Background: an optimization exercise with open tools, aiming at small area. Do not read the settings as production practice.
At most, simulation tests tie the RTL to the original design; equivalence was not proved.
Not every run is shown, and edits may drop behaviour that the tests do not exercise.
Function not checked in runs 2, 5 and 6: the RTL went through the layout flow alone.
The clock cells of runs 5 to 9 come from the design's own scripts or RTL, not from TritonCTS.
The clock port is modelled as an ideal driver, which makes a skipped or thinned clock tree look cheaper than it is; a real chip needs a root buffer or a tree.
Power and IR drop assume default switching activity.

Figure 1. Finished layout with every layer on (run 1).
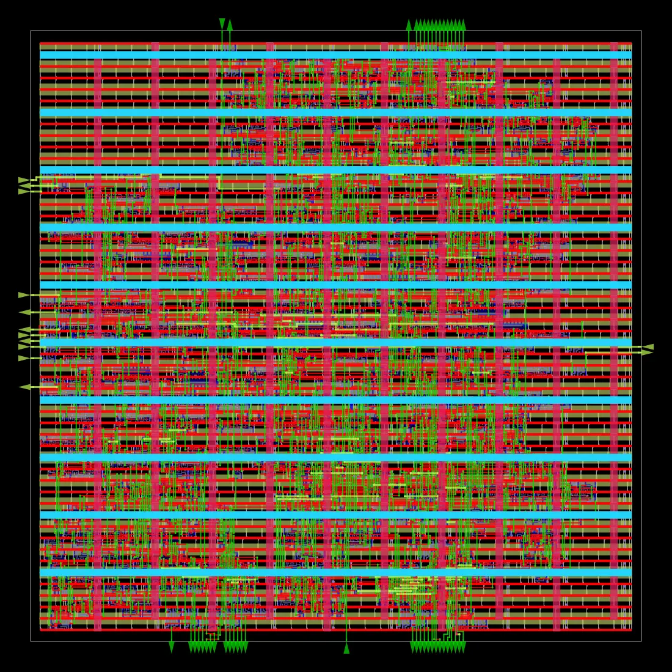
Figure 2. M3 wires (run 1).
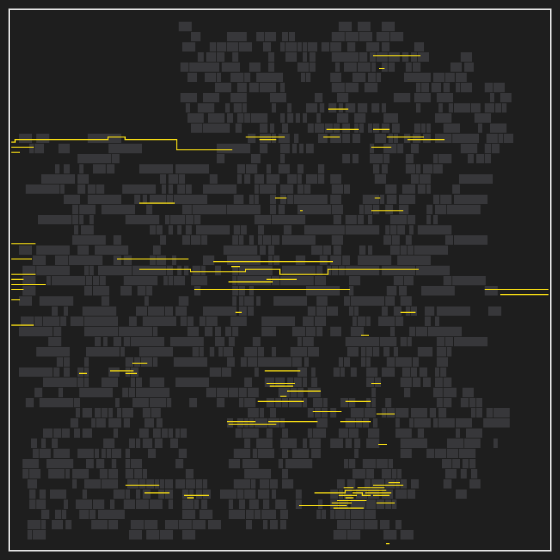
Figure 3. M2 wires (run 1).
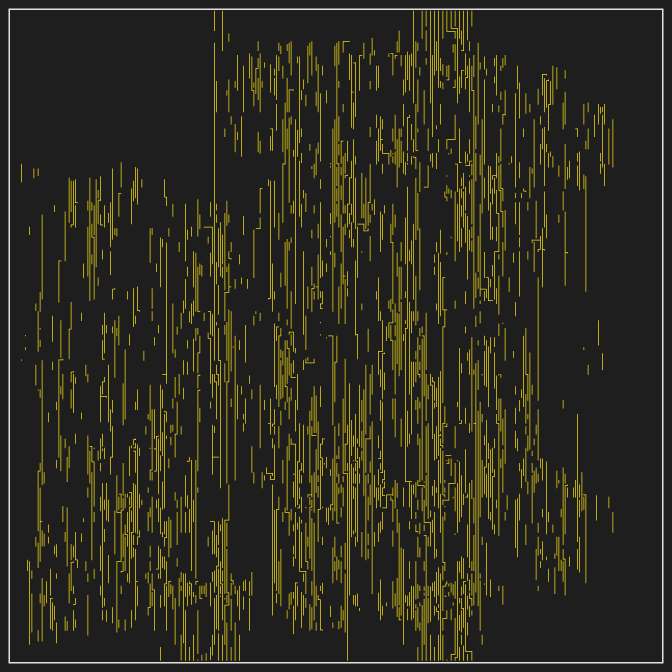
===== config.mk =====
export PLATFORM = sky130hd
export DESIGN_NAME = alarm_clock_pv
export DESIGN_NICKNAME = alarm_clock_pv
export VERILOG_FILES = /design/flow/design.v
export SDC_FILE = /design/flow/constraint.sdc
export NUM_CORES = 4
export LEC_CHECK = 0
export CAP_MARGIN = 20
export CORE_MARGIN = 2
export CORE_UTILIZATION = 40
export SLEW_MARGIN = 20

===== constraint.sdc =====
create_clock -name core_clock -period 50.0 [get_ports {CLK}]
set_input_delay 10.0000 -clock core_clock [delete_from_list [all_inputs] [get_ports {CLK}]]
set_output_delay 10.0000 -clock core_clock [all_outputs]
set_load 0.01 [all_outputs]

===== design.v =====
module alarm_clock_pv (input CLK,SW5,SW4,SW3,SW2,SW1,SW0,KEY1,KEY0,
output logic [6:0] SEC_LSB,SEC_MSB,MIN_LSB,MIN_MSB,HR_LSB,HR_MSB,
output logic LED7,LED5,LED4,LED3,LED2,LED1,LED0);
parameter DIV_SIZE = 4;
parameter [DIV_SIZE-1:0] DIV_MAX_1HZ = 4'd12;
parameter [DIV_SIZE-1:0] DIV_MAX_2HZ = 4'd6;
logic clk,reset,clkout,time_set,alarm_set,sethrs1min0,run_clock,activatealarm,alarmreset,runset,alrmA,alrm,clkout1,carry,Maxval,count2,clkt;
logic tick1,tick2,rise2;
logic [7:0]sec,min,hrs,min_alrm,hrs_alrm,secH,secL,minH,minL,hrsH,hrsL,AminH,AminL,AhrsH,AhrsL;
logic [7:0] count2_full;
logic [DIV_SIZE-1:0]count_max,count,count_max1,count1;
logic [6:0] HexSeg0,HexSeg1,HexSeg2,HexSeg3,HexSeg4,HexSeg5;
assign count_max = DIV_MAX_1HZ;
assign count_max1 = DIV_MAX_2HZ;
assign clk = CLK;
assign alarmreset = KEY0;
assign runset = KEY1;
assign activatealarm = SW5;
assign run_clock = SW4;
assign sethrs1min0 = SW3;
assign alarm_set = SW2;
assign time_set = SW1;
assign reset = SW0;
assign SEC_LSB = HexSeg0;
assign SEC_MSB = HexSeg1;
assign MIN_LSB = HexSeg2;
assign MIN_MSB = HexSeg3;
assign HR_LSB = HexSeg4;
assign HR_MSB = HexSeg5;
assign Maxval = 1'b1;
assign count2 = count2_full[0];
always_comb begin
clkt = tick1;
	if (time_set || alarm_set)
	clkt = tick2;
	else
	clkt = tick1;
end
always_comb begin
	HexSeg0 = 0;
	if (alarm_set == 1)
		HexSeg0 [6] = 1;
	 else if (secL == 8'b0)begin
		HexSeg0[6] = 1;
		end
	else if (secL == 8'd1)begin
		HexSeg0[0] = 1; HexSeg0[3] = 1; HexSeg0[4] = 1; HexSeg0[5] = 1; HexSeg0[6] = 1;
		end
	else if (secL == 8'd2)begin
		HexSeg0[2] = 1; HexSeg0[5] = 1;
		end
	else if (secL == 8'd3)begin
		HexSeg0[4] = 1; HexSeg0[5] = 1;
		end
	else if (secL == 8'd4)begin
		HexSeg0[0] = 1; HexSeg0[3] = 1; HexSeg0[4] = 1;
		end
	else if (secL == 8'd5)begin
		HexSeg0[1] = 1; HexSeg0[4] = 1;
		end
	else if (secL == 8'd6)begin
		HexSeg0[1] = 1;
		end
	else if (secL == 8'd7)begin
		HexSeg0[3] = 1; HexSeg0[4] = 1; HexSeg0[5] = 1; HexSeg0[6] = 1;
		end
	else if (secL == 8'd8)begin
		end
	else if (secL == 8'd9)begin
		HexSeg0[4] = 1;
		end
   end
always_comb begin
	HexSeg1 = 0;
	if (alarm_set == 1)
		HexSeg1[6] = 1;
	else if (secH == 8'b0)begin
		HexSeg1[6] = 1;
		end
	else if (secH == 8'd1)begin
		HexSeg1[0] = 1; HexSeg1[3] = 1; HexSeg1[4] = 1; HexSeg1[5] = 1; HexSeg1[6] = 1;
		end
	else if (secH == 8'd2)begin
		HexSeg1[2] = 1; HexSeg1[5] = 1;
		end
	else if (secH == 8'd3)begin
		HexSeg1[4] = 1; HexSeg1[5] = 1;
		end
	else if (secH == 8'd4)begin
		HexSeg1[0] = 1; HexSeg1[3] = 1; HexSeg1[4] = 1;
		end
	else if (secH == 8'd5)begin
		HexSeg1[1] = 1; HexSeg1[4] = 1;
		end
	else if (secH == 8'd6)begin
		HexSeg1[1] = 1;
		end
	else if (secH == 8'd7)begin
		HexSeg1[3] = 1; HexSeg1[4] = 1; HexSeg1[5] = 1; HexSeg1[6] = 1;
		end
	else if (secH == 8'd8)begin
		end
	else if (secH == 8'd9)begin
		HexSeg1[4] = 1;
		end
   end
always_comb begin
	HexSeg2 = 0;
	     if (alarm_set == 1 && AminL == 8'b0)begin
		HexSeg2[6] = 1;
		end
	else if (alarm_set == 0 && minL == 8'b0)begin
		HexSeg2[6] = 1;
		end
	else if (alarm_set == 1 && AminL == 8'd1)begin
		HexSeg2[0] = 1; HexSeg2[3] = 1; HexSeg2[4] = 1; HexSeg2[5] = 1; HexSeg2[6] = 1;
		end
	else if (alarm_set == 0 && minL == 8'd1)begin
		HexSeg2[0] = 1; HexSeg2[3] = 1; HexSeg2[4] = 1; HexSeg2[5] = 1; HexSeg2[6] = 1;
		end
	else if (alarm_set == 1 && AminL == 8'd2)begin
		HexSeg2[2] = 1; HexSeg2[5] = 1;
		end
	else if (alarm_set == 0 && minL == 8'd2)begin
		HexSeg2[2] = 1; HexSeg2[5] = 1;
		end
	else if (alarm_set == 1 && AminL == 8'd3)begin
		HexSeg2[4] = 1; HexSeg2[5] = 1;
		end
	else if (alarm_set == 0 && minL == 8'd3)begin
		HexSeg2[4] = 1; HexSeg2[5] = 1;
		end
	else if (alarm_set == 1 && AminL == 8'd4)begin
		HexSeg2[0] = 1; HexSeg2[3] = 1; HexSeg2[4] = 1;
		end
	else if (alarm_set == 0 && minL == 8'd4)begin
		HexSeg2[0] = 1; HexSeg2[3] = 1; HexSeg2[4] = 1;
		end
	else if (alarm_set == 1 && AminL == 8'd5)begin
		HexSeg2[1] = 1; HexSeg2[4] = 1;
		end
	else if (alarm_set == 0 && minL == 8'd5)begin
		HexSeg2[1] = 1; HexSeg2[4] = 1;
		end
	else if (alarm_set == 1 && AminL == 8'd6)begin
		HexSeg2[1] = 1;
		end
	else if (alarm_set == 0 && minL == 8'd6)begin
		HexSeg2[1] = 1;
		end
	else if (alarm_set == 1 && AminL == 8'd7)begin
		HexSeg2[3] = 1; HexSeg2[4] = 1; HexSeg2[5] = 1; HexSeg2[6] = 1;
		end
	else if (alarm_set == 0 && minL == 8'd7)begin
		HexSeg2[3] = 1; HexSeg2[4] = 1; HexSeg2[5] = 1; HexSeg2[6] = 1;
		end
	else if (alarm_set == 1 && AminL == 8'd8)begin
		end
	else if (alarm_set == 0 && minL == 8'd8)begin
		end
	else if (alarm_set == 1 && AminL == 8'd9)begin
		HexSeg2[4] = 1;
		end
	else if (alarm_set == 0 && minL == 8'd9)begin
		HexSeg2[4] = 1;
		end
   end
always_comb begin
	HexSeg3 = 0;
	     if (alarm_set == 1 && AminH == 8'b0)begin
		HexSeg3[6] = 1;
		end
	else if (alarm_set == 0 && minH == 8'b0)begin
		HexSeg3[6] = 1;
		end
	else if (alarm_set == 1 && AminH == 8'd1)begin
		HexSeg3[0] = 1; HexSeg3[3] = 1; HexSeg3[4] = 1; HexSeg3[5] = 1; HexSeg3[6] = 1;
		end
	else if (alarm_set == 0 && minH == 8'd1)begin
		HexSeg3[0] = 1; HexSeg3[3] = 1; HexSeg3[4] = 1; HexSeg3[5] = 1; HexSeg3[6] = 1;
		end
	else if (alarm_set == 1 && AminH == 8'd2)begin
		HexSeg3[2] = 1; HexSeg3[5] = 1;
		end
	else if (alarm_set == 0 && minH == 8'd2)begin
		HexSeg3[2] = 1; HexSeg3[5] = 1;
		end
	else if (alarm_set == 1 && AminH == 8'd3)begin
		HexSeg3[4] = 1; HexSeg3[5] = 1;
		end
	else if (alarm_set == 0 && minH == 8'd3)begin
		HexSeg3[4] = 1; HexSeg3[5] = 1;
		end
	else if (alarm_set == 1 && AminH == 8'd4)begin
		HexSeg3[0] = 1; HexSeg3[3] = 1; HexSeg3[4] = 1;
		end
	else if (alarm_set == 0 && minH == 8'd4)begin
		HexSeg3[0] = 1; HexSeg3[3] = 1; HexSeg3[4] = 1;
		end
	else if (alarm_set == 1 && AminH == 8'd5)begin
		HexSeg3[1] = 1; HexSeg3[4] = 1;
		end
	else if (alarm_set == 0 && minH == 8'd5)begin
		HexSeg3[1] = 1; HexSeg3[4] = 1;
		end
	else if (alarm_set == 1 && AminH == 8'd6)begin
		HexSeg3[1] = 1;
		end
	else if (alarm_set == 0 && minH == 8'd6)begin
		HexSeg3[1] = 1;
		end
	else if (alarm_set == 1 && AminH == 8'd7)begin
		HexSeg3[3] = 1; HexSeg3[4] = 1; HexSeg3[5] = 1; HexSeg3[6] = 1;
		end
	else if (alarm_set == 0 && minH == 8'd7)begin
		HexSeg3[3] = 1; HexSeg3[4] = 1; HexSeg3[5] = 1; HexSeg3[6] = 1;
		end
	else if (alarm_set == 1 && AminH == 8'd8)begin
		end
	else if (alarm_set == 0 && minH == 8'd8)begin
		end
	else if (alarm_set == 1 && AminH == 8'd9)begin
		HexSeg3[4] = 1;
		end
	else if (alarm_set == 0 && minH == 8'd9)begin
		HexSeg3[4] = 1;
		end
   end
always_comb begin
	HexSeg4 = 0;
	     if (alarm_set == 1 && AhrsL == 8'b0)begin
		HexSeg4[6] = 1;
		end
	else if (alarm_set == 0 && hrsL == 8'b0)begin
		HexSeg4[6] = 1;
		end
	else if (alarm_set == 1 && AhrsL == 8'd1)begin
		HexSeg4[0] = 1; HexSeg4[3] = 1; HexSeg4[4] = 1; HexSeg4[5] = 1; HexSeg4[6] = 1;
		end
	else if (alarm_set == 0 && hrsL == 8'd1)begin
		HexSeg4[0] = 1; HexSeg4[3] = 1; HexSeg4[4] = 1; HexSeg4[5] = 1; HexSeg4[6] = 1;
		end
	else if (alarm_set == 1 && AhrsL == 8'd2)begin
		HexSeg4[2] = 1; HexSeg4[5] = 1;
		end
	else if (alarm_set == 0 && hrsL == 8'd2)begin
		HexSeg4[2] = 1; HexSeg4[5] = 1;
		end
	else if (alarm_set == 1 && AhrsL == 8'd3)begin
		HexSeg4[4] = 1; HexSeg4[5] = 1;
		end
	else if (alarm_set == 0 && hrsL == 8'd3)begin
		HexSeg4[4] = 1; HexSeg4[5] = 1;
		end
	else if (alarm_set == 1 && AhrsL == 8'd4)begin
		HexSeg4[0] = 1; HexSeg4[3] = 1; HexSeg4[4] = 1;
		end
	else if (alarm_set == 0 && hrsL == 8'd4)begin
		HexSeg4[0] = 1; HexSeg4[3] = 1; HexSeg4[4] = 1;
		end
	else if (alarm_set == 1 && AhrsL == 8'd5)begin
		HexSeg4[1] = 1; HexSeg4[4] = 1;
		end
	else if (alarm_set == 0 && hrsL == 8'd5)begin
		HexSeg4[1] = 1; HexSeg4[4] = 1;
		end
	else if (alarm_set == 1 && AhrsL == 8'd6)begin
		HexSeg4[1] = 1;
		end
	else if (alarm_set == 0 && hrsL == 8'd6)begin
		HexSeg4[1] = 1;
		end
	else if (alarm_set == 1 && AhrsL == 8'd7)begin
		HexSeg4[3] = 1; HexSeg4[4] = 1; HexSeg4[5] = 1; HexSeg4[6] = 1;
		end
	else if (alarm_set == 0 && hrsL == 8'd7)begin
		HexSeg4[3] = 1; HexSeg4[4] = 1; HexSeg4[5] = 1; HexSeg4[6] = 1;
		end
	else if (alarm_set == 1 && AhrsL == 8'd8)begin
		end
	else if (alarm_set == 0 && hrsL == 8'd8)begin
		end
	else if (alarm_set == 1 && AhrsL == 8'd9)begin
		HexSeg4[4] = 1;
		end
	else if (alarm_set == 0 && hrsL == 8'd9)begin
		HexSeg4[4] = 1;
		end
   end
always_comb begin
	HexSeg5 = 0;
	     if (alarm_set == 1 && AhrsH == 8'b0) begin
		HexSeg5[6] = 1;
		end
	else if (alarm_set == 0 && hrsH == 8'b0)begin
		HexSeg5[6] = 1;
		end
	else if (alarm_set == 1 && AhrsH == 8'd1)begin
		HexSeg5[0] = 1; HexSeg5[3] = 1; HexSeg5[4] = 1; HexSeg5[5] = 1; HexSeg5[6] = 1;
		end
	else if (alarm_set == 0 && hrsH == 8'd1)begin
		HexSeg5[0] = 1; HexSeg5[3] = 1; HexSeg5[4] = 1; HexSeg5[5] = 1; HexSeg5[6] = 1;
		end
	else if (alarm_set == 1 && AhrsH == 8'd2)begin
		HexSeg5[2] = 1; HexSeg5[5] = 1;
		end
	else if (alarm_set == 0 && hrsH == 8'd2)begin
		HexSeg5[2] = 1; HexSeg5[5] = 1;
		end
	else if (alarm_set == 1 && AhrsH == 8'd3)begin
		HexSeg5[4] = 1; HexSeg5[5] = 1;
		end
	else if (alarm_set == 0 && hrsH == 8'd3)begin
		HexSeg5[4] = 1; HexSeg5[5] = 1;
		end
	else if (alarm_set == 1 && AhrsH == 8'd4)begin
		HexSeg5[0] = 1; HexSeg5[3] = 1; HexSeg5[4] = 1;
		end
	else if (alarm_set == 0 && hrsH == 8'd4)begin
		HexSeg5[0] = 1; HexSeg5[3] = 1; HexSeg5[4] = 1;
		end
	else if (alarm_set == 1 && AhrsH == 8'd5)begin
		HexSeg5[1] = 1; HexSeg5[4] = 1;
		end
	else if (alarm_set == 0 && hrsH == 8'd5)begin
		HexSeg5[1] = 1; HexSeg5[4] = 1;
		end
	else if (alarm_set == 1 && AhrsH == 8'd6)begin
		HexSeg5[1] = 1;
		end
	else if (alarm_set == 0 && hrsH == 8'd6)begin
		HexSeg5[1] = 1;
		end
	else if (alarm_set == 1 && AhrsH == 8'd7)begin
		HexSeg5[3] = 1; HexSeg5[4] = 1; HexSeg5[5] = 1; HexSeg5[6] = 1;
		end
	else if (alarm_set == 0 && hrsH == 8'd7)begin
		HexSeg5[3] = 1; HexSeg5[4] = 1; HexSeg5[5] = 1; HexSeg5[6] = 1;
		end
	else if (alarm_set == 1 && AhrsH == 8'd8)begin
		end
	else if (alarm_set == 0 && hrsH == 8'd8)begin
		end
	else if (alarm_set == 1 && AhrsH == 8'd9)begin
		HexSeg5[4] = 1;
		end
	else if (alarm_set == 0 && hrsH == 8'd9)begin
		HexSeg5[4] = 1;
		end
end
always_comb begin
	LED0 = 0;LED1 = 0; LED2 =0; LED3 = 0; LED4 = 0; LED5 = 0;
	if (SW5)
	LED5 = 1;
	if (SW4)
	LED4 = 1;
	if (SW3)
	LED3 = 1;
	if (SW2)
	LED2 = 1;
	if (SW1)
	LED1 = 1;
	if (SW0)
	LED0 = 1;
   end
always_ff @ (posedge clk or posedge reset) begin
	if (reset)
		LED7 <= 1'b0;
	else if (tick2) begin
		if (alrm == 1)
			LED7 <= count2;
		else
			LED7 <= 1'b0;
		end
   end
alarm_clock A1 (clk,clkt,reset,time_set,alarm_set,sethrs1min0,run_clock,activatealarm,alarmreset,runset,sec,min,hrs,min_alrm,hrs_alrm,alrm);
FreqDiv #(DIV_SIZE) F1 (clk, reset, count_max, count, clkout, tick1);
FreqDiv #(DIV_SIZE) F2 (clk, reset, count_max1, count1, clkout1, tick2);
mlsb_finder s1 (sec,secH,secL);
mlsb_finder m1 (min,minH,minL);
mlsb_finder h1 (hrs,hrsH,hrsL);
mlsb_finder Am1 (min_alrm,AminH,AminL);
mlsb_finder Ah1 (hrs_alrm,AhrsH,AhrsL);
clocktime c1(clk,tick2,alrm,reset,1'b0,{7'b0,Maxval},count2_full,carry,rise2);
endmodule
module alarm_clock(input clk,tick,reset,time_set,alarm_set,sethrs1min0,run_clock,activatealarm,alarmreset,runset,
output logic [7:0] sec,min,hrs,min_alrm,hrs_alrm,
output logic alrm);
logic carry_scl_1,carry_mcl_1,carry_hcl_1,carry_scl_2,carry_mcl_2,carry_hcl_2,minset,hrset,minsetA,hrsetA,runset_A;
logic [7:0] sec2;
	always_comb begin
	minset = 0; hrset =0;
		if (sethrs1min0 == 1 && time_set == 1 && runset == 0)begin
			minset = 0;
			hrset  = 1;
			end
		if (sethrs1min0 == 0 && time_set == 1 && runset == 0)begin
			minset = 1;
			hrset = 0;
			end
		end
	always_comb begin
	minsetA = 0; hrsetA = 0;
		if (sethrs1min0 == 1 && alarm_set == 1 && runset == 0)begin
			minsetA = 0;
			hrsetA  = 1;
			end
		if (sethrs1min0 == 0 && alarm_set == 1 && runset == 0)begin
			minsetA = 1;
			hrsetA  = 0;
			end
		end
	always_comb 
		begin
		alrm = 0;
		if (run_clock == 1 && activatealarm == 1 && alarmreset == 1 && hrs_alrm == hrs && min_alrm == min && hrs != 0 && min != 0)begin
			alrm = 1;
			end
		else if (run_clock == 1 && alarmreset == 0)begin
			alrm = 0;
			end
		end
timer t1 (clk,tick,run_clock,reset,1'b0,time_set,minset,hrset,sec,min,hrs,carry_scl_1,carry_mcl_1,carry_hcl_1);
timer a1 (clk,tick,!runset,reset,!alarmreset,alarm_set,minsetA,hrsetA,sec2,min_alrm,hrs_alrm,carry_scl_2,carry_mcl_2,carry_hcl_2);
endmodule
module timer (input clk, tick, freerun_t, reset_t, clear_t, set, minset, hrset, output logic [7:0] seconds,minutes,hours, output carry_scl_1, carry_mcl_1, carry_hcl_1);
localparam fiftynine = 8'd59, twentythree = 8'd23;
logic set_min_t,set_hr_t,carry_scl, carry_mcl, carry_hcl, carry_scl_, carry_mcl_;
logic rise_scl, rise_mcl, rise_hcl;
assign set_min_t = minset;
assign set_hr_t = hrset;
assign carry_scl_1 = carry_scl;
assign carry_mcl_1 = carry_mcl;
assign carry_hcl_1 = carry_hcl;
	always_comb begin
		if (set&&minset)
		carry_scl_ = tick;
		else
		carry_scl_ = rise_scl;
		end
	always_comb begin
		if (set&&hrset)
		carry_mcl_ = tick;
		else
		carry_mcl_ = rise_mcl;
		end
clocktime SecClock (clk, tick, freerun_t, reset_t, clear_t, fiftynine, seconds, carry_scl, rise_scl);
clocktime MinClock (clk, carry_scl_, freerun_t|set_min_t,reset_t, clear_t, fiftynine, minutes, carry_mcl, rise_mcl);
clocktime HrClock (clk, carry_mcl_, freerun_t|set_hr_t,reset_t, clear_t, twentythree, hours, carry_hcl, rise_hcl);
endmodule
module clocktime (input clk, en, freerun, reset, clear, input [7:0] Maxval, output logic [7:0] count, output logic carry, output logic rise);
   always_ff @ (posedge clk or posedge reset)begin
	if (reset) begin
	   count <= 0;
	   carry <= 0;
	   end
	else if (clear) begin
	   count <= 0;
	   carry <= 0;
	   end
	else if (en)
	   if (freerun)
		if (count < Maxval) begin
		   count <= count + 8'd1;
		   carry <= 0;
		   end
		else begin
		    count <=0;
		    carry <=1;
		    end
	end
   assign rise = en && freerun && !clear && !(count < Maxval) && !carry;
endmodule
module FreqDiv #(parameter Size = 5)(input clk, reset, input [Size-1:0] count_max, output logic [Size-1:0] count, output logic clkout, output logic tick);
always_ff @ (posedge clk or posedge reset)begin
	if (reset) begin
		count <= {Size{1'b0}};
		clkout <= 1'b0;
		end
	else if(count < count_max)
		count <= count + {{(Size-1){1'b0}},1'b1};
	else 	begin 
		count <= {Size{1'b0}};
		clkout <= ~clkout;
		end
	end
assign tick = !(count < count_max) && !clkout;
endmodule
module mlsb_finder (input [7:0] num, output logic [7:0] numH, numL);
function [7:0] msblsb;
input [7:0] A;
integer i;
msblsb = 0;
for (i=0;i<=9;i=i+1)
	if (A>=8'd10*(i[7:0]+8'd1))
	   msblsb = i[7:0]+8'd1;
endfunction
always_comb begin
	numH = msblsb(num);
	numL = num-numH*10;
end
endmodule

===== run.sh =====
#!/bin/bash
# synth_recipe.tcl (not shown) runs the flow's synth.tcl, then flattens the netlist and writes it again
# the make line also repeats each setting of config.mk as NAME=value (left out here)
make -C /OpenROAD-flow-scripts/flow DESIGN_CONFIG=/design/flow/config.mk WORK_HOME=/design/flow/orfs CLKGATE_MAP_FILE= SYNTH_SCRIPT=/design/flow/synth_recipe.tcl finish

==> flow_summary_export.csv, run 1 <==
group,metric,value,unit
run_status,status,"finished clean",
floorplan,coreArea,19400,um^2
timing,rsz0062_at_grt,"false",
floorplan,die_area,20880,um^2
grt,grt_pass1_vias,6508,
clock_network,clk_pin_slew,60,ps
timing,hold_violations,0,
finish,layout_common_cells,"nand2_1, a21oi_1, dfrtp_1, ha_1, inv_1",
yosys,synth_adder_area_share,13.69,%
place,gp_congestion,0.8829,
yosys,synth_top_family_by_area,"simple AND/OR/NAND/NOR gates",
grt,top_usage_layer,"met2",
yosys,seq_area_frac_synth,22.50,%
clock_network,clkSinkCount,71,
critical_path,worst_setup_path_end_kind,"primary output",
floorplan,taps,265,
timing,maxSlewHeadroom,35.34,%
finish,seq_share,20.19,%
place,dp_cells,1269,
critical_path,worstPathCellList,"clkdlybuf4s50_1, buf_4, inv_1, o221a_2, o221ai_1, nor3_1, a32oi_1, o211ai_1, clkdlybuf4s50_1",
routing,drc,0,
grt,grt.total_usage,18.76,%
finish,flops_and_latches,71,
timing,fin_setup_tns,0,ps
finish,top_area_cell_class,"multi-input combinational cells",
timing,setup_slack,27110,ps
timing,setup_viol,0,
yosys,synth_edf_count,0,
yosys,yosys_warnings,6,
yosys,netlist_area,7896,um^2
routing,dr.pass1.iters,5,
grt,antenna_found_initial,1,
finish,layout.nonclk_buf_share,6.796,%
place,numPortBuffers,57,
yosys,yosysTopAreaCell,"dfrtp_1",
finish,multi_input_area_share,63.11,%
finish,syn2layout_area_growth,11.46,%
yosys,synth_compound_area_share,23.99,%
floorplan,start_util,40.71,%
timing,fmax,43.69,MHz
yosys,yosysUniqueCellTypes,85,
finish,final_common_cell,"nand2_1",
power,powerDensity,42.91,nW/um^2
clock_network,insertion_delay,330,ps
yosys,synthSimpleGateAreaFrac,25.00,%
yosys,netlist.area_leader.share,22.50,%
yosys,async_flop_share,100.0,%
finish,final_core_util,45.37,%
yosys,synth-xor-area-share,5.879,%
routing,route.met2.wl,8.678,mm
routing,ant_nets,0,
critical_path,cp_top_family,"buffers and inverters",
yosys,ys.flop_type,"dfrtp_1",
critical_path,cp_slowest_stage_delay,560,ps
finish,drive_gt1_share,3.929,%
clock_network,cts_setup_buffers,0,
finish,fin_nets,1102,
grt,grt_pass1_wl,32.30,mm
timing,clock_skew,7.947,ps
yosys,syn_nets,1102,
power,comb_power_share,61.2,%
timing,period_minus_slack,22890,ps
routing,wl_per_cell,14.86,um
timing,slew_violations,0,
grt,grt_use_met1,28.03,%
finish,nFillCells,1973,
finish,num-nonclk-inverters,67,
clock_network,hold_buffers,0,
power,comb_power,0.231,mW
critical_path,worst_path_most_repeated_cell,"clkdlybuf4s50_1",
hold_path,hold_path.class,"reg -> reg",
clock_network,numCtsBuffers,9,
finish,multi_input_area,5554,um^2
timing,whs,428.6,ps
clock_network,post_cts_resized,0,
floorplan,rows,51,
clock_network,htreeDepth,3,
-- Figure 1 (at the start) --
Die H: 144.5 um
Design Area, Final: 8801 um^2
# IOs: 58

-- Figure 2 (at the start) --
- longest straight run: 41.4 um
- nets with wire on the layer: 67
- wire length on this layer: 681 um
- main direction: horizontal
met3 GRT Util: 2.583%
vias: 7,213

-- Figure 3 (at the start) --
- wire length on this layer: 8,680 um
- longest straight run: 70.4 um
- nets with wire on the layer: 886
- share of all routed wire: 46%
final WL: 19.07 mm
met2 GRT Util: 29.06%

-- run 1: path summary, 6_finish.rpt --
| kind | start | endpoint | slack (ps) | depth (start not counted) |
|---|---|---|---|---|
| setup / recovery | SW2 | MIN_LSB[5] | 27110 | 9 |
| max in group asynchronous | SW0 | A1.a1.MinClock.count[4] | 39140 | 3 |
| hold / removal | F2.count[3] | F2.count[2] | 430 | 1 |
| setup reg to reg | F2.count[1] | A1.a1.HrClock.count[3] | 47250 | 7 |
| hold reg to reg | F2.count[3] | F2.count[2] | 430 | 1 |
| min in group asynchronous | SW0 | c1.count[2] | 10290 | 3 |
-- run 1: cells in the mapped netlist, types with 8 or more instances --
cell type / number
dfrtp_1: 71
xnor2_1: 19
o211ai_1: 10
nor4_1: 11
a31oi_1: 13
and2_1: 24
buf_2: 11
o31ai_1: 15
or2_2: 9
o21a_1: 9
inv_1: 66
nand2b_1: 30
xor2_1: 34
clkbuf_1: 54
nand3_1: 36
and3_1: 13
nand2_1: 76
o22ai_1: 9
fa_1: 10
nand3b_1: 8
o21ai_0: 57
nand4_1: 9
ha_1: 68
nor2_1: 62
or3_1: 11
a21oi_1: 74
nor3_1: 37
a21o_1: 13
nor2b_1: 18
mux2i_1: 8
Figure 4. Pin placement (run 1).
Pins as bars across the die edge, other pins in grey.
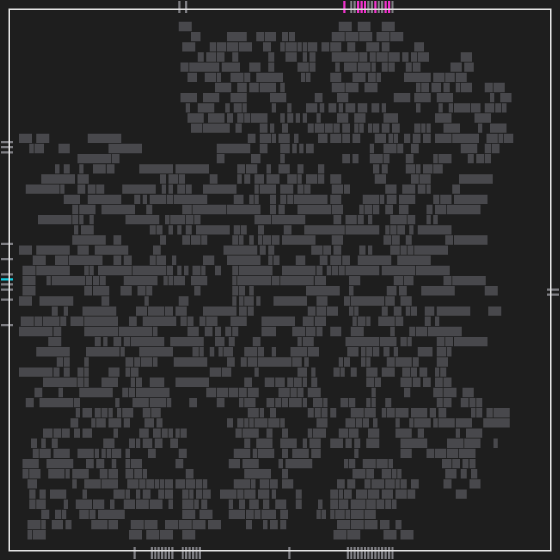

## Run 2: files that changed since run 1, shown whole
==> design.v <==
module alarm_clock_pv (input CLK,SW5,SW4,SW3,SW2,SW1,SW0,KEY1,KEY0,
output logic [6:0] SEC_LSB,SEC_MSB,MIN_LSB,MIN_MSB,HR_LSB,HR_MSB,
output logic LED7,LED5,LED4,LED3,LED2,LED1,LED0);
function automatic [3:0] inc4(input [3:0] v);   
  case (v)
    4'd0: inc4 = 4'd1;  4'd1: inc4 = 4'd2;  4'd2: inc4 = 4'd3;  4'd3: inc4 = 4'd4;
    4'd4: inc4 = 4'd5;  4'd5: inc4 = 4'd6;  4'd6: inc4 = 4'd7;  4'd7: inc4 = 4'd8;
    4'd8: inc4 = 4'd9;  4'd9: inc4 = 4'd10; 4'd10: inc4 = 4'd11; 4'd11: inc4 = 4'd12;
    4'd12: inc4 = 4'd13; 4'd13: inc4 = 4'd14; 4'd14: inc4 = 4'd15; default: inc4 = 4'd0;
  endcase
endfunction
function automatic [2:0] inc3(input [2:0] v);
  case (v)
    3'd0: inc3 = 3'd1; 3'd1: inc3 = 3'd2; 3'd2: inc3 = 3'd3; 3'd3: inc3 = 3'd4;
    3'd4: inc3 = 3'd5; 3'd5: inc3 = 3'd6; 3'd6: inc3 = 3'd7; default: inc3 = 3'd0;
  endcase
endfunction
function automatic [1:0] inc2(input [1:0] v);
  inc2 = {v[1] ^ v[0], ~v[0]};
endfunction
logic [3:0] d1; logic k1;
logic [2:0] d2; logic k2;
logic tick1, tick2, tick;
always_ff @(posedge CLK or posedge SW0)
  if (SW0) begin d1 <= 0; k1 <= 0; d2 <= 0; k2 <= 0; end
  else begin
    if (d1 == 4'd12) begin d1 <= 0; k1 <= ~k1; end else d1 <= inc4(d1);
    if (d2 == 3'd6)  begin d2 <= 0; k2 <= ~k2; end else d2 <= inc3(d2);
  end
assign tick1 = (d1 == 4'd12) && !k1;
assign tick2 = (d2 == 3'd6) && !k2;
assign tick = (SW1 || SW2) ? tick2 : tick1;
wire minset_in = !SW3 && !KEY1;
wire hrset_in  = SW3 && !KEY1;
logic [3:0] tso, tmo, tho; logic [2:0] tst, tmt; logic [1:0] tht;
wire t_minset = SW1 && minset_in;
wire t_hrset  = SW1 && hrset_in;
wire ts_max = tso == 4'd9 && tst == 3'd5;
wire tm_max = tmo == 4'd9 && tmt == 3'd5;
wire th_max = tho == 4'd3 && tht == 2'd2;
wire ts_step = tick && SW4;
wire ts_wrap = ts_step && ts_max;
wire tm_step = (t_minset ? tick : ts_wrap) && (SW4 || t_minset);
wire tm_wrap = tm_step && tm_max;
wire th_step = (t_hrset ? tick : tm_wrap) && (SW4 || t_hrset);
always_ff @(posedge CLK or posedge SW0)
  if (SW0) begin tso <= 0; tst <= 0; tmo <= 0; tmt <= 0; tho <= 0; tht <= 0; end
  else begin
    if (ts_step) begin
      tso <= (tso == 4'd9) ? 4'd0 : inc4(tso);
      if (tso == 4'd9) tst <= (tst == 3'd5) ? 3'd0 : inc3(tst);
    end
    if (tm_step) begin
      tmo <= (tmo == 4'd9) ? 4'd0 : inc4(tmo);
      if (tmo == 4'd9) tmt <= (tmt == 3'd5) ? 3'd0 : inc3(tmt);
    end
    if (th_step) begin
      tho <= (tho == 4'd9 || th_max) ? 4'd0 : inc4(tho);
      if (tho == 4'd9 || th_max) tht <= th_max ? 2'd0 : inc2(tht);
    end
  end
logic [5:0] as; logic [3:0] amo, aho; logic [2:0] amt; logic [1:0] aht;
wire a_run = !KEY1;
wire a_clr = !KEY0;
wire a_minset = SW2 && minset_in;
wire a_hrset  = SW2 && hrset_in;
wire as_max = as == 6'd59;
wire am_max = amo == 4'd9 && amt == 3'd5;
wire ah_max = aho == 4'd3 && aht == 2'd2;
wire as_step = tick && a_run;
wire as_wrap = as_step && as_max;
wire am_step = (a_minset ? tick : as_wrap) && a_run;
wire am_wrap = am_step && am_max;
wire ah_step = (a_hrset ? tick : am_wrap) && a_run;
always_ff @(posedge CLK or posedge SW0)
  if (SW0) begin as <= 0; amo <= 0; amt <= 0; aho <= 0; aht <= 0; end
  else if (a_clr) begin as <= 0; amo <= 0; amt <= 0; aho <= 0; aht <= 0; end
  else begin
    if (as_step) as <= as_max ? 6'd0 : {as[3:0] == 4'd15 ? inc2(as[5:4]) : as[5:4], inc4(as[3:0])};
    if (am_step) begin
      amo <= (amo == 4'd9) ? 4'd0 : inc4(amo);
      if (amo == 4'd9) amt <= (amt == 3'd5) ? 3'd0 : inc3(amt);
    end
    if (ah_step) begin
      aho <= (aho == 4'd9 || ah_max) ? 4'd0 : inc4(aho);
      if (aho == 4'd9 || ah_max) aht <= ah_max ? 2'd0 : inc2(aht);
    end
  end
wire alrm = SW4 && SW5 && KEY0 && ({aht,aho} == {tht,tho}) && ({amt,amo} == {tmt,tmo})
            && ({tht,tho} != 0) && ({tmt,tmo} != 0);
logic f;
always_ff @(posedge CLK or posedge SW0)
  if (SW0) begin f <= 0; LED7 <= 0; end
  else if (tick2) begin
    if (alrm) f <= ~f;
    LED7 <= alrm ? f : 1'b0;
  end
function automatic [6:0] seg(input [3:0] v);
  case (v)
    4'd0: seg = 7'b1000000; 4'd1: seg = 7'b1111001; 4'd2: seg = 7'b0100100;
    4'd3: seg = 7'b0110000; 4'd4: seg = 7'b0011001; 4'd5: seg = 7'b0010010;
    4'd6: seg = 7'b0000010; 4'd7: seg = 7'b1111000; 4'd8: seg = 7'b0000000;
    4'd9: seg = 7'b0010000; default: seg = 7'b0000000;
  endcase
endfunction
wire [3:0] dmo = SW2 ? amo : tmo;
wire [2:0] dmt = SW2 ? amt : tmt;
wire [3:0] dho = SW2 ? aho : tho;
wire [1:0] dht = SW2 ? aht : tht;
assign SEC_LSB = seg(SW2 ? 4'd0 : tso);
assign SEC_MSB = seg(SW2 ? 4'd0 : {1'b0,tst});
assign MIN_LSB = seg(dmo);
assign MIN_MSB = seg({1'b0,dmt});
assign HR_LSB = seg(dho);
assign HR_MSB = seg({2'b0,dht});
assign {LED5,LED4,LED3,LED2,LED1,LED0} = {SW5,SW4,SW3,SW2,SW1,SW0};
endmodule
Figure 5. Pin placement (run 2).
Pins as bars across the die edge, other pins in grey.
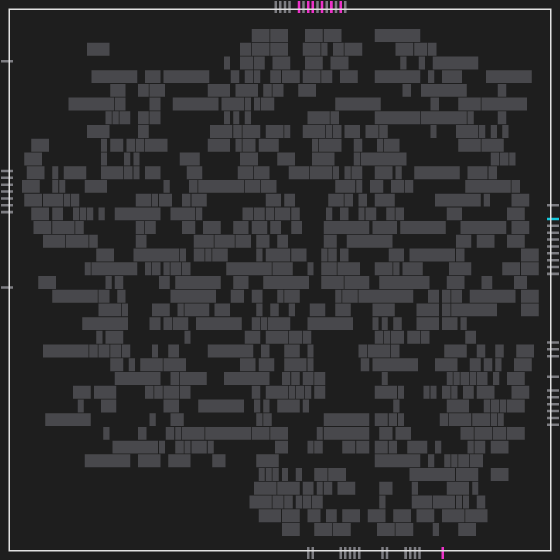
- magenta: HR_MSB (pins 7; direction output; edge 6 north, 1 south)
- cyan: SW3 (pins 1; direction input; edge east)
- all pins by edge: 20 east, 15 north, 14 south, 9 west
Die H: 107.1 um
Horiz. Die Dim: 107.1 um
Port Buf Inserts: 56

==> run 2 against run 1 <==
Net effect:
- clock skew down 4.0 ps
- sequential cell count fell by 21
- first-iteration DRC count down 62%
- global-route usage is 1.9 points lower
- routed wire length shrank 51%
- critical path type unchanged
- sequential power is 43% lower
- hold slack better by 51 ps
- synthesized cell count is 51% lower
- clock power down 53%
- non-clock buffer count decreased by 3
- maximum frequency rose by 2.2%
- setup slack better by 500 ps
==> flow_summary_export.csv, run 2 <==
group,metric,value,unit
finish,final_cells,666,
critical_path,cp_top_family,"buffers and inverters",
finish,diodes,0,
power,p_sw_share,32.82,%
critical_path,worst-path-buf-inv,4,
timing,maxSlewHeadroom,45.49,%
yosys,yosys-top-cells-count,"ha_1, dfrtp_1, nand2_1, inv_1, nor2_1",
finish,fin_nets,592,
power,ir_drop,12.86,uV
finish,syn2layout_area_growth,16.44,%
yosys,seq_area_frac_synth,29.46,%
critical_path,cp_slowest_stage_delay,530,ps
timing,period_minus_slack,22390,ps
clock_network,clk_pin_slew,90,ps
timing,clock_skew,3.965,ps
grt,grt_pass1_wl,15.92,mm
critical_path,crit_path_start_kind,"primary input",
place,dp_slack,27600,ps
power,comb_power,0.0349,mW
routing,ant_nets,0,
clock_network,htreeDepth,2,
critical_path,worstPathCellList,"clkdlybuf4s50_1, buf_4, nand2_1, o21ai_0, inv_1, ha_1, o21ai_0, and2_1, clkdlybuf4s50_1",
power,power_switching,0.03690,mW
run_status,status,"finished clean",
routing,wl_per_cell,14.14,um
power,leakage,2.142,nW
yosys,netlist.area_leader.share,29.46,%
place,postPlaceCellArea,4836,um^2
grt,grt.total_usage,16.89,%
yosys,syn_area_per_cell,8.599,um^2
job,drv_cap,0,
yosys,yosysTopAreaCell,"dfrtp_1",
finish,drive_gt1_share,4.906,%
yosys,netlist_area,4248,um^2
routing,vias_per_cell,5.360,
critical_path,crit_required,40000,ps
finish,nFillCells,1010,
power,powerSeq,0.0483,mW
place,dp_cells,658,
power,p_clk,0.0292,mW
finish,design_area,4946,um^2
grt,grt_max_degree,51,
power,powerDensity,22.73,nW/um^2
clock_network,insertion_delay,300,ps
finish,final_common_cell,"clkdlybuf4s50_1",
yosys,syn_nets,557,
floorplan,start_util,41.15,%
timing,setup_viol,0,
floorplan,die_area,11460,um^2
finish,final_core_util,47.91,%
finish,regMostFlops,"as",
clock_network,hold_buffers,0,
floorplan,rows,37,
yosys,yosys_warnings,1,
critical_path,crit_type,"in -> out",
power,comb_power_share,31.1,%
critical_path,cp_slowest_cell,"clkdlybuf4s50_1",
critical_path,cp.arrival,12390,ps
power,power-top-group,"sequential cells",
clock_network,numCtsBuffers,5,
power,internal_power,0.07552,mW
yosys,ys_seq_elements,50,
place,hpwl,7.058,mm
clock_network,post_cts_resized,0,
finish,largest_register_ffs,6,
clock_network,root_buffer,"clkbuf_8",
yosys,ys.flop_type,"dfrtp_1",
power,seqPwrFrac,43.0,%
routing,dr.pass1.iters,4,
timing,fin_setup_tns,0,ps
timing,slew_violations,0,
timing,fmax,44.67,MHz
floorplan,coreArea,10320,um^2
clock_network,cts_buffer_depth,2,
timing,rsz0062_at_grt,"false",
finish,seq_area,1251,um^2
timing,tightest_slew,810.7,ps
yosys,synth_edf_count,0,
timing,setup_slack,27610,ps
clock_network,clkSinkCount,50,
yosys,async_flop_share,100.0,%
yosys,synth_most_common_cell,"ha_1",
yosys,synth_area_leaders,"dfrtp_1, ha_1, nand2_1",
power,power_frac_clock,25.9,%
critical_path,critPathMaxFanout,31,
power,total_power,0.1124,mW
timing,whs,480.0,ps
hold_path,hold_path.class,"reg -> reg",
finish,multi_input_area,2696,um^2
place,gp_congestion,0.7731,
finish,layout_common_cells,"clkdlybuf4s50_1, ha_1, dfrtp_1, nand2_1",
routing,drc,0,
grt,gr-total-overflow,0,
floorplan,pin_count,58,
timing,timing.final.crit_share,44.77,%
yosys,yosysUniqueCellTypes,64,
yosys,syn_inst,494,
critical_path,worst_setup_path_end_kind,"primary output",
routing,drt_iter0_drc,192,
grt,antenna_found_initial,0,
clock_network,cts_tree,"yes",
timing,hold_violations,0,
grt,grt_pass1_vias,3380,
clock_network,cts_setup_buffers,0,
Figure 6. M3 wires (run 2).
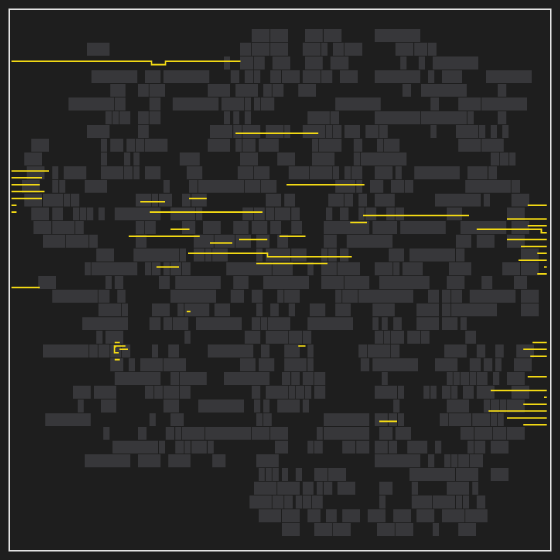
- longest straight run: 27.6 um
- main direction: horizontal
- wire length on this layer: 364 um
vias: 3,570
final WL: 9.414 mm
met3 GRT Util: 2.736%

## run 2: layout make-up
| type | count | area share [%] |
|---|---|---|
| Clock buffer | 6 | 1.467 |
| Inverter | 38 | 2.884 |
| Multi-Input combinational cell | 376 | 54.52 |
| Tap cell | 136 | 3.440 |
| Timing Repair Buffer | 58 | 11.64 |
| Clock inverter | 2 | 0.7589 |
| Sequential cell | 50 | 25.30 |
## run 2: worst paths after layout
check / startpoint / to / slack (ps) / cells past startpoint
min: f / f / 480 / 1
max: SW2 / HR_LSB[3] / 27610 / 9
min reg2reg: f / f / 480 / 1
min in group asynchronous: SW0 / tst[0] / 10220 / 3
max in group asynchronous: SW0 / aho[0] / 39340 / 3
max reg2reg: d2[0] / tmt[1] / 47360 / 5
## run 2: per-layer routing
metal	global-route usage (%)	part of all wire, %	up-vias
li1	-	-	1782
met1	22.92	48	1710
met2	28.25	47	67
met3	2.736	3.9	11
met4	3.711	0.88	0
met5	0	0	-
## run 2: logic make-up after synthesis
group,synth area share (%)
AND/OR/NAND/NOR,20.24
AO/OA/AOI/OAI,18.35
buffers and inverters,7.069
adder cells (fa/ha/maj),15.91
flip-flops,29.46
multiplexers,4.978
XOR/XNOR,3.918
other,0.08828
Figure 7. Finished layout with every layer on (run 2).
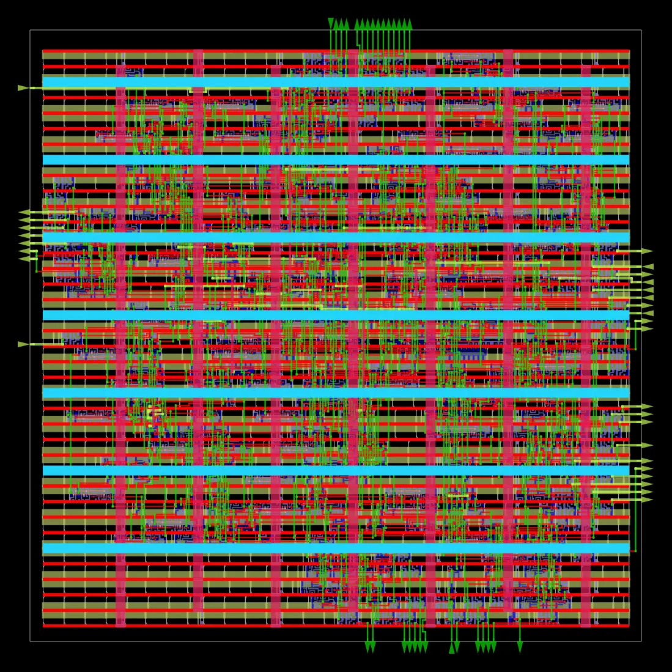

## Run 3: files that changed since run 2, shown whole
==> design.v <==
module alarm_clock_pv (input CLK,SW5,SW4,SW3,SW2,SW1,SW0,KEY1,KEY0,
output logic [6:0] SEC_LSB,SEC_MSB,MIN_LSB,MIN_MSB,HR_LSB,HR_MSB,
output logic LED7,LED5,LED4,LED3,LED2,LED1,LED0);
function automatic [3:0] nx13(input [3:0] q);
  nx13 = {((q[2])), ((q[1])), ((q[0])), ~((q[3] & ~q[0]) | (~q[3] & q[0]) | (~q[2] & q[1] & ~q[0]))};
endfunction
function automatic last13(input [3:0] q);
  last13 = ((q[3] & ~q[2] & ~q[0]));
endfunction
function automatic [2:0] nx7(input [2:0] q);
  nx7 = {((q[1])), ((q[0])), ((~q[2] & ~q[0]) | (q[2] & q[0]))};
endfunction
function automatic last7(input [2:0] q);
  last7 = ((q[2] & ~q[1] & ~q[0]));
endfunction
function automatic [3:0] nxo(input [3:0] q);
  nxo = {((q[2])), ((q[1])), ((q[0])), ((~q[3] & q[2]) | (~q[3] & ~q[0]) | (~q[2] & q[1]))};
endfunction
function automatic is9(input [3:0] q);
  is9 = ((q[3] & ~q[2] & ~q[0]));
endfunction
function automatic is3(input [3:0] q);
  is3 = ((~q[3] & q[2] & ~q[1]));
endfunction
function automatic is0o(input [3:0] q);
  is0o = ((~q[3] & ~q[1] & ~q[0]));
endfunction
function automatic [2:0] nxj(input [2:0] q);
  nxj = {((q[1])), ((q[0])), ((~q[2]))};
endfunction
function automatic is5(input [2:0] q);
  is5 = ((q[2] & ~q[1]));
endfunction
function automatic is0j(input [2:0] q);
  is0j = ((~q[2] & ~q[0]));
endfunction
function automatic [1:0] nxh(input [1:0] q);
  nxh = {((~q[1] & q[0])), ((~q[1]))};
endfunction
function automatic is2(input [1:0] q);
  is2 = ((q[1]));
endfunction
function automatic is0h(input [1:0] q);
  is0h = ((~q[0]));
endfunction
function automatic [6:0] sego(input [3:0] q);
  sego = {((~q[3] & ~q[2] & ~q[1]) | (q[3] & q[1] & ~q[0])), ((~q[1] & q[0]) | (q[1] & ~q[0])), ((~q[3] & q[0]) | (q[3] & ~q[2]) | (q[2] & q[1] & ~q[0])), ((~q[2] & q[0]) | (q[2] & q[1] & ~q[0])), ((~q[3] & q[1] & ~q[0])), ((q[2] & q[1] & q[0])), ((~q[2] & q[0]))};
endfunction
function automatic [6:0] segj(input [2:0] q);
  segj = {((~q[2] & ~q[1])), ((q[0])), ((q[2]) | (~q[1] & q[0])), ((~q[1] & q[0]) | (q[1] & ~q[0])), ((~q[2] & q[1])), ((q[2] & ~q[1])), ((~q[1] & q[0]) | (q[1] & ~q[0]))};
endfunction
function automatic [6:0] segh(input [1:0] q);
  segh = {((~q[1])), ((q[0])), ((~q[1] & q[0])), ((~q[1] & q[0])), ((q[1])), (1'b0), ((~q[1] & q[0]))};
endfunction
function automatic [1:0] nx4(input [1:0] q);
  nx4 = {((q[0])), ((~q[1]))};
endfunction
function automatic last4(input [1:0] q);
  last4 = ((q[1] & ~q[0]));
endfunction
function automatic [3:0] nx15(input [3:0] q);
  nx15 = {((q[2])), ((q[1])), ((q[0])), ((~q[3] & ~q[0]) | (q[3] & q[0]))};
endfunction
function automatic last15(input [3:0] q);
  last15 = ((q[3] & ~q[2] & ~q[1] & ~q[0]));
endfunction
logic p; logic [3:0] m13; logic [2:0] m7;
always_ff @(posedge CLK or posedge SW0)
  if (SW0) begin p <= 1'b0; m13 <= 4'd0; m7 <= 3'd0; end
  else begin p <= ~p; m13 <= nx13(m13); m7 <= nx7(m7); end
wire tick1 = ~p & last13(m13);
wire tick2 = ~p & last7(m7);
wire tick = (SW1 | SW2) ? tick2 : tick1;
wire minset_in = ~SW3 & ~KEY1;
wire hrset_in  = SW3 & ~KEY1;
logic [3:0] tso, tmo, tho; logic [2:0] tst, tmt; logic [1:0] tht;
wire t_minset = SW1 & minset_in;
wire t_hrset  = SW1 & hrset_in;
wire ts_step = tick & SW4;
wire ts_wrap = ts_step & is9(tso) & is5(tst);
wire tm_step = (t_minset ? tick : ts_wrap) & (SW4 | t_minset);
wire tm_wrap = tm_step & is9(tmo) & is5(tmt);
wire th_step = (t_hrset ? tick : tm_wrap) & (SW4 | t_hrset);
wire th_23 = is3(tho) & is2(tht);
always_ff @(posedge CLK or posedge SW0)
  if (SW0) begin tso <= 4'd0; tst <= 3'd0; tmo <= 4'd0; tmt <= 3'd0; tho <= 4'd0; tht <= 2'd0; end
  else begin
    if (ts_step) begin tso <= nxo(tso); if (is9(tso)) tst <= nxj(tst); end
    if (tm_step) begin tmo <= nxo(tmo); if (is9(tmo)) tmt <= nxj(tmt); end
    if (th_step) begin
      if (th_23) begin tho <= 4'd0; tht <= 2'd0; end
      else begin tho <= nxo(tho); if (is9(tho)) tht <= nxh(tht); end
    end
  end
logic [1:0] as4; logic [3:0] as15;
logic [3:0] amo, aho; logic [2:0] amt; logic [1:0] aht;
wire a_run = ~KEY1;
wire a_minset = SW2 & minset_in;
wire a_hrset  = SW2 & hrset_in;
wire as_step = tick & a_run;
wire as_wrap = as_step & last4(as4) & last15(as15);
wire am_step = (a_minset ? tick : as_wrap) & a_run;
wire am_wrap = am_step & is9(amo) & is5(amt);
wire ah_step = (a_hrset ? tick : am_wrap) & a_run;
wire ah_23 = is3(aho) & is2(aht);
always_ff @(posedge CLK or posedge SW0)
  if (SW0) begin as4 <= 2'd0; as15 <= 4'd0; amo <= 4'd0; amt <= 3'd0; aho <= 4'd0; aht <= 2'd0; end
  else if (~KEY0) begin as4 <= 2'd0; as15 <= 4'd0; amo <= 4'd0; amt <= 3'd0; aho <= 4'd0; aht <= 2'd0; end
  else begin
    if (as_step) begin as4 <= nx4(as4); as15 <= nx15(as15); end
    if (am_step) begin amo <= nxo(amo); if (is9(amo)) amt <= nxj(amt); end
    if (ah_step) begin
      if (ah_23) begin aho <= 4'd0; aht <= 2'd0; end
      else begin aho <= nxo(aho); if (is9(aho)) aht <= nxh(aht); end
    end
  end
wire alrm = SW4 & SW5 & KEY0 & (aho == tho) & (aht == tht) & (amo == tmo) & (amt == tmt)
            & ~(is0o(tho) & is0h(tht)) & ~(is0o(tmo) & is0j(tmt));
logic f;
always_ff @(posedge CLK or posedge SW0)
  if (SW0) begin f <= 1'b0; LED7 <= 1'b0; end
  else if (tick2) begin
    if (alrm) f <= ~f;
    LED7 <= alrm & f;
  end
assign SEC_LSB = SW2 ? 7'b1000000 : sego(tso);
assign SEC_MSB = SW2 ? 7'b1000000 : segj(tst);
assign MIN_LSB = sego(SW2 ? amo : tmo);
assign MIN_MSB = segj(SW2 ? amt : tmt);
assign HR_LSB = sego(SW2 ? aho : tho);
assign HR_MSB = segh(SW2 ? aht : tht);
always_comb begin
  LED0 = 0; LED1 = 0; LED2 = 0; LED3 = 0; LED4 = 0; LED5 = 0;
  if (SW5) LED5 = 1;
  if (SW4) LED4 = 1;
  if (SW3) LED3 = 1;
  if (SW2) LED2 = 1;
  if (SW1) LED1 = 1;
  if (SW0) LED0 = 1;
end
endmodule
Figure 8. Finished layout with every layer on (run 3).
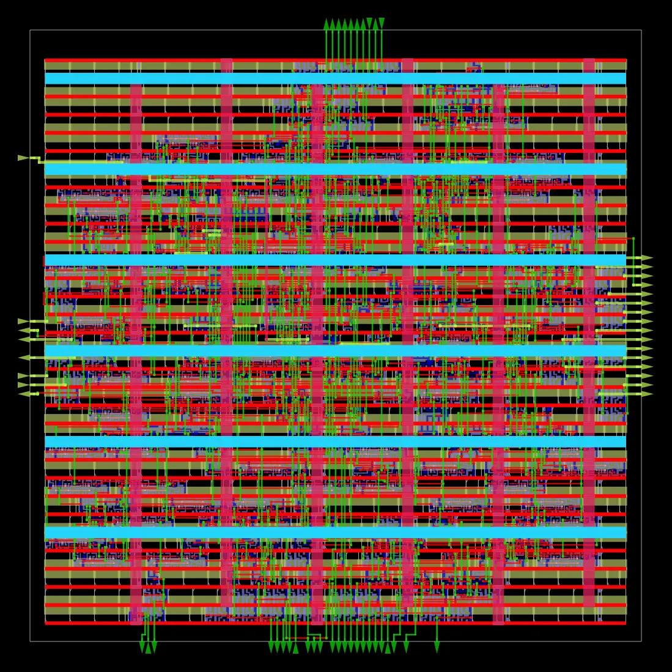
total die area: 8386 um^2
Final Util: 50.71%
row cnt: 31
final WL: 6.687 mm
Design Area, Final: 3717 um^2

Figure 9. Pin placement (run 3).
Pins as bars across the die edge, other pins in grey.
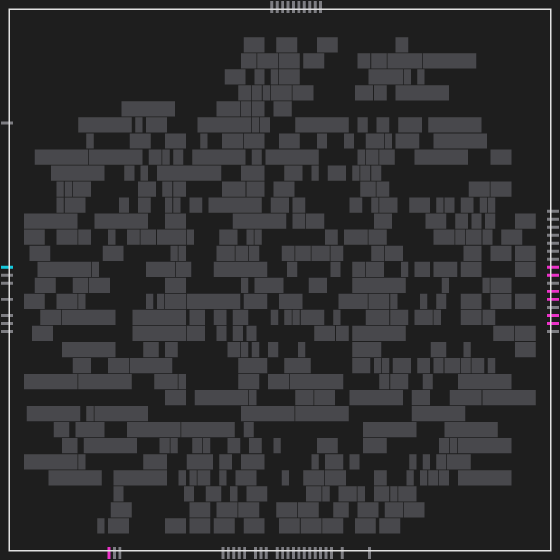
- cyan: SW3 (pins 1; direction input; edge west)
- magenta: HR_MSB (pins 7; direction output; edge 6 east, 1 south)
- all pins by edge: 24 south, 16 east, 10 north, 8 west
Horiz. Die Dim: 91.58 um
Die H: 91.58 um

==> run 3 against run 2 <==
Net effect:
- sequential power shrank 7.7%
- synthesized area shrank 28%
- maximum frequency grew 0.75%
- non-clock buffer count shrank 1
- register-to-register slack lost 140 ps
- critical path type unchanged
- critical path depth shrank 3
- critical endpoint is now MIN_LSB[6]
- die area shrank 27%
- clock skew grew 8.0 ps
- final cell count shrank 30%
- cell area shrank 25%
- synthesized cell count shrank 33%
- hold slack lost 90 ps
==> flow_summary_export.csv, run 3 <==
group,metric,value,unit
yosys,yosysTopAreaCell,"dfrtp_1",
finish,top_area_cell_class,"multi-input combinational cells",
finish,layout_common_cells,"clkdlybuf4s50_1, dfrtp_1, nor2_1, mux2i_1, nand2_1",
routing,dr.pass1.iters,4,
timing,setup_slack,27780,ps
grt,grt.total_usage,16.52,%
timing,period_minus_slack,22220,ps
yosys,seq_area_frac_synth,39.97,%
power,internal_power,0.06709,mW
critical_path,cp_top_family,"buffers and inverters",
critical_path,worst_setup_path_end_kind,"primary output",
clock_network,numCtsBuffers,5,
timing,rsz0062_at_grt,"false",
clock_network,clk_pin_slew,100,ps
clock_network,root_buffer,"clkbuf_8",
job,drv_cap,0,
finish,fin_nets,375,
place,numPortBuffers,56,
yosys,ys_seq_elements,49,
yosys,yosysUniqueCellTypes,54,
critical_path,crit_start,"SW2",
routing,vias_per_cell,5.239,
critical_path,crit_path_start_kind,"primary input",
critical_path,cp_slowest_cell,"clkdlybuf4s50_1",
yosys,synth_top_family_by_area,"simple AND/OR/NAND/NOR gates",
timing,tightest_slew,840.7,ps
critical_path,crit_type,"in -> out",
clock_network,cts_setup_buffers,0,
hold_path,hold_path.class,"reg -> reg",
finish,drive_gt1_share,10.14,%
yosys,syn_area_per_cell,9.297,um^2
grt,grt_pass1_vias,2220,
run_status,status,"finished clean",
power,p_sw_share,28.05,%
routing,via_count,2431,
finish,final_cells,464,
critical_path,cp_slowest_stage_delay,570,ps
yosys,synth_edf_count,0,
grt,grt_max_degree,50,
place,gp_congestion,0.7390,
floorplan,taps,99,
finish,syn2layout_area_growth,21.17,%
finish,n_all_buffers,57,
timing,setup_viol,0,
critical_path,worst-path-buf-inv,3,
timing,timing.final.crit_share,44.44,%
timing,clock_skew,11.97,ps
clock_network,insertion_delay,300,ps
yosys,netlist.area_leader.share,39.97,%
routing,wl_per_cell,14.41,um
finish,multi_input_comb_cells,232,
floorplan,pin_count,58,
clock_network,hold_buffers,0,
yosys,syn_nets,341,
timing,maxSlewHeadroom,43.89,%
power,powerDensity,25.08,nW/um^2
power,comb_power,0.0194,mW
timing,slew_violations,0,
hold_path,worstHoldStart,"m13[1]",
yosys,synth_most_common_cell,"dfrtp_1",
clock_network,post_cts_resized,0,
yosys,ys.flop_type,"dfrtp_1",
power,power_frac_clock,31.4,%
power,power_switching,0.02615,mW
yosys,syn_inst,330,
place,dp_slack,27780,ps
place,dp_cells,456,
finish,layout.nonclk_buf_share,15.28,%
yosys,yosys-top-cells-count,"dfrtp_1, nor2_1, mux2i_1, inv_1, nand2_1",
routing,ant_nets,0,
power,p_clk,0.0292,mW
power,total_power,0.09324,mW
routing,drc,0,
yosys,synth_area_leaders,"dfrtp_1, mux2i_1, mux2_2",
floorplan,start_util,41.85,%
clock_network,cts_tree,"yes",
finish,nFillCells,694,
critical_path,worstPathCellList,"clkdlybuf4s50_1, buf_4, mux2i_1, nand2b_1, o21ai_0, clkdlybuf4s50_1",
yosys,synthSimpleGateAreaFrac,19.70,%
finish,flops_and_latches,49,
timing,fmax,45.01,MHz
critical_path,cp.arrival,12220,ps
finish,multi_input_area,1608,um^2
yosys,synth_compound_area_share,14.48,%
power,powerSeq,0.0446,mW
clock_network,htreeDepth,2,
power,seqPwrFrac,47.9,%
## run 3: cell count changes in the layout (fill, tap and decap cells not counted), moves of 7 or more
| cell | change |
|---|---|
| nand3_1 | -8 |
| and2_1 | -7 |
| a21oi_1 | -16 |
| inv_1 | -19 |
| mux2i_1 | +11 |
| nand2_1 | -28 |
| o21ai_0 | -14 |
| ha_1 | -52 |
## run 3: path summary, 6_finish.rpt
path	cells after the start	slack, ps	endpoint
worst max-delay path	6	27780	MIN_LSB[6]
worst max register to register	5	47220	tht[1]
max in group asynchronous	2	39320	tmt[2]
worst min register to register	0	390	m13[2]
min in group asynchronous	2	10180	m13[2]
worst min-delay path	0	390	m13[2]
## run 3: logic make-up (layout without fill, tap and decap cells)
logic type / after synthesis / count (layout)
flip-flops: 49 / 49
other: 1 / 1
AO/OA/AOI/OAI: 62 / 62
adder cells (fa/ha/maj): 2 / 2
multiplexers: 36 / 36
AND/OR/NAND/NOR: 114 / 114
buffers and inverters: 49 / 84
XOR/XNOR: 17 / 17
## run 3: layer usage
layer	GRT usage, %	vias up	wire length [um]
met5	0	-	0
met4	2.652	0	23
met3	2.988	2	194
met2	25.25	42	3058
met1	24.75	1172	3410
li1	-	1215	-
Figure 10. M2 wires (run 3).
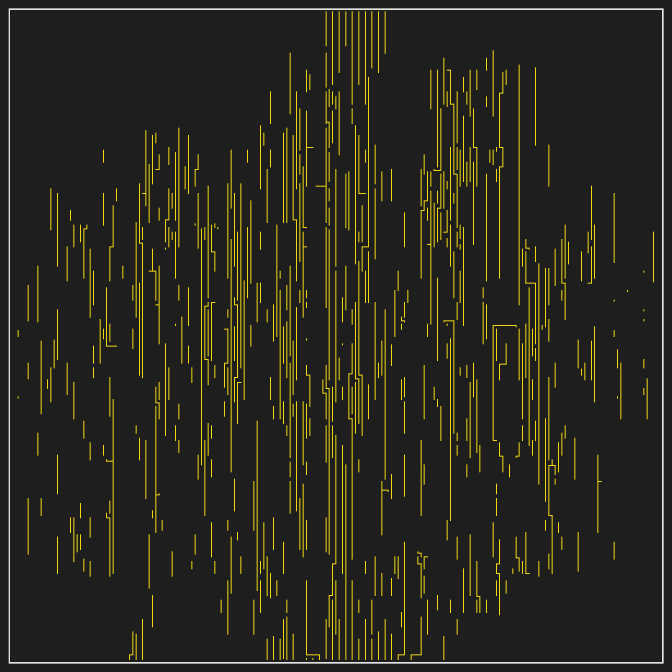

==> run 3 -> run 4 <==
==> flow/run.sh (new file) <==
#!/bin/bash
# Own layout flow: the standard flow, with an area-oriented synthesis
# (ABC area script, no half-adder extraction), the smallest buffer on
# every port and a smaller clock tree. Each tool's output goes to a log here.
set -uo pipefail
R=orfs/results/$FLOW_PLATFORM/alarm_clock_pv/base

bash standard.sh synth > log_1_standard_synth.log 2>&1 || exit 1
cp $R/1_2_yosys.v std_1_2_yosys.v

# 2. own synthesis: same yosys script with another ABC script and no adder mapping
rm -rf myscripts; cp -r $FLOW_HOME/scripts myscripts
cp flow/abc_area.script myscripts/abc_speed.script
mkdir -p std_results; cp $R/1_* std_results/
rm -f $R/1_*
if bash standard.sh ADDER_MAP_FILE= SCRIPTS_DIR=$PWD/myscripts synth > log_2_own_synth.log 2>&1 \
   && python3 flow/cmpff.py std_1_2_yosys.v $R/1_2_yosys.v > log_2_cmpff.log 2>&1; then
  echo "own synthesis used" >> log_2_cmpff.log
else
  echo "own synthesis rejected, using the standard one" >> log_2_cmpff.log
  rm -f $R/1_*; cp std_results/1_* $R/
fi

# 3. layout
bash standard.sh \
  BUFFER_PORTS_ARGS="-buffer_cell sky130_fd_sc_hd__buf_1" \
  CTS_ARGS="-sink_clustering_enable -repair_clock_nets -dont_use_dummy_load -buf_list sky130_fd_sc_hd__clkbuf_8 -sink_clustering_size 30 -sink_clustering_max_diameter 100" \
  finish > log_3_layout.log 2>&1
==> flow/abc_area.script (new file) <==
strash
&get -n
&deepsyn -T 20
&put
dch -f
amap
==> flow/cmpff.py (new file) <==
# Compare the flip-flops of two synthesized netlists: same instance names, same cell
# types up to drive strength. Exit 1 if they differ.
import re, sys
def ffs(path):
    src = open(path).read()
    out = {}
    for typ, name in re.findall(r'^\s*(sky130_fd_sc_hd__\w+)\s+(\\?\S+)\s*\(', src, re.M):
        base = re.sub(r'_\d+$', '', typ)
        if re.search(r'__(df|sdf|edf|dl|sedf)', typ):
            out[name] = base
    return out
a, b = ffs(sys.argv[1]), ffs(sys.argv[2])
if a != b or not a:
    print('flip-flops differ:', len(a), len(b), sorted(set(a.items()) ^ set(b.items()))[:10])
    sys.exit(1)
print('flip-flops match:', len(a))
==> standard.sh (new file) <==
#!/bin/bash
# synth_recipe.tcl (not shown) runs the flow's synth.tcl, then flattens the netlist and writes it again
# the make line also repeats each setting of config.mk as NAME=value (left out here)
make -C /OpenROAD-flow-scripts/flow DESIGN_CONFIG=/design/flow/config.mk WORK_HOME=/design/flow/orfs CLKGATE_MAP_FILE= SYNTH_SCRIPT=/design/flow/synth_recipe.tcl "${@:-finish}"
removed: run.sh
Figure 11. M2 wires (run 4).
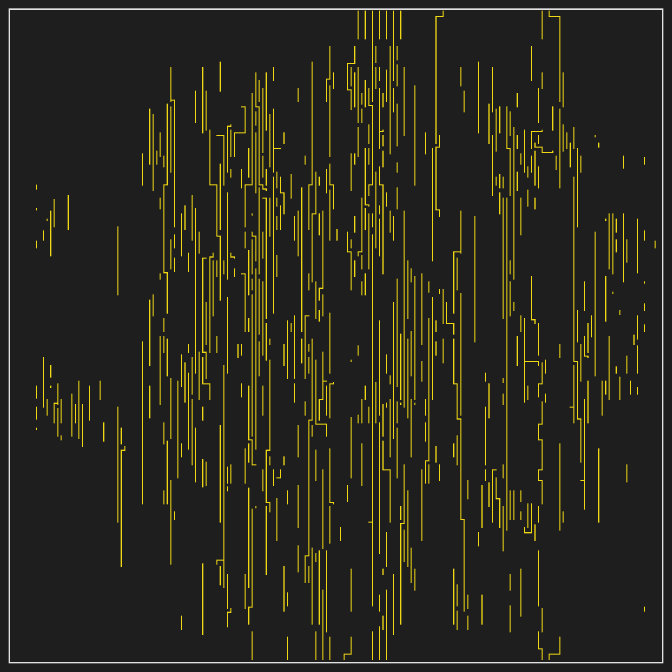
- share of all routed wire: 44%
- main direction: vertical
- wire length on this layer: 2,820 um
- nets with wire on the layer: 321
- longest straight run: 48.3 um
met2 GRT Util: 28.85%
vias: 2,441
final WL: 6.344 mm

==> run 4 against run 3 <==
Net effect:
- still clean on timing, DRC and antenna
- routed wire length is 5.1% lower
- register-to-register slack lost 2100 ps
- combinational power up 11%
- clock power is 28% lower
- clock-buffer cell count did not move
- final cell count down 3.2%
- sequential share of layout area is 9.1 points higher
- via count grew 0.41%
- die area decreased by 14%
- maximum frequency increased by 1.3%
==> flow_summary_export.csv, run 4 <==
group,metric,value,unit
routing,wl_per_cell,14.13,um
timing,timing.final.crit_share,43.88,%
place,dp_cells,444,
power,ir_drop,12.84,uV
clock_network,cts_buffer_depth,2,
power,p_clk,0.0211,mW
timing,tightest_slew,887.6,ps
yosys,async_flop_share,100.0,%
yosys,synthSimpleGateAreaFrac,15.89,%
yosys,netlist_area,2614,um^2
critical_path,cp_slowest_stage_delay,490,ps
hold_path,worstHoldStart,"m7[1]",
power,internal_power,0.05843,mW
critical_path,worst_setup_path_end_kind,"primary output",
clock_network,post_cts_resized,0,
grt,gr-total-overflow,0,
power,leakage,1.109,nW
routing,ant_nets,0,
yosys,synth_most_common_cell,"clkinv_1",
critical_path,rrSetupSlack,45080,ps
yosys,synth_top_family_by_area,"compound AO/OA/AOI/OAI gates",
yosys,yosysTopAreaCell,"dfrtp_1",
yosys,synth-xor-area-share,0,%
finish,final_core_util,45.91,%
critical_path,crit_end,"MIN_LSB[4]",
critical_path,crit_path_start_kind,"primary input",
routing,vias_per_cell,5.437,
power,power_switching,0.02914,mW
clock_network,insertion_delay,310,ps
timing,setup_viol,0,
finish,fin_nets,383,
critical_path,cp_slowest_cell,"clkinv_1",
critical_path,crit_type,"in -> out",
clock_network,clk_pin_slew,100,ps
clock_network,htreeDepth,2,
yosys,synth_area_leaders,"dfrtp_1, o22ai_1, clkinv_1",
critical_path,crit_required,40000,ps
clock_network,numCtsBuffers,5,
hold_path,worstHoldEndpoint,"m7[2]",
grt,grt_pass1_wl,10.81,mm
power,power-top-group,"sequential cells",
critical_path,crit_start,"SW2",
clock_network,hold_buffers,0,
place,gp_congestion,0.8353,
routing,drc,0,
finish,final_cells,449,
critical_path,cp.arrival,11940,ps
critical_path,reg2reg_to,"tht[1]",
routing,dr.pass1.iters,4,
clock_network,cts_setup_buffers,0,
yosys,syn_inst,321,
yosys,synth_compound_area_share,24.56,%
yosys,seq_area_frac_synth,46.91,%
critical_path,worstSetupPathDepth,9,
place,hpwl,4.717,mm
hold_path,hold_path.class,"reg -> reg",
floorplan,pin_count,58,
routing,drt_iter0_drc,130,
place,dp_slack,28110,ps
yosys,netlist.area_leader.share,46.91,%
timing,rsz0062_at_grt,"false",
finish,final_common_cell,"clkinv_1",
yosys,yosysUniqueCellTypes,30,
timing,setup_slack,28060,ps
yosys,synth_adder_area_share,0,%
timing,clock_skew,20.16,ps
timing,maxSlewHeadroom,40.20,%
yosys,syn_area_per_cell,8.143,um^2
floorplan,start_util,41.16,%
power,powerSeq,0.0450,mW
yosys,syn_nets,330,
timing,period_minus_slack,21940,ps
timing,fmax,45.58,MHz
floorplan,die_area,7197,um^2
finish,syn2layout_area_growth,11.54,%
floorplan,coreArea,6350,um^2
critical_path,worstPathCellList,"buf_1, buf_4, clkinv_1, o22ai_1, clkinv_1, nor2_1, nor2_1, o22ai_1, buf_1",
grt,antenna_found_initial,0,
yosys,ys.flop_type,"dfrtp_1",
critical_path,rr_startpoint,"m7[2]",
timing,slew_violations,0,
timing,fin_setup_tns,0,ps
critical_path,worst-path-buf-inv,5,
run_status,status,"finished clean",
power,comb_power_share,24.5,%
power,p_sw_share,33.27,%
critical_path,reg2regPathDepth,20,
power,power_frac_clock,24.1,%
power,powerDensity,30.04,nW/um^2
yosys,yosys-top-cells-count,"clkinv_1, nor2_1, dfrtp_1, o22ai_1",
grt,grt.total_usage,18.74,%
yosys,synthMuxAreaShare,0,%
finish,drive_gt1_share,1.882,%
hold_path,hold_depth,0,
grt,grt_max_degree,50,
finish,layout_common_cells,"clkinv_1, buf_1, nor2_1, dfrtp_1, o22ai_1",
power,total_power,0.08757,mW
clock_network,cts_tree,"yes",
timing,hold_violations,0,
clock_network,root_buffer,"clkbuf_8",
power,comb_power,0.0215,mW
job,drv_cap,0,
yosys,yosys_warnings,1,
critical_path,critPathMaxFanout,21,
floorplan,rows,29,
yosys,ys_seq_elements,49,
Figure 12. Pin placement (run 4).
Pins as bars across the die edge, other pins in grey.
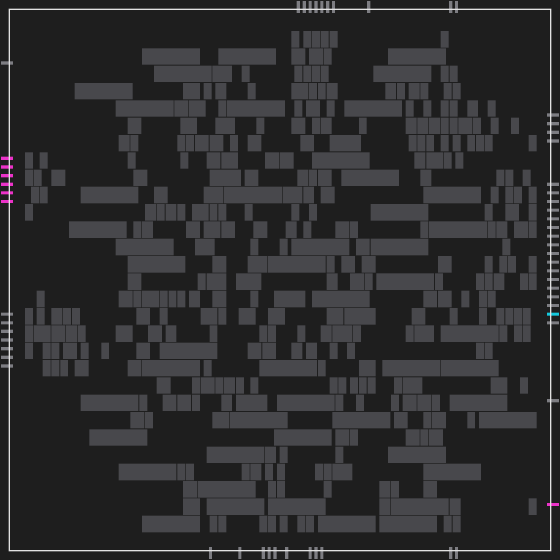
Horiz. Die Dim: 84.84 um
Die H: 84.84 um

==> run 4: kinds of logic after synthesis <==
family,count (synthesis)
flip-flops,49
AND/OR/NAND/NOR,96
AO/OA/AOI/OAI,99
other,1
buffers and inverters,76
==> run 4: area by class of cell <==
type / count / area (um^2)
Fill cell: 664 / 3435
Tap cell: 77 / 96.34
Clock buffer: 5 / 68.82
Sequential cell: 49 / 1226
Inverter: 65 / 245.2
Multi-Input combinational cell: 196 / 1061
Timing Repair Buffer: 57 / 217.7
==> run 4: per-stage QoR <==
step	instance area (um^2)	hold WS [ps]
2_1_floorplan	2614	354.6
3_3_place_gp	2845	360.6
3_5_place_dp	2845	371.3
4_1_cts	2914	360.2
5_1_grt	2915	385.2
6_report	2915	363.7
==> run 4: per-layer routing <==
layer | vias to the layer above | GRT usage (%) | routed length, um
met5 | - | 0 | 0
met4 | 0 | 6.926 | 141
met3 | 10 | 3.502 | 287
li1 | 1222 | - | -
met1 | 1148 | 26.56 | 3097
met2 | 61 | 28.85 | 2817
Figure 13. M3 wires (run 4).
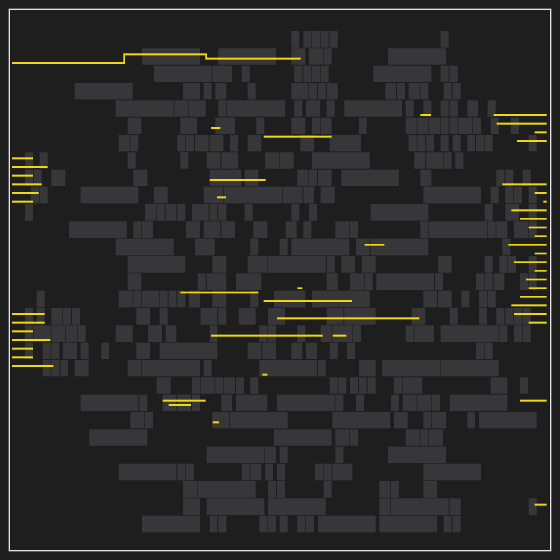

==> run 4 -> run 5 <==
--- a/design.v
+++ b/design.v
@@ -16,9 +16,9 @@
 function automatic [3:0] nxo(input [3:0] q);
-  nxo = {((q[2])), ((q[1])), ((q[0])), ((~q[3] & q[2]) | (~q[3] & ~q[0]) | (~q[2] & q[1]))};
+  nxo = {((q[2])), ((q[1])), ((~q[3] & ~q[2])), ((~q[0]))};
 endfunction
 function automatic is9(input [3:0] q);
-  is9 = ((q[3] & ~q[2] & ~q[0]));
+  is9 = ((q[3] & ~q[2] & q[0]));
 endfunction
 function automatic is3(input [3:0] q);
-  is3 = ((~q[3] & q[2] & ~q[1]));
+  is3 = ((q[2] & ~q[1] & q[0]));
 endfunction
@@ -46,3 +46,3 @@
 function automatic [6:0] sego(input [3:0] q);
-  sego = {((~q[3] & ~q[2] & ~q[1]) | (q[3] & q[1] & ~q[0])), ((~q[1] & q[0]) | (q[1] & ~q[0])), ((~q[3] & q[0]) | (q[3] & ~q[2]) | (q[2] & q[1] & ~q[0])), ((~q[2] & q[0]) | (q[2] & q[1] & ~q[0])), ((~q[3] & q[1] & ~q[0])), ((q[2] & q[1] & q[0])), ((~q[2] & q[0]))};
+  sego = {((q[1] & q[0]) | (~q[3] & ~q[1] & ~q[0])), ((~q[3] & q[2]) | (q[2] & q[0]) | (q[1] & q[0])), ((q[0]) | (q[3] & ~q[2])), ((q[1] & q[0]) | (q[3] & ~q[2] & ~q[0])), ((~q[3] & q[2] & ~q[0])), ((~q[3] & ~q[1] & q[0]) | (~q[2] & q[1] & ~q[0])), ((q[3] & ~q[2] & ~q[0]) | (~q[2] & q[1] & q[0]))};
 endfunction
--- a/flow/run.sh
+++ b/flow/run.sh
@@ -3,3 +3,4 @@
 # (ABC area script, no half-adder extraction), the smallest buffer on
-# every port and a smaller clock tree. Each tool's output goes to a log here.
+# every port and a small hand-built clock tree. Each tool's output goes
+# to a log file here.
 set -uo pipefail
@@ -23,6 +24,9 @@
 
-# 3. layout
-bash standard.sh \
+# 3. layout; clock_tree_synthesis replaced by manual_cts
+CTS_K=${CTS_K:-4}; CTS_CELL=${CTS_CELL:-sky130_fd_sc_hd__clkbuf_8}
+[ -f flow/cts.conf ] && . flow/cts.conf
+sed -i "s|^log_cmd clock_tree_synthesis.*|source $PWD/flow/manual_cts.tcl\nmanual_cts CLK $CTS_K $CTS_CELL\nset_propagated_clock [all_clocks]|" myscripts/cts.tcl
+grep -n manual_cts myscripts/cts.tcl > log_3_cts_patch.log
+bash standard.sh SCRIPTS_DIR=$PWD/myscripts \
   BUFFER_PORTS_ARGS="-buffer_cell sky130_fd_sc_hd__buf_1" \
-  CTS_ARGS="-sink_clustering_enable -repair_clock_nets -dont_use_dummy_load -buf_list sky130_fd_sc_hd__clkbuf_8 -sink_clustering_size 30 -sink_clustering_max_diameter 100" \
   finish > log_3_layout.log 2>&1
==> flow/cts.conf (new file) <==
CTS_K=4; CTS_CELL=sky130_fd_sc_hd__clkbuf_8
==> flow/manual_cts.tcl (new file) <==
# Clock buffering in place of clock_tree_synthesis: the flip-flops are split
# into k groups of equal size by recursive bisection of their locations, and
# each group gets one clock buffer at its centroid, driven by the clock port.
proc mcts_split {pts k} {
  if {$k <= 1} { return [list $pts] }
  set xs {}; set ys {}
  foreach q $pts { lappend xs [lindex $q 1]; lappend ys [lindex $q 2] }
  set dx [expr {[tcl::mathfunc::max {*}$xs] - [tcl::mathfunc::min {*}$xs]}]
  set dy [expr {[tcl::mathfunc::max {*}$ys] - [tcl::mathfunc::min {*}$ys]}]
  set idx [expr {$dx >= $dy ? 1 : 2}]
  set s [lsort -real -index $idx $pts]
  set k1 [expr {$k / 2}]
  set n1 [expr {int(round([llength $s] * double($k1) / $k))}]
  return [concat [mcts_split [lrange $s 0 [expr {$n1 - 1}]] $k1] \
                 [mcts_split [lrange $s $n1 end] [expr {$k - $k1}]]]
}
proc manual_cts {clk k cell} {
  set pts {}
  foreach p [get_pins -of_objects [get_nets $clk]] {
    if {[get_property $p direction] != "input"} continue
    set b [[sta::sta_to_db_inst [get_cells -of_objects $p]] getBBox]
    lappend pts [list $p [expr {([$b xMin] + [$b xMax]) / 2000.0}] [expr {([$b yMin] + [$b yMax]) / 2000.0}]]
  }
  set j 0
  foreach grp [mcts_split $pts $k] {
    set lp {}; set sx 0; set sy 0
    foreach q $grp { lappend lp [lindex $q 0]; set sx [expr {$sx + [lindex $q 1]}]; set sy [expr {$sy + [lindex $q 2]}] }
    set n [llength $grp]
    set loc [list [expr {$sx / $n}] [expr {$sy / $n}]]
    puts "manual_cts: group $j, $n sinks, buffer at $loc"
    insert_buffer -buffer_cell $cell -load_pins $lp -location $loc -buffer_name clkbuf_m_$j -net_name clknet_m_$j
    incr j
  }
}
--- a/config.mk
+++ b/config.mk
@@ -9,3 +9,4 @@
 export CORE_MARGIN = 2
-export CORE_UTILIZATION = 40
+export CORE_UTILIZATION = 70
+export PLACE_DENSITY = 0.8
 export SLEW_MARGIN = 20
Figure 14. M3 wires (run 5).
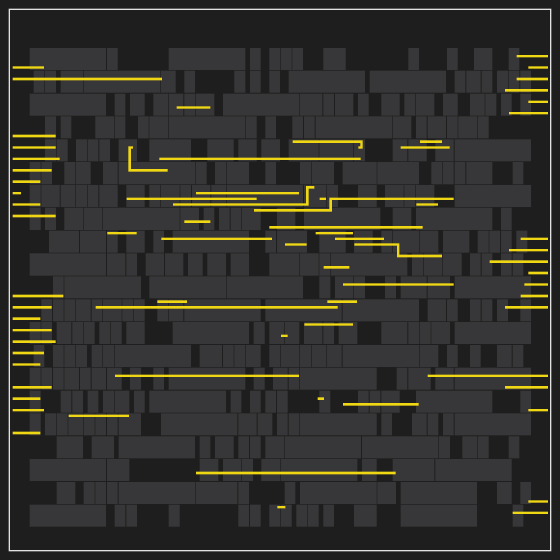
- nets with wire on the layer: 63
- share of all routed wire: 8.1%
- main direction: horizontal
final WL: 5.810 mm
vias: 2,426
met3 GRT Util: 3.521%

Figure 15. Cells by drive strength (run 5).
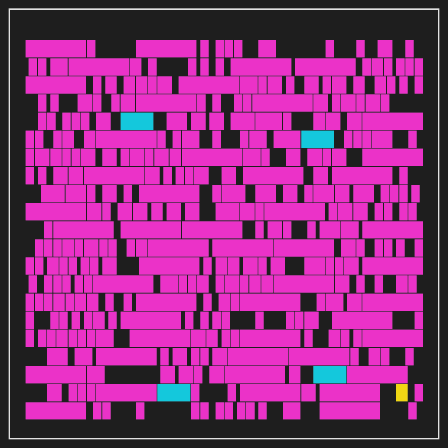
- magenta: drive 1 or less (cells 348; share 99%)
- cyan: drive 6 and up (cells 4; share 1.1%)
- yellow: drive 2 (cells 1; share 0.28%)
Design Area, Final: 2788 um^2
P&R area growth vs syn: 9.484%
setup slack after layout: 27,170 ps

==> run 5 against run 4 <==
Net effect:
- still clean on timing, DRC and antenna
- first-iteration DRC count is 71% higher
- combinational power down 11%
- sequential power decreased by 1%
- routed wire length down 8.4%
- clock skew fell by 8.7 ps
- utilization up 36 points
- critical path depth is 1 lower
- setup slack worse by 890 ps
- synthesized cell count down 5.3%
==> flow_summary_export.csv, run 5 <==
group,metric,value,unit
floorplan,die_area,4136,um^2
grt,grt_max_degree,50,
critical_path,crit_path_start_kind,"primary input",
yosys,yosys_warnings,1,
yosys,synth-xor-area-share,0,%
power,power-top-group,"sequential cells",
floorplan,die_x,64.31,um
power,internal_power,0.05570,mW
place,gp_congestion,0.8838,
finish,final_cells,399,
clock_network,clk_pin_slew,70,ps
power,powerDensity,29.08,nW/um^2
finish,diodes,0,
yosys,ys.flop_type,"dfrtp_1",
clock_network,hold_buffers,0,
grt,grt.total_usage,29.94,%
power,total_power,0.08108,mW
place,dp_cells,395,
routing,drc,0,
finish,final_common_cell,"clkinv_1",
yosys,synth_most_common_cell,"clkinv_1",
grt,gr-total-overflow,0,
yosys,syn_inst,304,
critical_path,cp.arrival,12830,ps
yosys,synth_edf_count,0,
yosys,synth_compound_area_share,24.28,%
yosys,seq_area_frac_synth,48.16,%
routing,wl_per_cell,14.56,um
place,dp_slack,27320,ps
critical_path,worst_setup_path_end_kind,"primary output",
critical_path,crit_required,40000,ps
run_status,status,"finished clean",
power,ir_drop,22.77,uV
yosys,yosysTopAreaCell,"dfrtp_1",
finish,final_core_util,81.61,%
yosys,netlist_area,2546,um^2
floorplan,start_util,74.54,%
critical_path,critPathMaxFanout,20,
yosys,syn_nets,313,
power,leakage,1.091,nW
grt,grt_pass1_vias,2306,
power,power_frac_clock,21.4,%
yosys,synth_area_leaders,"dfrtp_1, o22ai_1, clkinv_1",
finish,nFillCells,255,
timing,rsz0062_at_grt,"false",
timing,fmax,43.80,MHz
clock_network,post_cts_resized,0,
power,power_switching,0.02538,mW
routing,ant_nets,0,
job,drv_cap,0,
grt,grt_pass1_wl,10.07,mm
floorplan,rows,21,
floorplan,coreArea,3416,um^2
clock_network,cts_setup_buffers,0,
timing,tightest_slew,913.6,ps
hold_path,hold_path.class,"reg -> reg",
yosys,yosysUniqueCellTypes,32,
timing,setup_viol,0,
place,hpwl,4.419,mm
timing,clock_skew,11.50,ps
grt,antenna_found_initial,0,
## run 5: cell count changes in the layout (fill, tap and decap cells not counted), moves of 4 or more
cell	change
a21oi_1	-5
a22oi_1	-4
nor2_1	-19
nor3_1	+4
nand2_1	+9
## run 5: cell type report, without the clock buffers
class                           count  area, um^2  area share, %
Inverter                           64       241.5          8.663
Multi-Input combinational cell    180       997.2          35.77
Tap cell                           46       57.56          2.065
Timing Repair Buffer               56       210.2          7.540
Sequential cell                    49        1226          43.99
## run 5: worst paths after layout
check                             from        end  slack, ps  cells past startpoint
worst max-delay path               SW2  HR_LSB[1]      27170                      8
worst min-delay path             m7[1]      m7[2]        400                      0
worst max register to register  m13[0]     tht[1]      46090                     16
worst min register to register   m7[1]      m7[2]        400                      0
max in group asynchronous          SW0     tht[1]      39530                      2
min in group asynchronous          SW0     amt[0]       9980                      2
## run 5: worst max-delay path: stages
cell,delay (ps)
buf_1,660
clkinv_1,800
o22ai_1,570
clkinv_1,200
nor2_1,170
nor2_1,70
a32o_1,220
buf_1,120
## run 5: per-layer routing
layer	GRT usage (%)	vias up	share of wire [%]
met4	6.383	0	1.6
li1	-	1160	-
met5	0	-	0
met2	52.60	106	49
met1	40.19	1152	42
met3	3.521	8	8.1
Figure 16. Finished layout with every layer on (run 5).
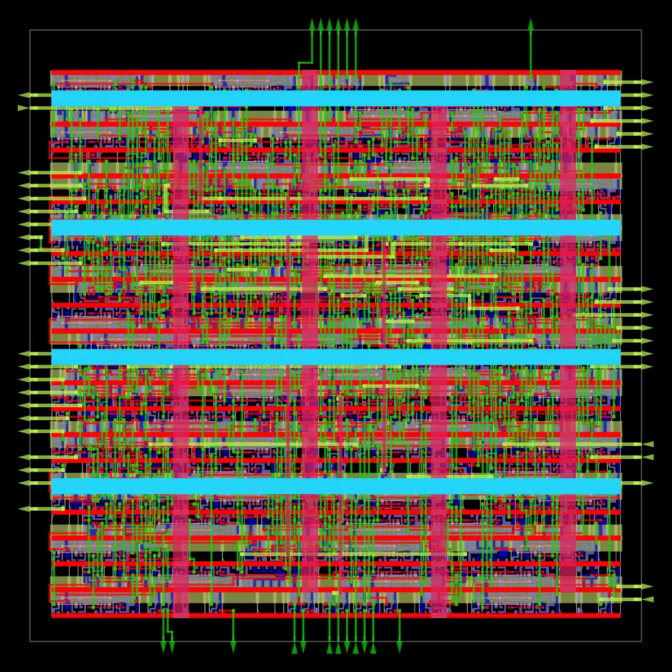

==> run 5 -> run 6 <==
--- a/config.mk
+++ b/config.mk
@@ -9,4 +9,3 @@
 export CORE_MARGIN = 2
-export CORE_UTILIZATION = 70
-export PLACE_DENSITY = 0.8
+export CORE_UTILIZATION = 40
 export SLEW_MARGIN = 20
Figure 17. Finished layout with every layer on (run 6).
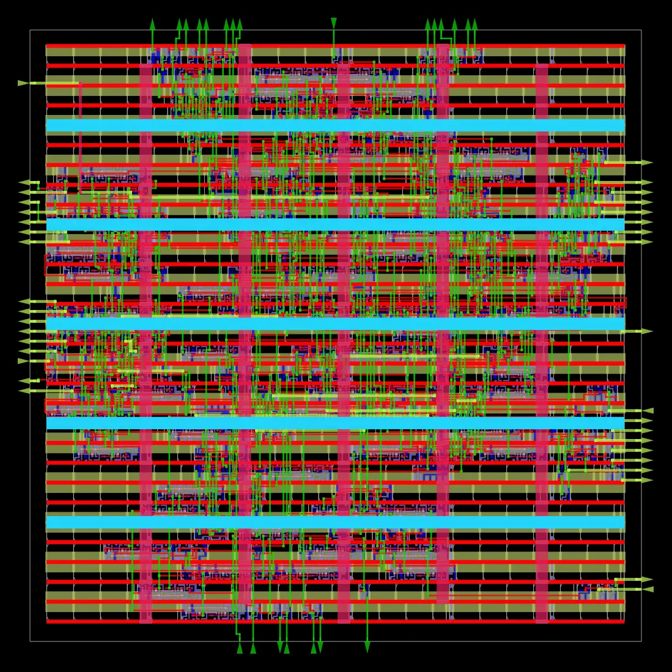
Die H: 83.79 um
total die area: 7020 um^2
Finished Layout Cells: 431
Final Util: 45.41%

==> run 6 against run 5 <==
Net effect:
- still clean
- setup slack better by 580 ps
- clock power hardly changed
- sequential power hardly changed
- critical path depth is 1 higher
==> flow_summary_export.csv, run 6 <==
group,metric,value,unit
power,leakage,1.096,nW
finish,seq_area,1226,um^2
yosys,ys_seq_elements,49,
yosys,synth_edf_count,0,
yosys,yosysTopAreaCell,"dfrtp_1",
yosys,netlist.area_leader.share,48.16,%
critical_path,crit_required,40000,ps
floorplan,start_util,40.80,%
finish,syn2layout_area_growth,11.30,%
timing,fmax,44.95,MHz
timing,setup_viol,0,
yosys,async_flop_share,100.0,%
finish,drive_gt1_share,1.695,%
finish,nFillCells,611,
yosys,synth_most_common_cell,"clkinv_1",
finish,multi_input_area,997.2,um^2
critical_path,crit_type,"in -> out",
timing,timing.final.crit_share,44.49,%
power,ir_drop,19.45,uV
critical_path,worst-path-buf-inv,5,
finish,design_area,2834,um^2
job,drv_cap,0,
critical_path,crit_path_start_kind,"primary input",
clock_network,post_cts_resized,0,
hold_path,hold_path.class,"reg -> reg",
finish,fin_nets,365,
grt,grt_pass1_vias,2063,
floorplan,rows,29,
power,p_clk,0.0174,mW
routing,drt_iter0_drc,125,
power,comb_power,0.0195,mW
power,power-top-group,"sequential cells",
run_status,status,"finished clean",
clock_network,cts_setup_buffers,0,
clock_network,clk_pin_slew,80,ps
routing,dr.max_layer_used,"met4",
yosys,syn_inst,304,
timing,hold_violations,0,
yosys,ys.flop_type,"dfrtp_1",
finish,layout_common_cells,"clkinv_1, buf_1, dfrtp_1, o22ai_1, nor2_1",
power,power_switching,0.02555,mW
routing,route.met2.wl,2.716,mm
timing,whs,381.4,ps
grt,grt_pass1_wl,9.873,mm
grt,antenna_found_initial,0,
critical_path,cp_slowest_cell,"o22ai_1",
timing,rsz0062_at_grt,"false",
critical_path,worstPathCellList,"buf_1, buf_4, clkinv_1, o22ai_1, clkinv_1, nor2_1, nor2_1, a32o_1, buf_1",
yosys,syn_nets,313,
floorplan,coreArea,6241,um^2
power,power_frac_clock,21.4,%
routing,ant_nets,0,
finish,diodes,0,
grt,grt.total_usage,16.59,%
clock_network,insertion_delay,140,ps
place,postPlaceCellArea,2778,um^2
power,comb_power_share,24.0,%
timing,period_minus_slack,22240,ps
place,hpwl,4.424,mm
timing,slew_violations,0,
yosys,yosys_warnings,1,
yosys,yosysUniqueCellTypes,32,
power,powerSeq,0.0444,mW
critical_path,cp.arrival,12240,ps
routing,drc,0,
grt,top_usage_layer,"met2",
critical_path,cp_slowest_stage_delay,560,ps
timing,maxSlewHeadroom,43.82,%
grt,grt_use_met1,24.35,%
yosys,synth_area_leaders,"dfrtp_1, o22ai_1, clkinv_1",
timing,tightest_slew,841.8,ps
critical_path,worst_setup_path_end_kind,"primary output",
clock_network,hold_buffers,0,
yosys,syn_area_per_cell,8.376,um^2
routing,wl_per_cell,13.69,um
power,seqPwrFrac,54.6,%
critical_path,cp_top_family,"buffers and inverters",
timing,clock_skew,7.068,ps
floorplan,pin_count,58,
grt,gr-total-overflow,0,
yosys,seq_area_frac_synth,48.16,%
place,gp_congestion,0.8271,
routing,vias_per_cell,5.341,
routing,wl_met1,2.837,mm
grt,grtUsageMet3,1.286,%
critical_path,critPathMaxFanout,20,
finish,final_common_cell,"clkinv_1",
routing,dr.pass1.iters,4,
grt,grt_max_degree,50,
place,numPortBuffers,56,
floorplan,die_x,83.79,um
power,powerDensity,28.69,nW/um^2
timing,fin_setup_tns,0,ps
yosys,netlist_area,2546,um^2
yosys,yosys-top-cells-count,"clkinv_1, dfrtp_1, o22ai_1, nor2_1, nand2_1",
power,internal_power,0.05575,mW
power,total_power,0.08130,mW
power,p_sw_share,31.43,%
routing,dr_wl_met3,332,um
Figure 18. M2 wires (run 6).
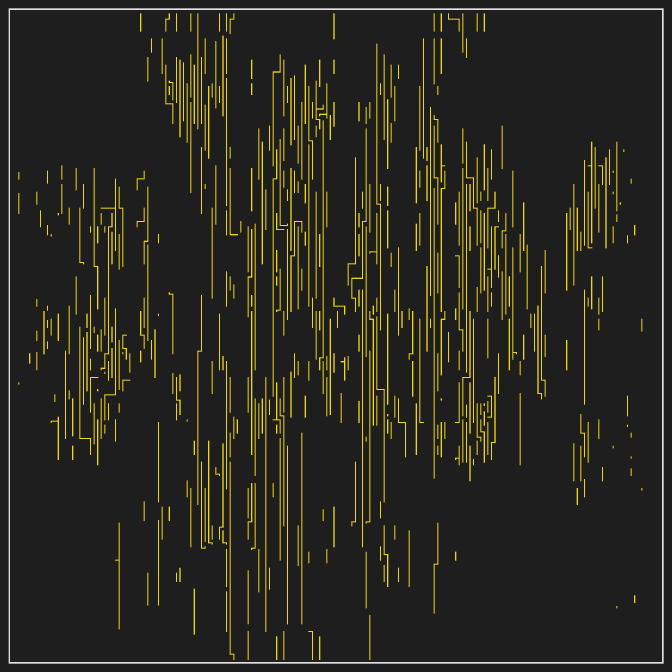
vias: 2,302
met2 GRT Util: 28.07%
final WL: 5.901 mm

[run 6: logic make-up (layout without fill, tap and decap cells)]
| logic type | count (synthesis) | after routing | share of synthesized area (%) |
|---|---|---|---|
| flip-flops | 49 | 49 | 48.16 |
| buffers and inverters | 75 | 125 | 12.68 |
| AO/OA/AOI/OAI | 93 | 93 | 24.28 |
| AND/OR/NAND/NOR | 86 | 86 | 14.74 |
| other | 1 | 1 | 0.1473 |
[run 6: final cells by class, without the clock buffers]
type	count	share of cell area, %
Sequential cell	49	43.27
Tap cell	77	3.400
Timing Repair Buffer	57	7.682
Inverter	64	8.521
Multi-Input combinational cell	180	35.19
[run 6: final timing paths]
path,depth (start not counted),slack (ps),to,startpoint
worst max-delay path,9,27760,HR_LSB[1],SW2
worst min register to register,0,380,m13[2],m13[1]
max in group asynchronous,2,39520,amt[0],SW0
worst max register to register,16,46210,tht[1],m13[0]
min in group asynchronous,2,9990,as4[1],SW0
worst min-delay path,0,380,m13[2],m13[1]
[run 6: stage by stage]
stage / setup WS, ps / std cells / util, %
detailed placement: 27790 / 427 / 44.51
global placement: 27930 / 427 / 44.51
CTS: 27780 / 431 / 45.39
finish: 27760 / 431 / 45.41
floorplan: 28700 / 304 / -
global route: 27480 / 431 / 45.41
Figure 19. M3 wires (run 6).
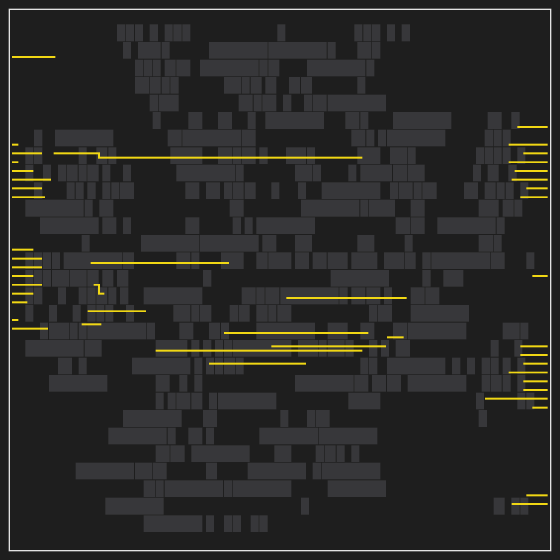

==> run 6 -> run 7 <==
--- a/design.v
+++ b/design.v
@@ -16,9 +16,9 @@
 function automatic [3:0] nxo(input [3:0] q);
-  nxo = {((q[2])), ((q[1])), ((~q[3] & ~q[2])), ((~q[0]))};
+  nxo = {((q[2])), ((q[1])), ((q[0])), ((~q[3] & q[2]) | (~q[3] & ~q[0]) | (~q[2] & q[1]))};
 endfunction
 function automatic is9(input [3:0] q);
-  is9 = ((q[3] & ~q[2] & q[0]));
+  is9 = ((q[3] & ~q[2] & ~q[0]));
 endfunction
 function automatic is3(input [3:0] q);
-  is3 = ((q[2] & ~q[1] & q[0]));
+  is3 = ((~q[3] & q[2] & ~q[1]));
 endfunction
@@ -46,3 +46,3 @@
 function automatic [6:0] sego(input [3:0] q);
-  sego = {((q[1] & q[0]) | (~q[3] & ~q[1] & ~q[0])), ((~q[3] & q[2]) | (q[2] & q[0]) | (q[1] & q[0])), ((q[0]) | (q[3] & ~q[2])), ((q[1] & q[0]) | (q[3] & ~q[2] & ~q[0])), ((~q[3] & q[2] & ~q[0])), ((~q[3] & ~q[1] & q[0]) | (~q[2] & q[1] & ~q[0])), ((q[3] & ~q[2] & ~q[0]) | (~q[2] & q[1] & q[0]))};
+  sego = {((~q[3] & ~q[2] & ~q[1]) | (q[3] & q[1] & ~q[0])), ((~q[1] & q[0]) | (q[1] & ~q[0])), ((~q[3] & q[0]) | (q[3] & ~q[2]) | (q[2] & q[1] & ~q[0])), ((~q[2] & q[0]) | (q[2] & q[1] & ~q[0])), ((~q[3] & q[1] & ~q[0])), ((q[2] & q[1] & q[0])), ((~q[2] & q[0]))};
 endfunction
@@ -66,2 +66,14 @@
 endfunction
+function automatic [4:0] nxhr(input [4:0] q);
+  nxhr = {~((~q[4] & q[2]) | (~q[4] & ~q[3]) | (~q[4] & q[0]) | (q[3] & q[2] & ~q[1] & q[0])), ~((~q[2]) | (q[3] & ~q[1] & q[0])), ((q[1]) | (q[4] & q[3] & ~q[2])), ~((~q[0]) | (q[3] & q[2] & ~q[1])), ((~q[3] & q[2]) | (~q[3] & ~q[0]) | (~q[2] & q[1]))};
+endfunction
+function automatic is0hr(input [4:0] q);
+  is0hr = ((~q[4] & ~q[3] & ~q[1] & ~q[0]));
+endfunction
+function automatic [6:0] seghro(input [3:0] q);
+  seghro = {((~q[2] & ~q[1] & q[0]) | (~q[3] & ~q[1] & ~q[0]) | (q[3] & q[1] & ~q[0])), ((~q[1] & q[0]) | (q[1] & ~q[0])), ~((~q[3] & ~q[0]) | (q[2] & ~q[1] & ~q[0]) | (q[3] & q[2] & q[1] & q[0])), ((~q[2] & q[0]) | (q[3] & q[1] & ~q[0])), ((~q[3] & q[1] & ~q[0])), ((q[2] & q[1] & q[0])), ((~q[2] & q[0]))};
+endfunction
+function automatic [6:0] seghrt(input [4:0] q);
+  seghrt = {~((~q[3] & q[2] & ~q[0]) | (q[3] & ~q[1] & q[0])), ((q[4])), ~((~q[4]) | (~q[3] & q[2] & ~q[0]) | (q[3] & ~q[1] & q[0])), ~((~q[4]) | (~q[3] & q[2] & ~q[0]) | (q[3] & ~q[1] & q[0])), ((~q[3] & q[2] & ~q[0]) | (q[3] & ~q[1] & q[0])), (1'b0), ~((~q[4]) | (~q[3] & q[2] & ~q[0]) | (q[3] & ~q[1] & q[0]))};
+endfunction
 logic p; logic [3:0] m13; logic [2:0] m7;
@@ -75,3 +87,3 @@
 wire hrset_in  = SW3 & ~KEY1;
-logic [3:0] tso, tmo, tho; logic [2:0] tst, tmt; logic [1:0] tht;
+logic [3:0] tso, tmo; logic [2:0] tst, tmt; logic [4:0] th;
 wire t_minset = SW1 & minset_in;
@@ -83,5 +95,4 @@
 wire th_step = (t_hrset ? tick : tm_wrap) & (SW4 | t_hrset);
-wire th_23 = is3(tho) & is2(tht);
 always_ff @(posedge CLK or posedge SW0)
-  if (SW0) begin tso <= 4'd0; tst <= 3'd0; tmo <= 4'd0; tmt <= 3'd0; tho <= 4'd0; tht <= 2'd0; end
+  if (SW0) begin tso <= 4'd0; tst <= 3'd0; tmo <= 4'd0; tmt <= 3'd0; th <= 5'd0; end
   else begin
@@ -89,9 +100,6 @@
     if (tm_step) begin tmo <= nxo(tmo); if (is9(tmo)) tmt <= nxj(tmt); end
-    if (th_step) begin
-      if (th_23) begin tho <= 4'd0; tht <= 2'd0; end
-      else begin tho <= nxo(tho); if (is9(tho)) tht <= nxh(tht); end
-    end
+    if (th_step) th <= nxhr(th);
   end
 logic [1:0] as4; logic [3:0] as15;
-logic [3:0] amo, aho; logic [2:0] amt; logic [1:0] aht;
+logic [3:0] amo; logic [2:0] amt; logic [4:0] ah;
 wire a_run = ~KEY1;
@@ -104,6 +112,5 @@
 wire ah_step = (a_hrset ? tick : am_wrap) & a_run;
-wire ah_23 = is3(aho) & is2(aht);
 always_ff @(posedge CLK or posedge SW0)
-  if (SW0) begin as4 <= 2'd0; as15 <= 4'd0; amo <= 4'd0; amt <= 3'd0; aho <= 4'd0; aht <= 2'd0; end
-  else if (~KEY0) begin as4 <= 2'd0; as15 <= 4'd0; amo <= 4'd0; amt <= 3'd0; aho <= 4'd0; aht <= 2'd0; end
+  if (SW0) begin as4 <= 2'd0; as15 <= 4'd0; amo <= 4'd0; amt <= 3'd0; ah <= 5'd0; end
+  else if (~KEY0) begin as4 <= 2'd0; as15 <= 4'd0; amo <= 4'd0; amt <= 3'd0; ah <= 5'd0; end
   else begin
@@ -111,9 +118,6 @@
     if (am_step) begin amo <= nxo(amo); if (is9(amo)) amt <= nxj(amt); end
-    if (ah_step) begin
-      if (ah_23) begin aho <= 4'd0; aht <= 2'd0; end
-      else begin aho <= nxo(aho); if (is9(aho)) aht <= nxh(aht); end
-    end
+    if (ah_step) ah <= nxhr(ah);
   end
-wire alrm = SW4 & SW5 & KEY0 & (aho == tho) & (aht == tht) & (amo == tmo) & (amt == tmt)
-            & ~(is0o(tho) & is0h(tht)) & ~(is0o(tmo) & is0j(tmt));
+wire alrm = SW4 & SW5 & KEY0 & (ah == th) & (amo == tmo) & (amt == tmt)
+            & ~is0hr(th) & ~(is0o(tmo) & is0j(tmt));
 logic f;
@@ -129,4 +133,5 @@
 assign MIN_MSB = segj(SW2 ? amt : tmt);
-assign HR_LSB = sego(SW2 ? aho : tho);
-assign HR_MSB = segh(SW2 ? aht : tht);
+wire [4:0] dh = SW2 ? ah : th;
+assign HR_LSB = seghro(dh[3:0]);
+assign HR_MSB = seghrt(dh);
 always_comb begin
==> flow/cts.conf (replaced) <==
CTS_K=3; CTS_CELL=sky130_fd_sc_hd__clkbuf_8
--- a/config.mk
+++ b/config.mk
@@ -9,3 +9,4 @@
 export CORE_MARGIN = 2
-export CORE_UTILIZATION = 40
+export CORE_UTILIZATION = 70
+export PLACE_DENSITY = 0.8
 export SLEW_MARGIN = 20
Figure 20. M3 wires (run 7).
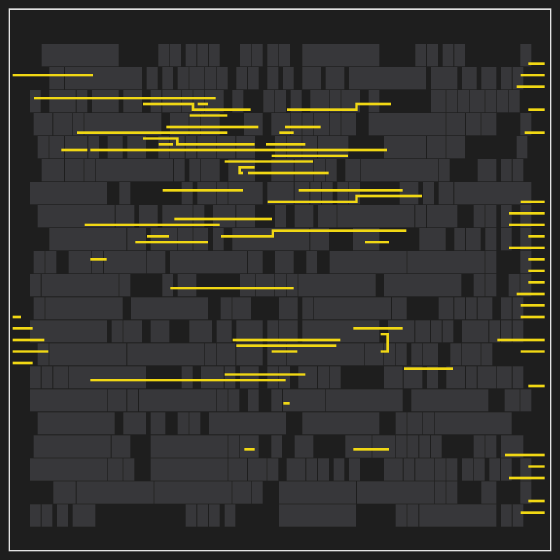
- nets with wire on the layer: 61
- wire length on this layer: 453 um
final WL: 5.520 mm
vias: 2,372

Figure 21. Pin placement (run 7).
Pins as bars across the die edge, other pins in grey.
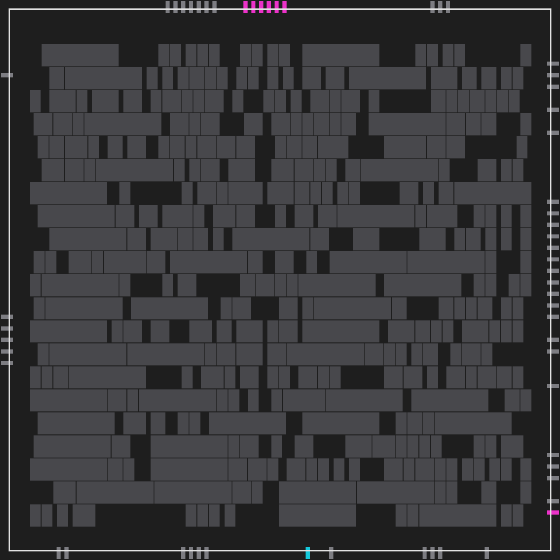
- cyan: SW3 (pins 1; direction input; edge south)
- magenta: HR_MSB (pins 7; direction output; edge 6 north, 1 east)
- all pins by edge: 24 east, 16 north, 12 south, 6 west
Die H: 63.81 um
Horiz. Die Dim: 63.81 um

==> run 7 against run 6 <==
Net effect:
- combinational power grew 98%
- cell area fell by 3.1%
- synthesized area shrank 1.7%
- sequential power grew about 20%
- routed wire length decreased by 6.5%
- critical path depth is the same
- hold slack gained 1.3 ps
- maximum frequency is 0.96% higher
- highest routed layer unchanged
- setup slack improved by 210 ps
- power increased by 31%
==> flow_summary_export.csv, run 7 <==
group,metric,value,unit
yosys,netlist_area,2504,um^2
finish,syn2layout_area_growth,9.645,%
yosys,syn_area_per_cell,8.290,um^2
critical_path,worst_setup_path_end_kind,"primary output",
critical_path,rrSetupSlack,44550,ps
timing,setup_viol,0,
routing,dr.pass1.iters,4,
routing,drt_iter0_drc,207,
yosys,synth_area_leaders,"dfrtp_1, o22ai_1, clkinv_1",
finish,final_core_util,80.99,%
critical_path,crit_type,"in -> out",
place,dp_cells,395,
power,ir_drop,24.92,uV
timing,tightest_slew,826.9,ps
finish,layout_common_cells,"clkinv_1, buf_1, dfrtp_1, o22ai_1, nor2_1",
place,dp_slack,28010,ps
grt,grt.total_usage,28.44,%
power,comb_power,0.0387,mW
finish,final_cells,398,
yosys,synth-xor-area-share,0,%
critical_path,reg2reg_to,"th[4]",
yosys,ys.flop_type,"dfrtp_1",
clock_network,post_cts_resized,0,
grt,grt_pass1_wl,9.508,mm
timing,fmax,45.38,MHz
timing,setup_slack,27970,ps
hold_path,hold_depth,0,
yosys,yosys_warnings,1,
place,postPlaceCellArea,2704,um^2
hold_path,hold_path.class,"reg -> reg",
grt,grt_max_degree,48,
power,internal_power,0.06396,mW
yosys,seq_area_frac_synth,46.98,%
timing,period_minus_slack,22030,ps
yosys,synth_edf_count,0,
yosys,synth_adder_area_share,0,%
finish,seq_area,1176,um^2
power,p_sw_share,39.87,%
power,powerSeq,0.0532,mW
hold_path,worstHoldStart,"m7[1]",
critical_path,cp_slowest_cell,"clkinv_1",
timing,slew_violations,0,
routing,vias_per_cell,5.960,
yosys,async_flop_share,100.0,%
timing,timing.final.crit_share,44.07,%
power,comb_power_share,36.4,%
power,power-top-group,"sequential cells",
yosys,yosys-top-cells-count,"clkinv_1, dfrtp_1, o22ai_1, nor2_1, nand2_1",
yosys,yosysTopAreaCell,"dfrtp_1",
timing,maxSlewHeadroom,44.71,%
grt,grt_pass1_vias,2111,
finish,diodes,0,
yosys,synth_top_family_by_area,"compound AO/OA/AOI/OAI gates",
grt,gr-total-overflow,0,
grt,antenna_found_initial,0,
timing,whs,382.7,ps
clock_network,insertion_delay,150,ps
timing,hold_violations,0,
timing,rsz0062_at_grt,"false",
place,hpwl,4.192,mm
yosys,synth_most_common_cell,"clkinv_1",
finish,multi_input_area,1020,um^2
place,gp_congestion,0.9149,
critical_path,cp.arrival,12030,ps
power,leakage,1.031,nW
floorplan,start_util,73.86,%
critical_path,rr_startpoint,"m7[2]",
power,p_clk,0.0144,mW
timing,fin_setup_tns,0,ps
clock_network,cts_setup_buffers,0,
finish,drive_gt1_share,1.420,%
critical_path,cp_slowest_stage_delay,430,ps
hold_path,worstHoldEndpoint,"m7[2]",
power,total_power,0.1064,mW
clock_network,hold_buffers,0,
clock_network,clk_pin_slew,90,ps
job,drv_cap,0,
critical_path,worst-path-buf-inv,5,
routing,ant_nets,0,
critical_path,reg2regPathDepth,15,
critical_path,worstPathCellList,"buf_1, buf_4, clkinv_1, o22ai_1, clkinv_1, or2_0, o22ai_1, nor2_1, buf_1",
critical_path,crit_required,40000,ps
power,powerDensity,38.75,nW/um^2
yosys,synth_compound_area_share,26.44,%
routing,wl_per_cell,13.87,um
finish,nFillCells,234,
critical_path,critPathMaxFanout,21,
run_status,status,"finished clean",
power,seqPwrFrac,50.0,%
power,power_switching,0.04241,mW
critical_path,cp_top_family,"buffers and inverters",
yosys,synthSimpleGateAreaFrac,14.14,%
critical_path,crit_path_start_kind,"primary input",
finish,final_common_cell,"clkinv_1",
yosys,syn_nets,311,
yosys,yosysUniqueCellTypes,35,
yosys,netlist.area_leader.share,46.98,%
floorplan,coreArea,3390,um^2
## run 7: metal layers
metal	vias to the layer above	routed length, um	track usage (%)
li1	1172	-	-
met2	115	2567	46.88
met1	1075	2398	41.77
met5	-	0	0
met4	0	102	5.707
met3	10	452	2.465
## run 7: cell type report, without the clock buffers
| type | instances | share of cell area [%] |
|---|---|---|
| repair buffers | 58 | 8.204 |
| well taps | 46 | 2.097 |
| multi-input cells | 184 | 37.15 |
| inverters | 60 | 8.204 |
| flip-flops and latches | 47 | 42.84 |
## run 7: cell families (layout without fill, tap and decap cells)
| group | Yosys count | in the layout |
|---|---|---|
| compound gates | 102 | 102 |
| simple gates | 81 | 81 |
| flops | 47 | 47 |
| other cells | 1 | 1 |
| buf+inv | 71 | 121 |
## run 7: worst max-delay path by stage
stage / slack, ps / from / endpoint / depth (start not counted)
floorplan: 28460 / SW2 / HR_MSB[3] / 7
global placement: 28100 / SW2 / HR_MSB[0] / 9
detailed placement: 28010 / SW2 / HR_MSB[4] / 9
CTS: 28010 / SW2 / HR_MSB[4] / 9
global route: 27740 / SW2 / HR_MSB[4] / 9
finish: 27970 / SW2 / HR_MSB[4] / 9
Figure 22. M2 wires (run 7).
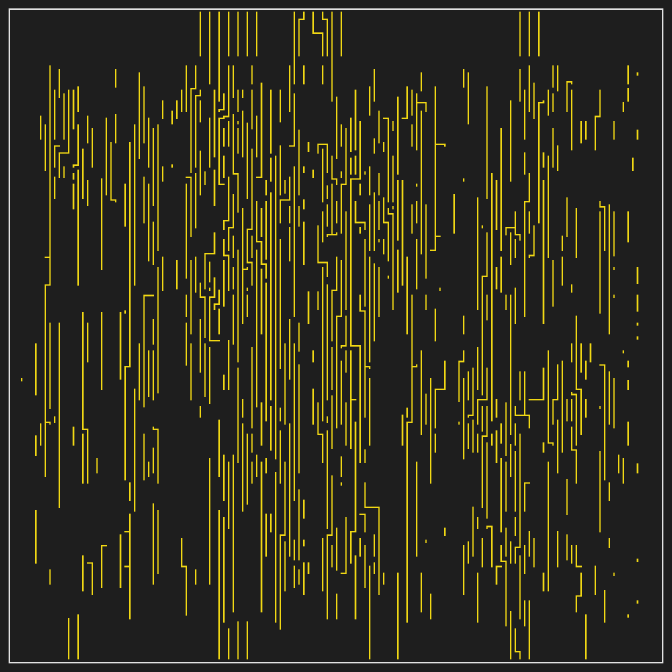

==> run 7 -> run 8 <==
==> flow/cts.conf (replaced) <==
CTS_K=4; CTS_CELL=sky130_fd_sc_hd__clkbuf_8
Figure 23. M2 wires (run 8).
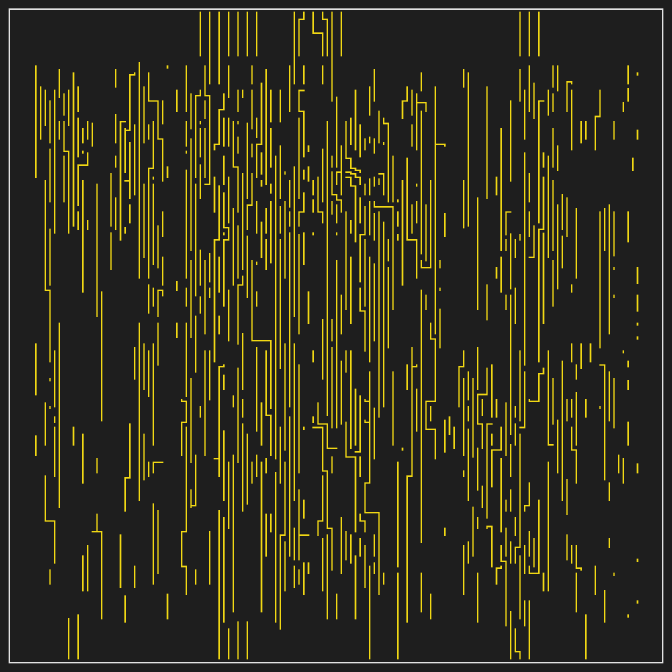
vias: 2,414
final WL: 5.656 mm
met2 GRT Util: 48.31%

Figure 24. M3 wires (run 8).
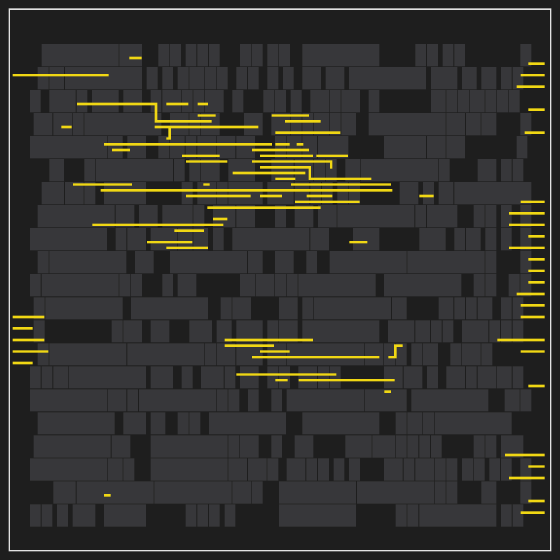
met3 GRT Util: 2.289%

==> run 8 against run 7 <==
Net effect:
- setup slack improved by 2.1 ps
- combinational power rose by 1%
- sequential share of layout area fell by 0.21 points
- power rose by 2.4%
- sequential cell count did not move
- synthesized area did not move
- sequential power rose by 0.9%
- first-iteration DRC count fell by 12%
- largest cell class unchanged
- final cell count rose by 0.25%
- hold slack got worse by 5.4 ps
- highest routed layer unchanged
- critical path depth did not move
- utilization rose by 0.41 points
==> flow_summary_export.csv, run 8 <==
group,metric,value,unit
place,postPlaceCellArea,2704,um^2
timing,fin_setup_tns,0,ps
routing,ant_nets,0,
yosys,synth_adder_area_share,0,%
critical_path,cp_slowest_stage_delay,430,ps
hold_path,hold_depth,0,
clock_network,post_cts_resized,0,
finish,diodes,0,
yosys,seq_area_frac_synth,46.98,%
finish,final_cells,399,
routing,dr_wl_met3,402,um
routing,wl_met1,2.437,mm
floorplan,pin_count,58,
critical_path,rr_startpoint,"m7[2]",
finish,final_common_cell,"clkinv_1",
timing,maxSlewHeadroom,45.16,%
power,power_switching,0.04318,mW
power,comb_power_share,35.9,%
power,total_power,0.1089,mW
power,power-top-group,"sequential cells",
place,gp_congestion,0.9149,
grt,grt_use_met1,42.01,%
place,dp_cells,395,
power,powerSeq,0.0537,mW
timing,clock_skew,5.688,ps
clock_network,insertion_delay,140,ps
power,powerDensity,39.48,nW/um^2
critical_path,worst-path-buf-inv,5,
grt,grt_pass1_vias,2151,
run_status,status,"finished clean",
power,p_clk,0.0161,mW
critical_path,crit_type,"in -> out",
timing,period_minus_slack,22030,ps
floorplan,rows,21,
timing,whs,377.3,ps
yosys,synth_top_family_by_area,"compound AO/OA/AOI/OAI gates",
grt,gr-total-overflow,0,
critical_path,reg2reg_to,"th[4]",
hold_path,hold_path.class,"reg -> reg",
floorplan,die_h,63.81,um
critical_path,cp.arrival,12030,ps
floorplan,coreArea,3390,um^2
power,comb_power,0.0392,mW
yosys,synth-xor-area-share,0,%
critical_path,cp_slowest_cell,"clkinv_1",
critical_path,critPathMaxFanout,21,
yosys,synth_most_common_cell,"clkinv_1",
timing,rsz0062_at_grt,"false",
yosys,syn_inst,302,
routing,dr.pass1.iters,5,
critical_path,worst_setup_path_end_kind,"primary output",
yosys,netlist.area_leader.share,46.98,%
clock_network,clk_pin_slew,70,ps
timing,tightest_slew,820.0,ps
floorplan,start_util,73.86,%
routing,route.met2.wl,2.675,mm
timing,slew_violations,0,
finish,syn2layout_area_growth,10.20,%
critical_path,crit_end,"HR_MSB[4]",
yosys,ys_seq_elements,47,
power,internal_power,0.06574,mW
power,p_sw_share,39.64,%
grt,grt_pass1_wl,9.701,mm
grt,grt_max_degree,48,
grt,top_usage_layer,"met2",
timing,hold_violations,0,
clock_network,hold_buffers,0,
routing,drt_iter0_drc,182,
clock_network,cts_setup_buffers,0,
run 8: changes by cell type in the layout (fill, tap and decap cells not counted), sizes merged:
cell | before | now
clkbuf | 3 | 4
run 8: per-stage QoR:
stage | utilization, % | setup slack [ps]
floorplan | - | 28460
global placement | 79.77 | 28100
detailed placement | 79.77 | 28010
CTS | 81.40 | 28010
global route | 81.40 | 27740
finish | 81.40 | 27970
run 8: cells by family after synthesis:
family / after synthesis
compound gates: 102
flops: 47
simple gates: 81
buf+inv: 71
other cells: 1
run 8: worst reg2reg max path: stages, from the launching register on:
cell and delay, ps:
dfrtp_1 330, clkinv_1 90, nor4_1 470, o21ai_0 200, nor2b_1 350, clkinv_1 230
nor3_1 450, clkinv_1 230, o32ai_1 610, clkinv_1 340, nor4_1 740, nand4_1 140
o21ai_0 350, nand2_1 160, nor4_1 310, o32ai_1 120
run 8: area by class of cell, without the clock buffers:
class | count | area, um^2
Inverter | 60 | 225.2
Timing Repair Buffer | 58 | 225.2
Multi-Input combinational cell | 184 | 1020
Sequential cell | 47 | 1176
Fill cell | 231 | 630.6
Tap cell | 46 | 57.56
Figure 25. Pin placement (run 8).
Pins as bars across the die edge, other pins in grey.
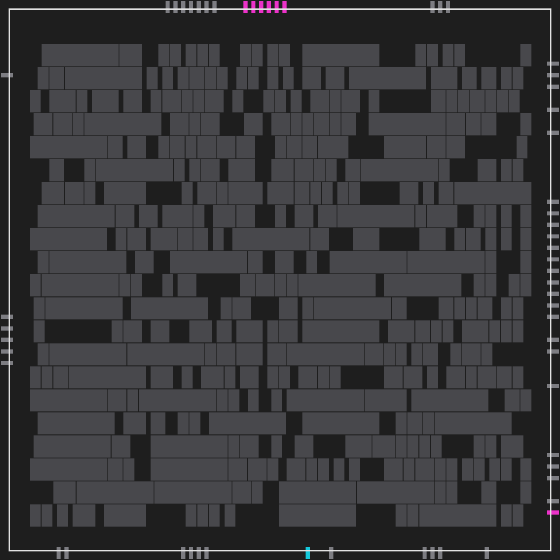

==> run 8 -> run 9 <==
==> flow/run.sh (replaced) <==
#!/bin/bash
# Own layout flow: the standard flow, with an area-oriented synthesis
# (several ABC area scripts, the smallest result kept, no half-adder
# extraction), the smallest buffer on every port and a small hand-built
# clock tree. Each tool's output goes to a log file here.
set -uo pipefail
R=orfs/results/$FLOW_PLATFORM/alarm_clock_pv/base

bash standard.sh synth > log_1_standard_synth.log 2>&1 || exit 1
cp $R/1_2_yosys.v std_1_2_yosys.v

# 2. own synthesis: ORFS's yosys script with the ABC step replaced and no adder mapping
rm -rf myscripts; cp -r $FLOW_HOME/scripts myscripts
sed -i "s|^\(\s*\)log_cmd abc {\*}\$abc_args|\1source $PWD/flow/multi_abc.tcl|" myscripts/synth.tcl
grep -n multi_abc myscripts/synth.tcl > log_2_synth_patch.log
mkdir -p std_results; cp $R/1_* std_results/
rm -f $R/1_*
if MULTI_ABC_DIR=$PWD/flow bash standard.sh ADDER_MAP_FILE= SCRIPTS_DIR=$PWD/myscripts synth > log_2_own_synth.log 2>&1 \
   && python3 flow/cmpff.py std_1_2_yosys.v $R/1_2_yosys.v > log_2_cmpff.log 2>&1; then
  echo "own synthesis used" >> log_2_cmpff.log
else
  echo "own synthesis rejected, using the standard one" >> log_2_cmpff.log
  rm -f $R/1_*; cp std_results/1_* $R/
fi

# 3. layout; clock_tree_synthesis replaced by manual_cts
CTS_K=4; CTS_CELL=sky130_fd_sc_hd__clkbuf_8
[ -f flow/cts.conf ] && . flow/cts.conf
sed -i "s|^log_cmd clock_tree_synthesis.*|source $PWD/flow/manual_cts.tcl\nmanual_cts CLK $CTS_K $CTS_CELL\nset_propagated_clock [all_clocks]|" myscripts/cts.tcl
grep -n manual_cts myscripts/cts.tcl > log_3_cts_patch.log
bash standard.sh SCRIPTS_DIR=$PWD/myscripts MATCH_CELL_FOOTPRINT=0 \
  BUFFER_PORTS_ARGS="-buffer_cell sky130_fd_sc_hd__buf_1" \
  finish > log_3_layout.log 2>&1
==> flow/abc_try_1.script (new file) <==
strash
balance; rewrite; refactor; balance; rewrite; rewrite -z; balance; refactor -z; rewrite -z; balance
dch -f
amap
==> flow/abc_try_2.script (new file) <==
strash
balance; rewrite; refactor; balance; rewrite; rewrite -z; balance; refactor -z; rewrite -z; balance
dch -f
amap -F 100 -A 100
==> flow/abc_try_3.script (new file) <==
strash
&get -n
&deepsyn -T 20
&put
dch -f
amap
==> flow/abc_try_4.script (new file) <==
strash
&get -n
&deepsyn -T 20
&put
balance; rewrite; refactor; balance; rewrite; rewrite -z; balance; refactor -z; rewrite -z; balance
dch -f
amap -F 100 -A 100
==> flow/abc_try_5.script (new file) <==
strash
balance; rewrite; refactor; balance; rewrite; rewrite -z; balance; refactor -z; rewrite -z; balance
if -K 4 -a
mfs2
strash
dch -f
amap
==> flow/abc_try_6.script (new file) <==
strash
dc2
dc2
dc2
dch -f
amap -F 100 -A 100
==> flow/abc_try_7.script (new file) <==
strash
&get -n
&deepsyn -T 20 -S 11
&put
balance; rewrite; refactor; balance; rewrite; rewrite -z; balance; refactor -z; rewrite -z; balance
dch -f
amap -F 100 -A 100
==> flow/abc_try_8.script (new file) <==
strash
&get -n
&deepsyn -T 30 -S 23
&put
dch -f
amap
==> flow/cts.conf (replaced) <==
CTS_K=3; CTS_CELL=sky130_fd_sc_hd__clkbuf_8
==> flow/multi_abc.tcl (new file) <==
# Run ABC with each abc_try_*.script in flow/ on the same design and keep the
# mapping with the smallest cell area (replaces the single abc call in synth.tcl).
design -save pre_multi_abc
set best_area 1e30
set best_script ""
foreach s [lsort [glob $::env(MULTI_ABC_DIR)/abc_try_*.script]] {
  design -load pre_multi_abc
  abc {*}[lreplace $abc_args 1 1 $s]
  set st [tee -q -s result.string stat {*}$lib_args]
  if {[regexp {Chip area for module[^:]*:\s+([0-9.eE+]+)} $st -> area]} {
    puts "multi_abc: $s area $area"
    if {$area < $best_area} {
      set best_area $area; set best_script $s
      design -save best_multi_abc
    }
  }
}
design -load best_multi_abc
puts "multi_abc: using $best_script area $best_area"
removed: flow/abc_area.script
Figure 26. Pin placement (run 9).
Pins as bars across the die edge, other pins in grey.
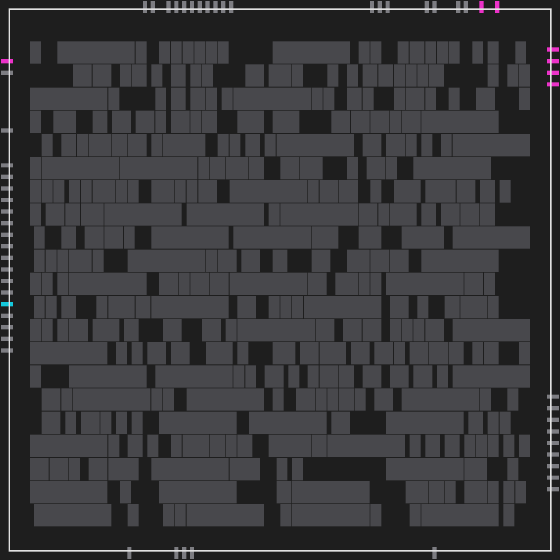
Die H: 63.48 um
Horiz. Die Dim: 63.48 um

Figure 27. Finished layout with every layer on (run 9).
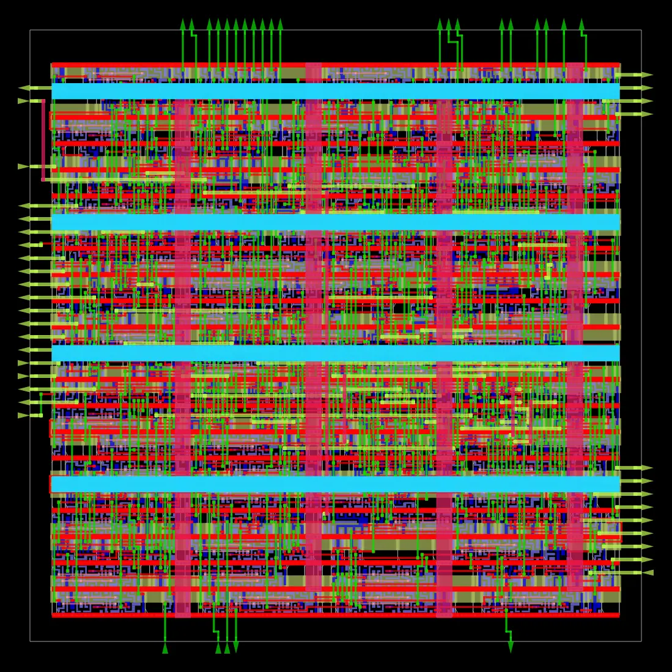
final WL: 5.644 mm
Design Area, Final: 2718 um^2
row cnt: 21
Finished Layout Cells: 387

==> run 9 against run 8 <==
Net effect:
- sequential power down 17%
- setup slack lost 200 ps
- largest cell class unchanged
- utilization down 0.59 points
- power fell by 23%
- synthesized cell count shrank 3.6%
==> flow_summary_export.csv, run 9 <==
group,metric,value,unit
critical_path,crit_path_start_kind,"primary input",
floorplan,start_util,73.62,%
grt,grt.total_usage,29.25,%
place,numPortBuffers,56,
grt,grtUsageMet3,1.429,%
finish,fin_nets,352,
clock_network,insertion_delay,150,ps
yosys,syn_inst,291,
yosys,netlist.area_leader.share,47.50,%
timing,hold_violations,0,
critical_path,crit_type,"in -> out",
yosys,syn_area_per_cell,8.509,um^2
routing,dr.pass1.iters,5,
yosys,yosys-top-cells-count,"clkinv_1, o22ai_1, dfrtp_1, nor2_1, o21ai_0",
power,total_power,0.08391,mW
timing,tightest_slew,1034,ps
critical_path,worst_setup_path_end_kind,"primary output",
critical_path,cp.arrival,12230,ps
routing,route.met2.wl,2.691,mm
critical_path,worstPathCellList,"buf_1, buf_4, clkinv_1, o22ai_1, clkinv_1, o32ai_1, nor2b_1, buf_1",
timing,timing.final.crit_share,44.46,%
grt,grt_use_met1,43.88,%
timing,slew_violations,0,
timing,period_minus_slack,22230,ps
yosys,ys_seq_elements,47,
finish,nFillCells,252,
floorplan,coreArea,3363,um^2
critical_path,cp_top_family,"buffers and inverters",
finish,reg_top3,"ah x5, th x5",
grt,antenna_found_initial,0,
clock_network,clk_pin_slew,90,ps
routing,vias_per_cell,6.171,
routing,dr_wl_met3,416,um
routing,via_count,2388,
yosys,syn_nets,300,
critical_path,cp_slowest_cell,"o32ai_1",
clock_network,cts_setup_buffers,0,
yosys,yosysUniqueCellTypes,32,
routing,drc,0,
yosys,netlist_area,2476,um^2
place,gp_congestion,0.9170,
finish,layout_common_cells,"clkinv_1, buf_1, o22ai_1, dfrtp_1, nor2_1",
finish,final_common_cell,"clkinv_1",
timing,whs,389.4,ps
timing,fmax,44.98,MHz
yosys,ys.flop_type,"dfrtp_1",
yosys,synth_edf_count,0,
routing,drt_iter0_drc,258,
hold_path,hold_path.class,"reg -> reg",
routing,wl_met1,2.479,mm
grt,top_usage_layer,"met2",
power,leakage,0.9906,nW
power,powerDensity,30.88,nW/um^2
clock_network,post_cts_resized,0,
yosys,synth_area_leaders,"dfrtp_1, o22ai_1, clkinv_1",
finish,final_core_util,80.80,%
clock_network,hold_buffers,0,
yosys,yosysTopAreaCell,"dfrtp_1",
run_status,status,"finished clean",
timing,rsz0062_at_grt,"false",
grt,grt_use_met2,49.34,%
routing,wl_per_cell,14.58,um
timing,fin_setup_tns,0,ps
routing,ant_nets,0,
critical_path,crit_required,40000,ps
timing,clock_skew,4.097,ps
routing,dr.max_layer_used,"met4",
job,drv_cap,0,
grt,grt_pass1_vias,2153,
place,hpwl,4.237,mm
finish,diodes,0,
critical_path,critPathMaxFanout,23,
yosys,yosys_warnings,1,
finish,drive_gt1_share,1.466,%
timing,maxSlewHeadroom,30.87,%
critical_path,worst-path-buf-inv,5,
finish,syn2layout_area_growth,9.753,%
grt,grt_max_degree,48,
yosys,synth_most_common_cell,"clkinv_1",
timing,setup_slack,27770,ps
timing,setup_viol,0,
place,dp_cells,384,
floorplan,die_area,4029,um^2
place,postPlaceCellArea,2676,um^2
yosys,async_flop_share,100.0,%
place,dp_slack,27810,ps
yosys,seq_area_frac_synth,47.50,%
power,ir_drop,19.02,uV
grt,gr-total-overflow,0,
grt,grt_pass1_wl,9.687,mm
floorplan,pin_count,58,
critical_path,cp_slowest_stage_delay,500,ps
==> run 9: cell type report, without the clock buffers <==
class / count / area (um^2) / area share (%)
multi-input cells: 173 / 992.2 / 36.51
well taps: 46 / 57.56 / 2.118
inverters: 60 / 225.2 / 8.287
flip-flops and latches: 47 / 1176 / 43.28
repair buffers: 58 / 225.2 / 8.287
==> run 9: kinds of logic (layout without fill, tap and decap cells) <==
family                 count (synthesis)  after routing  share of synthesized area, %
buffers and inverters                 71            121                         12.43
AOI/OAI and AO/OA                    107            107                         27.79
and+or+nand+nor                       65             65                         12.13
DFF                                   47             47                         47.50
other                                  1              1                        0.1514
==> run 9: path summary, 6_finish.rpt <==
check,start,to,slack (ps),cells after the start
min,m13[1],m13[2],390,0
min reg2reg,m13[1],m13[2],390,0
max,SW2,HR_MSB[3],27770,8
min in group asynchronous,SW0,f,9950,3
max reg2reg,m7[2],th[4],44930,16
max in group asynchronous,SW0,ah[4],39650,3
==> run 9: power breakdown <==
group / switching (mW) / total (mW) / leakage [nW] / internal, mW
sequential: 0.00336 / 0.0444 / 0.568 / 0.0411
combinational: 0.0164 / 0.0244 / 0.401 / 0.00807
clock: 0.00948 / 0.0150 / 0.0216 / 0.00556

afterwards: timing with drivers on the ports:
The flow's constraints put no driver on any port. The routed layouts listed below were extracted and timed again, unchanged, in two steps. Step 1 sets driving cells, clkbuf_16 on the clock port and buf_2 on the other inputs (assumed; they add their load-dependent delay and slew). Step 2 moves the port delays by t, midway between the first and last clock arrival at a register: inputs arrive t later, outputs are due t later. That takes back most of the time a late clock gives input paths. a / b / c = ideal ports / drivers / drivers and shift; a / b = the first two.
run	t, ns	slack for setup (ns)	hold slack, ns	worst setup path at the end
run 1	0.362	27.112 / 27.092 / 27.092	0.429 / 0.429 / 0.429	input to output
run 2	0.335	27.613 / 27.586 / 27.586	0.480 / 0.480 / 0.480	input to output
run 3	0.322	27.781 / 27.758 / 27.758	0.390 / 0.390 / 0.390	input to output
run 4	0.330	28.058 / 28.035 / 28.035	0.364 / 0.364 / 0.364	input to output
run 5	0.197	27.171 / 27.129 / 27.129	0.396 / 0.396 / 0.396	input to output
run 6	0.199	27.755 / 27.732 / 27.732	0.381 / 0.381 / 0.381	input to output
run 7	0.199	27.966 / 27.940 / 27.940	0.383 / 0.383 / 0.383	input to output
run 8	0.192	27.968 / 27.942 / 27.942	0.377 / 0.377 / 0.377	input to output
run 9	0.201	27.768 / 27.746 / 27.746	0.389 / 0.389 / 0.389	input to output
After both steps setup and hold are still met in every run listed. The setup slack of run 5, which loses most, moves by -0.042 ns with the drivers and by -0.042 ns with both steps.
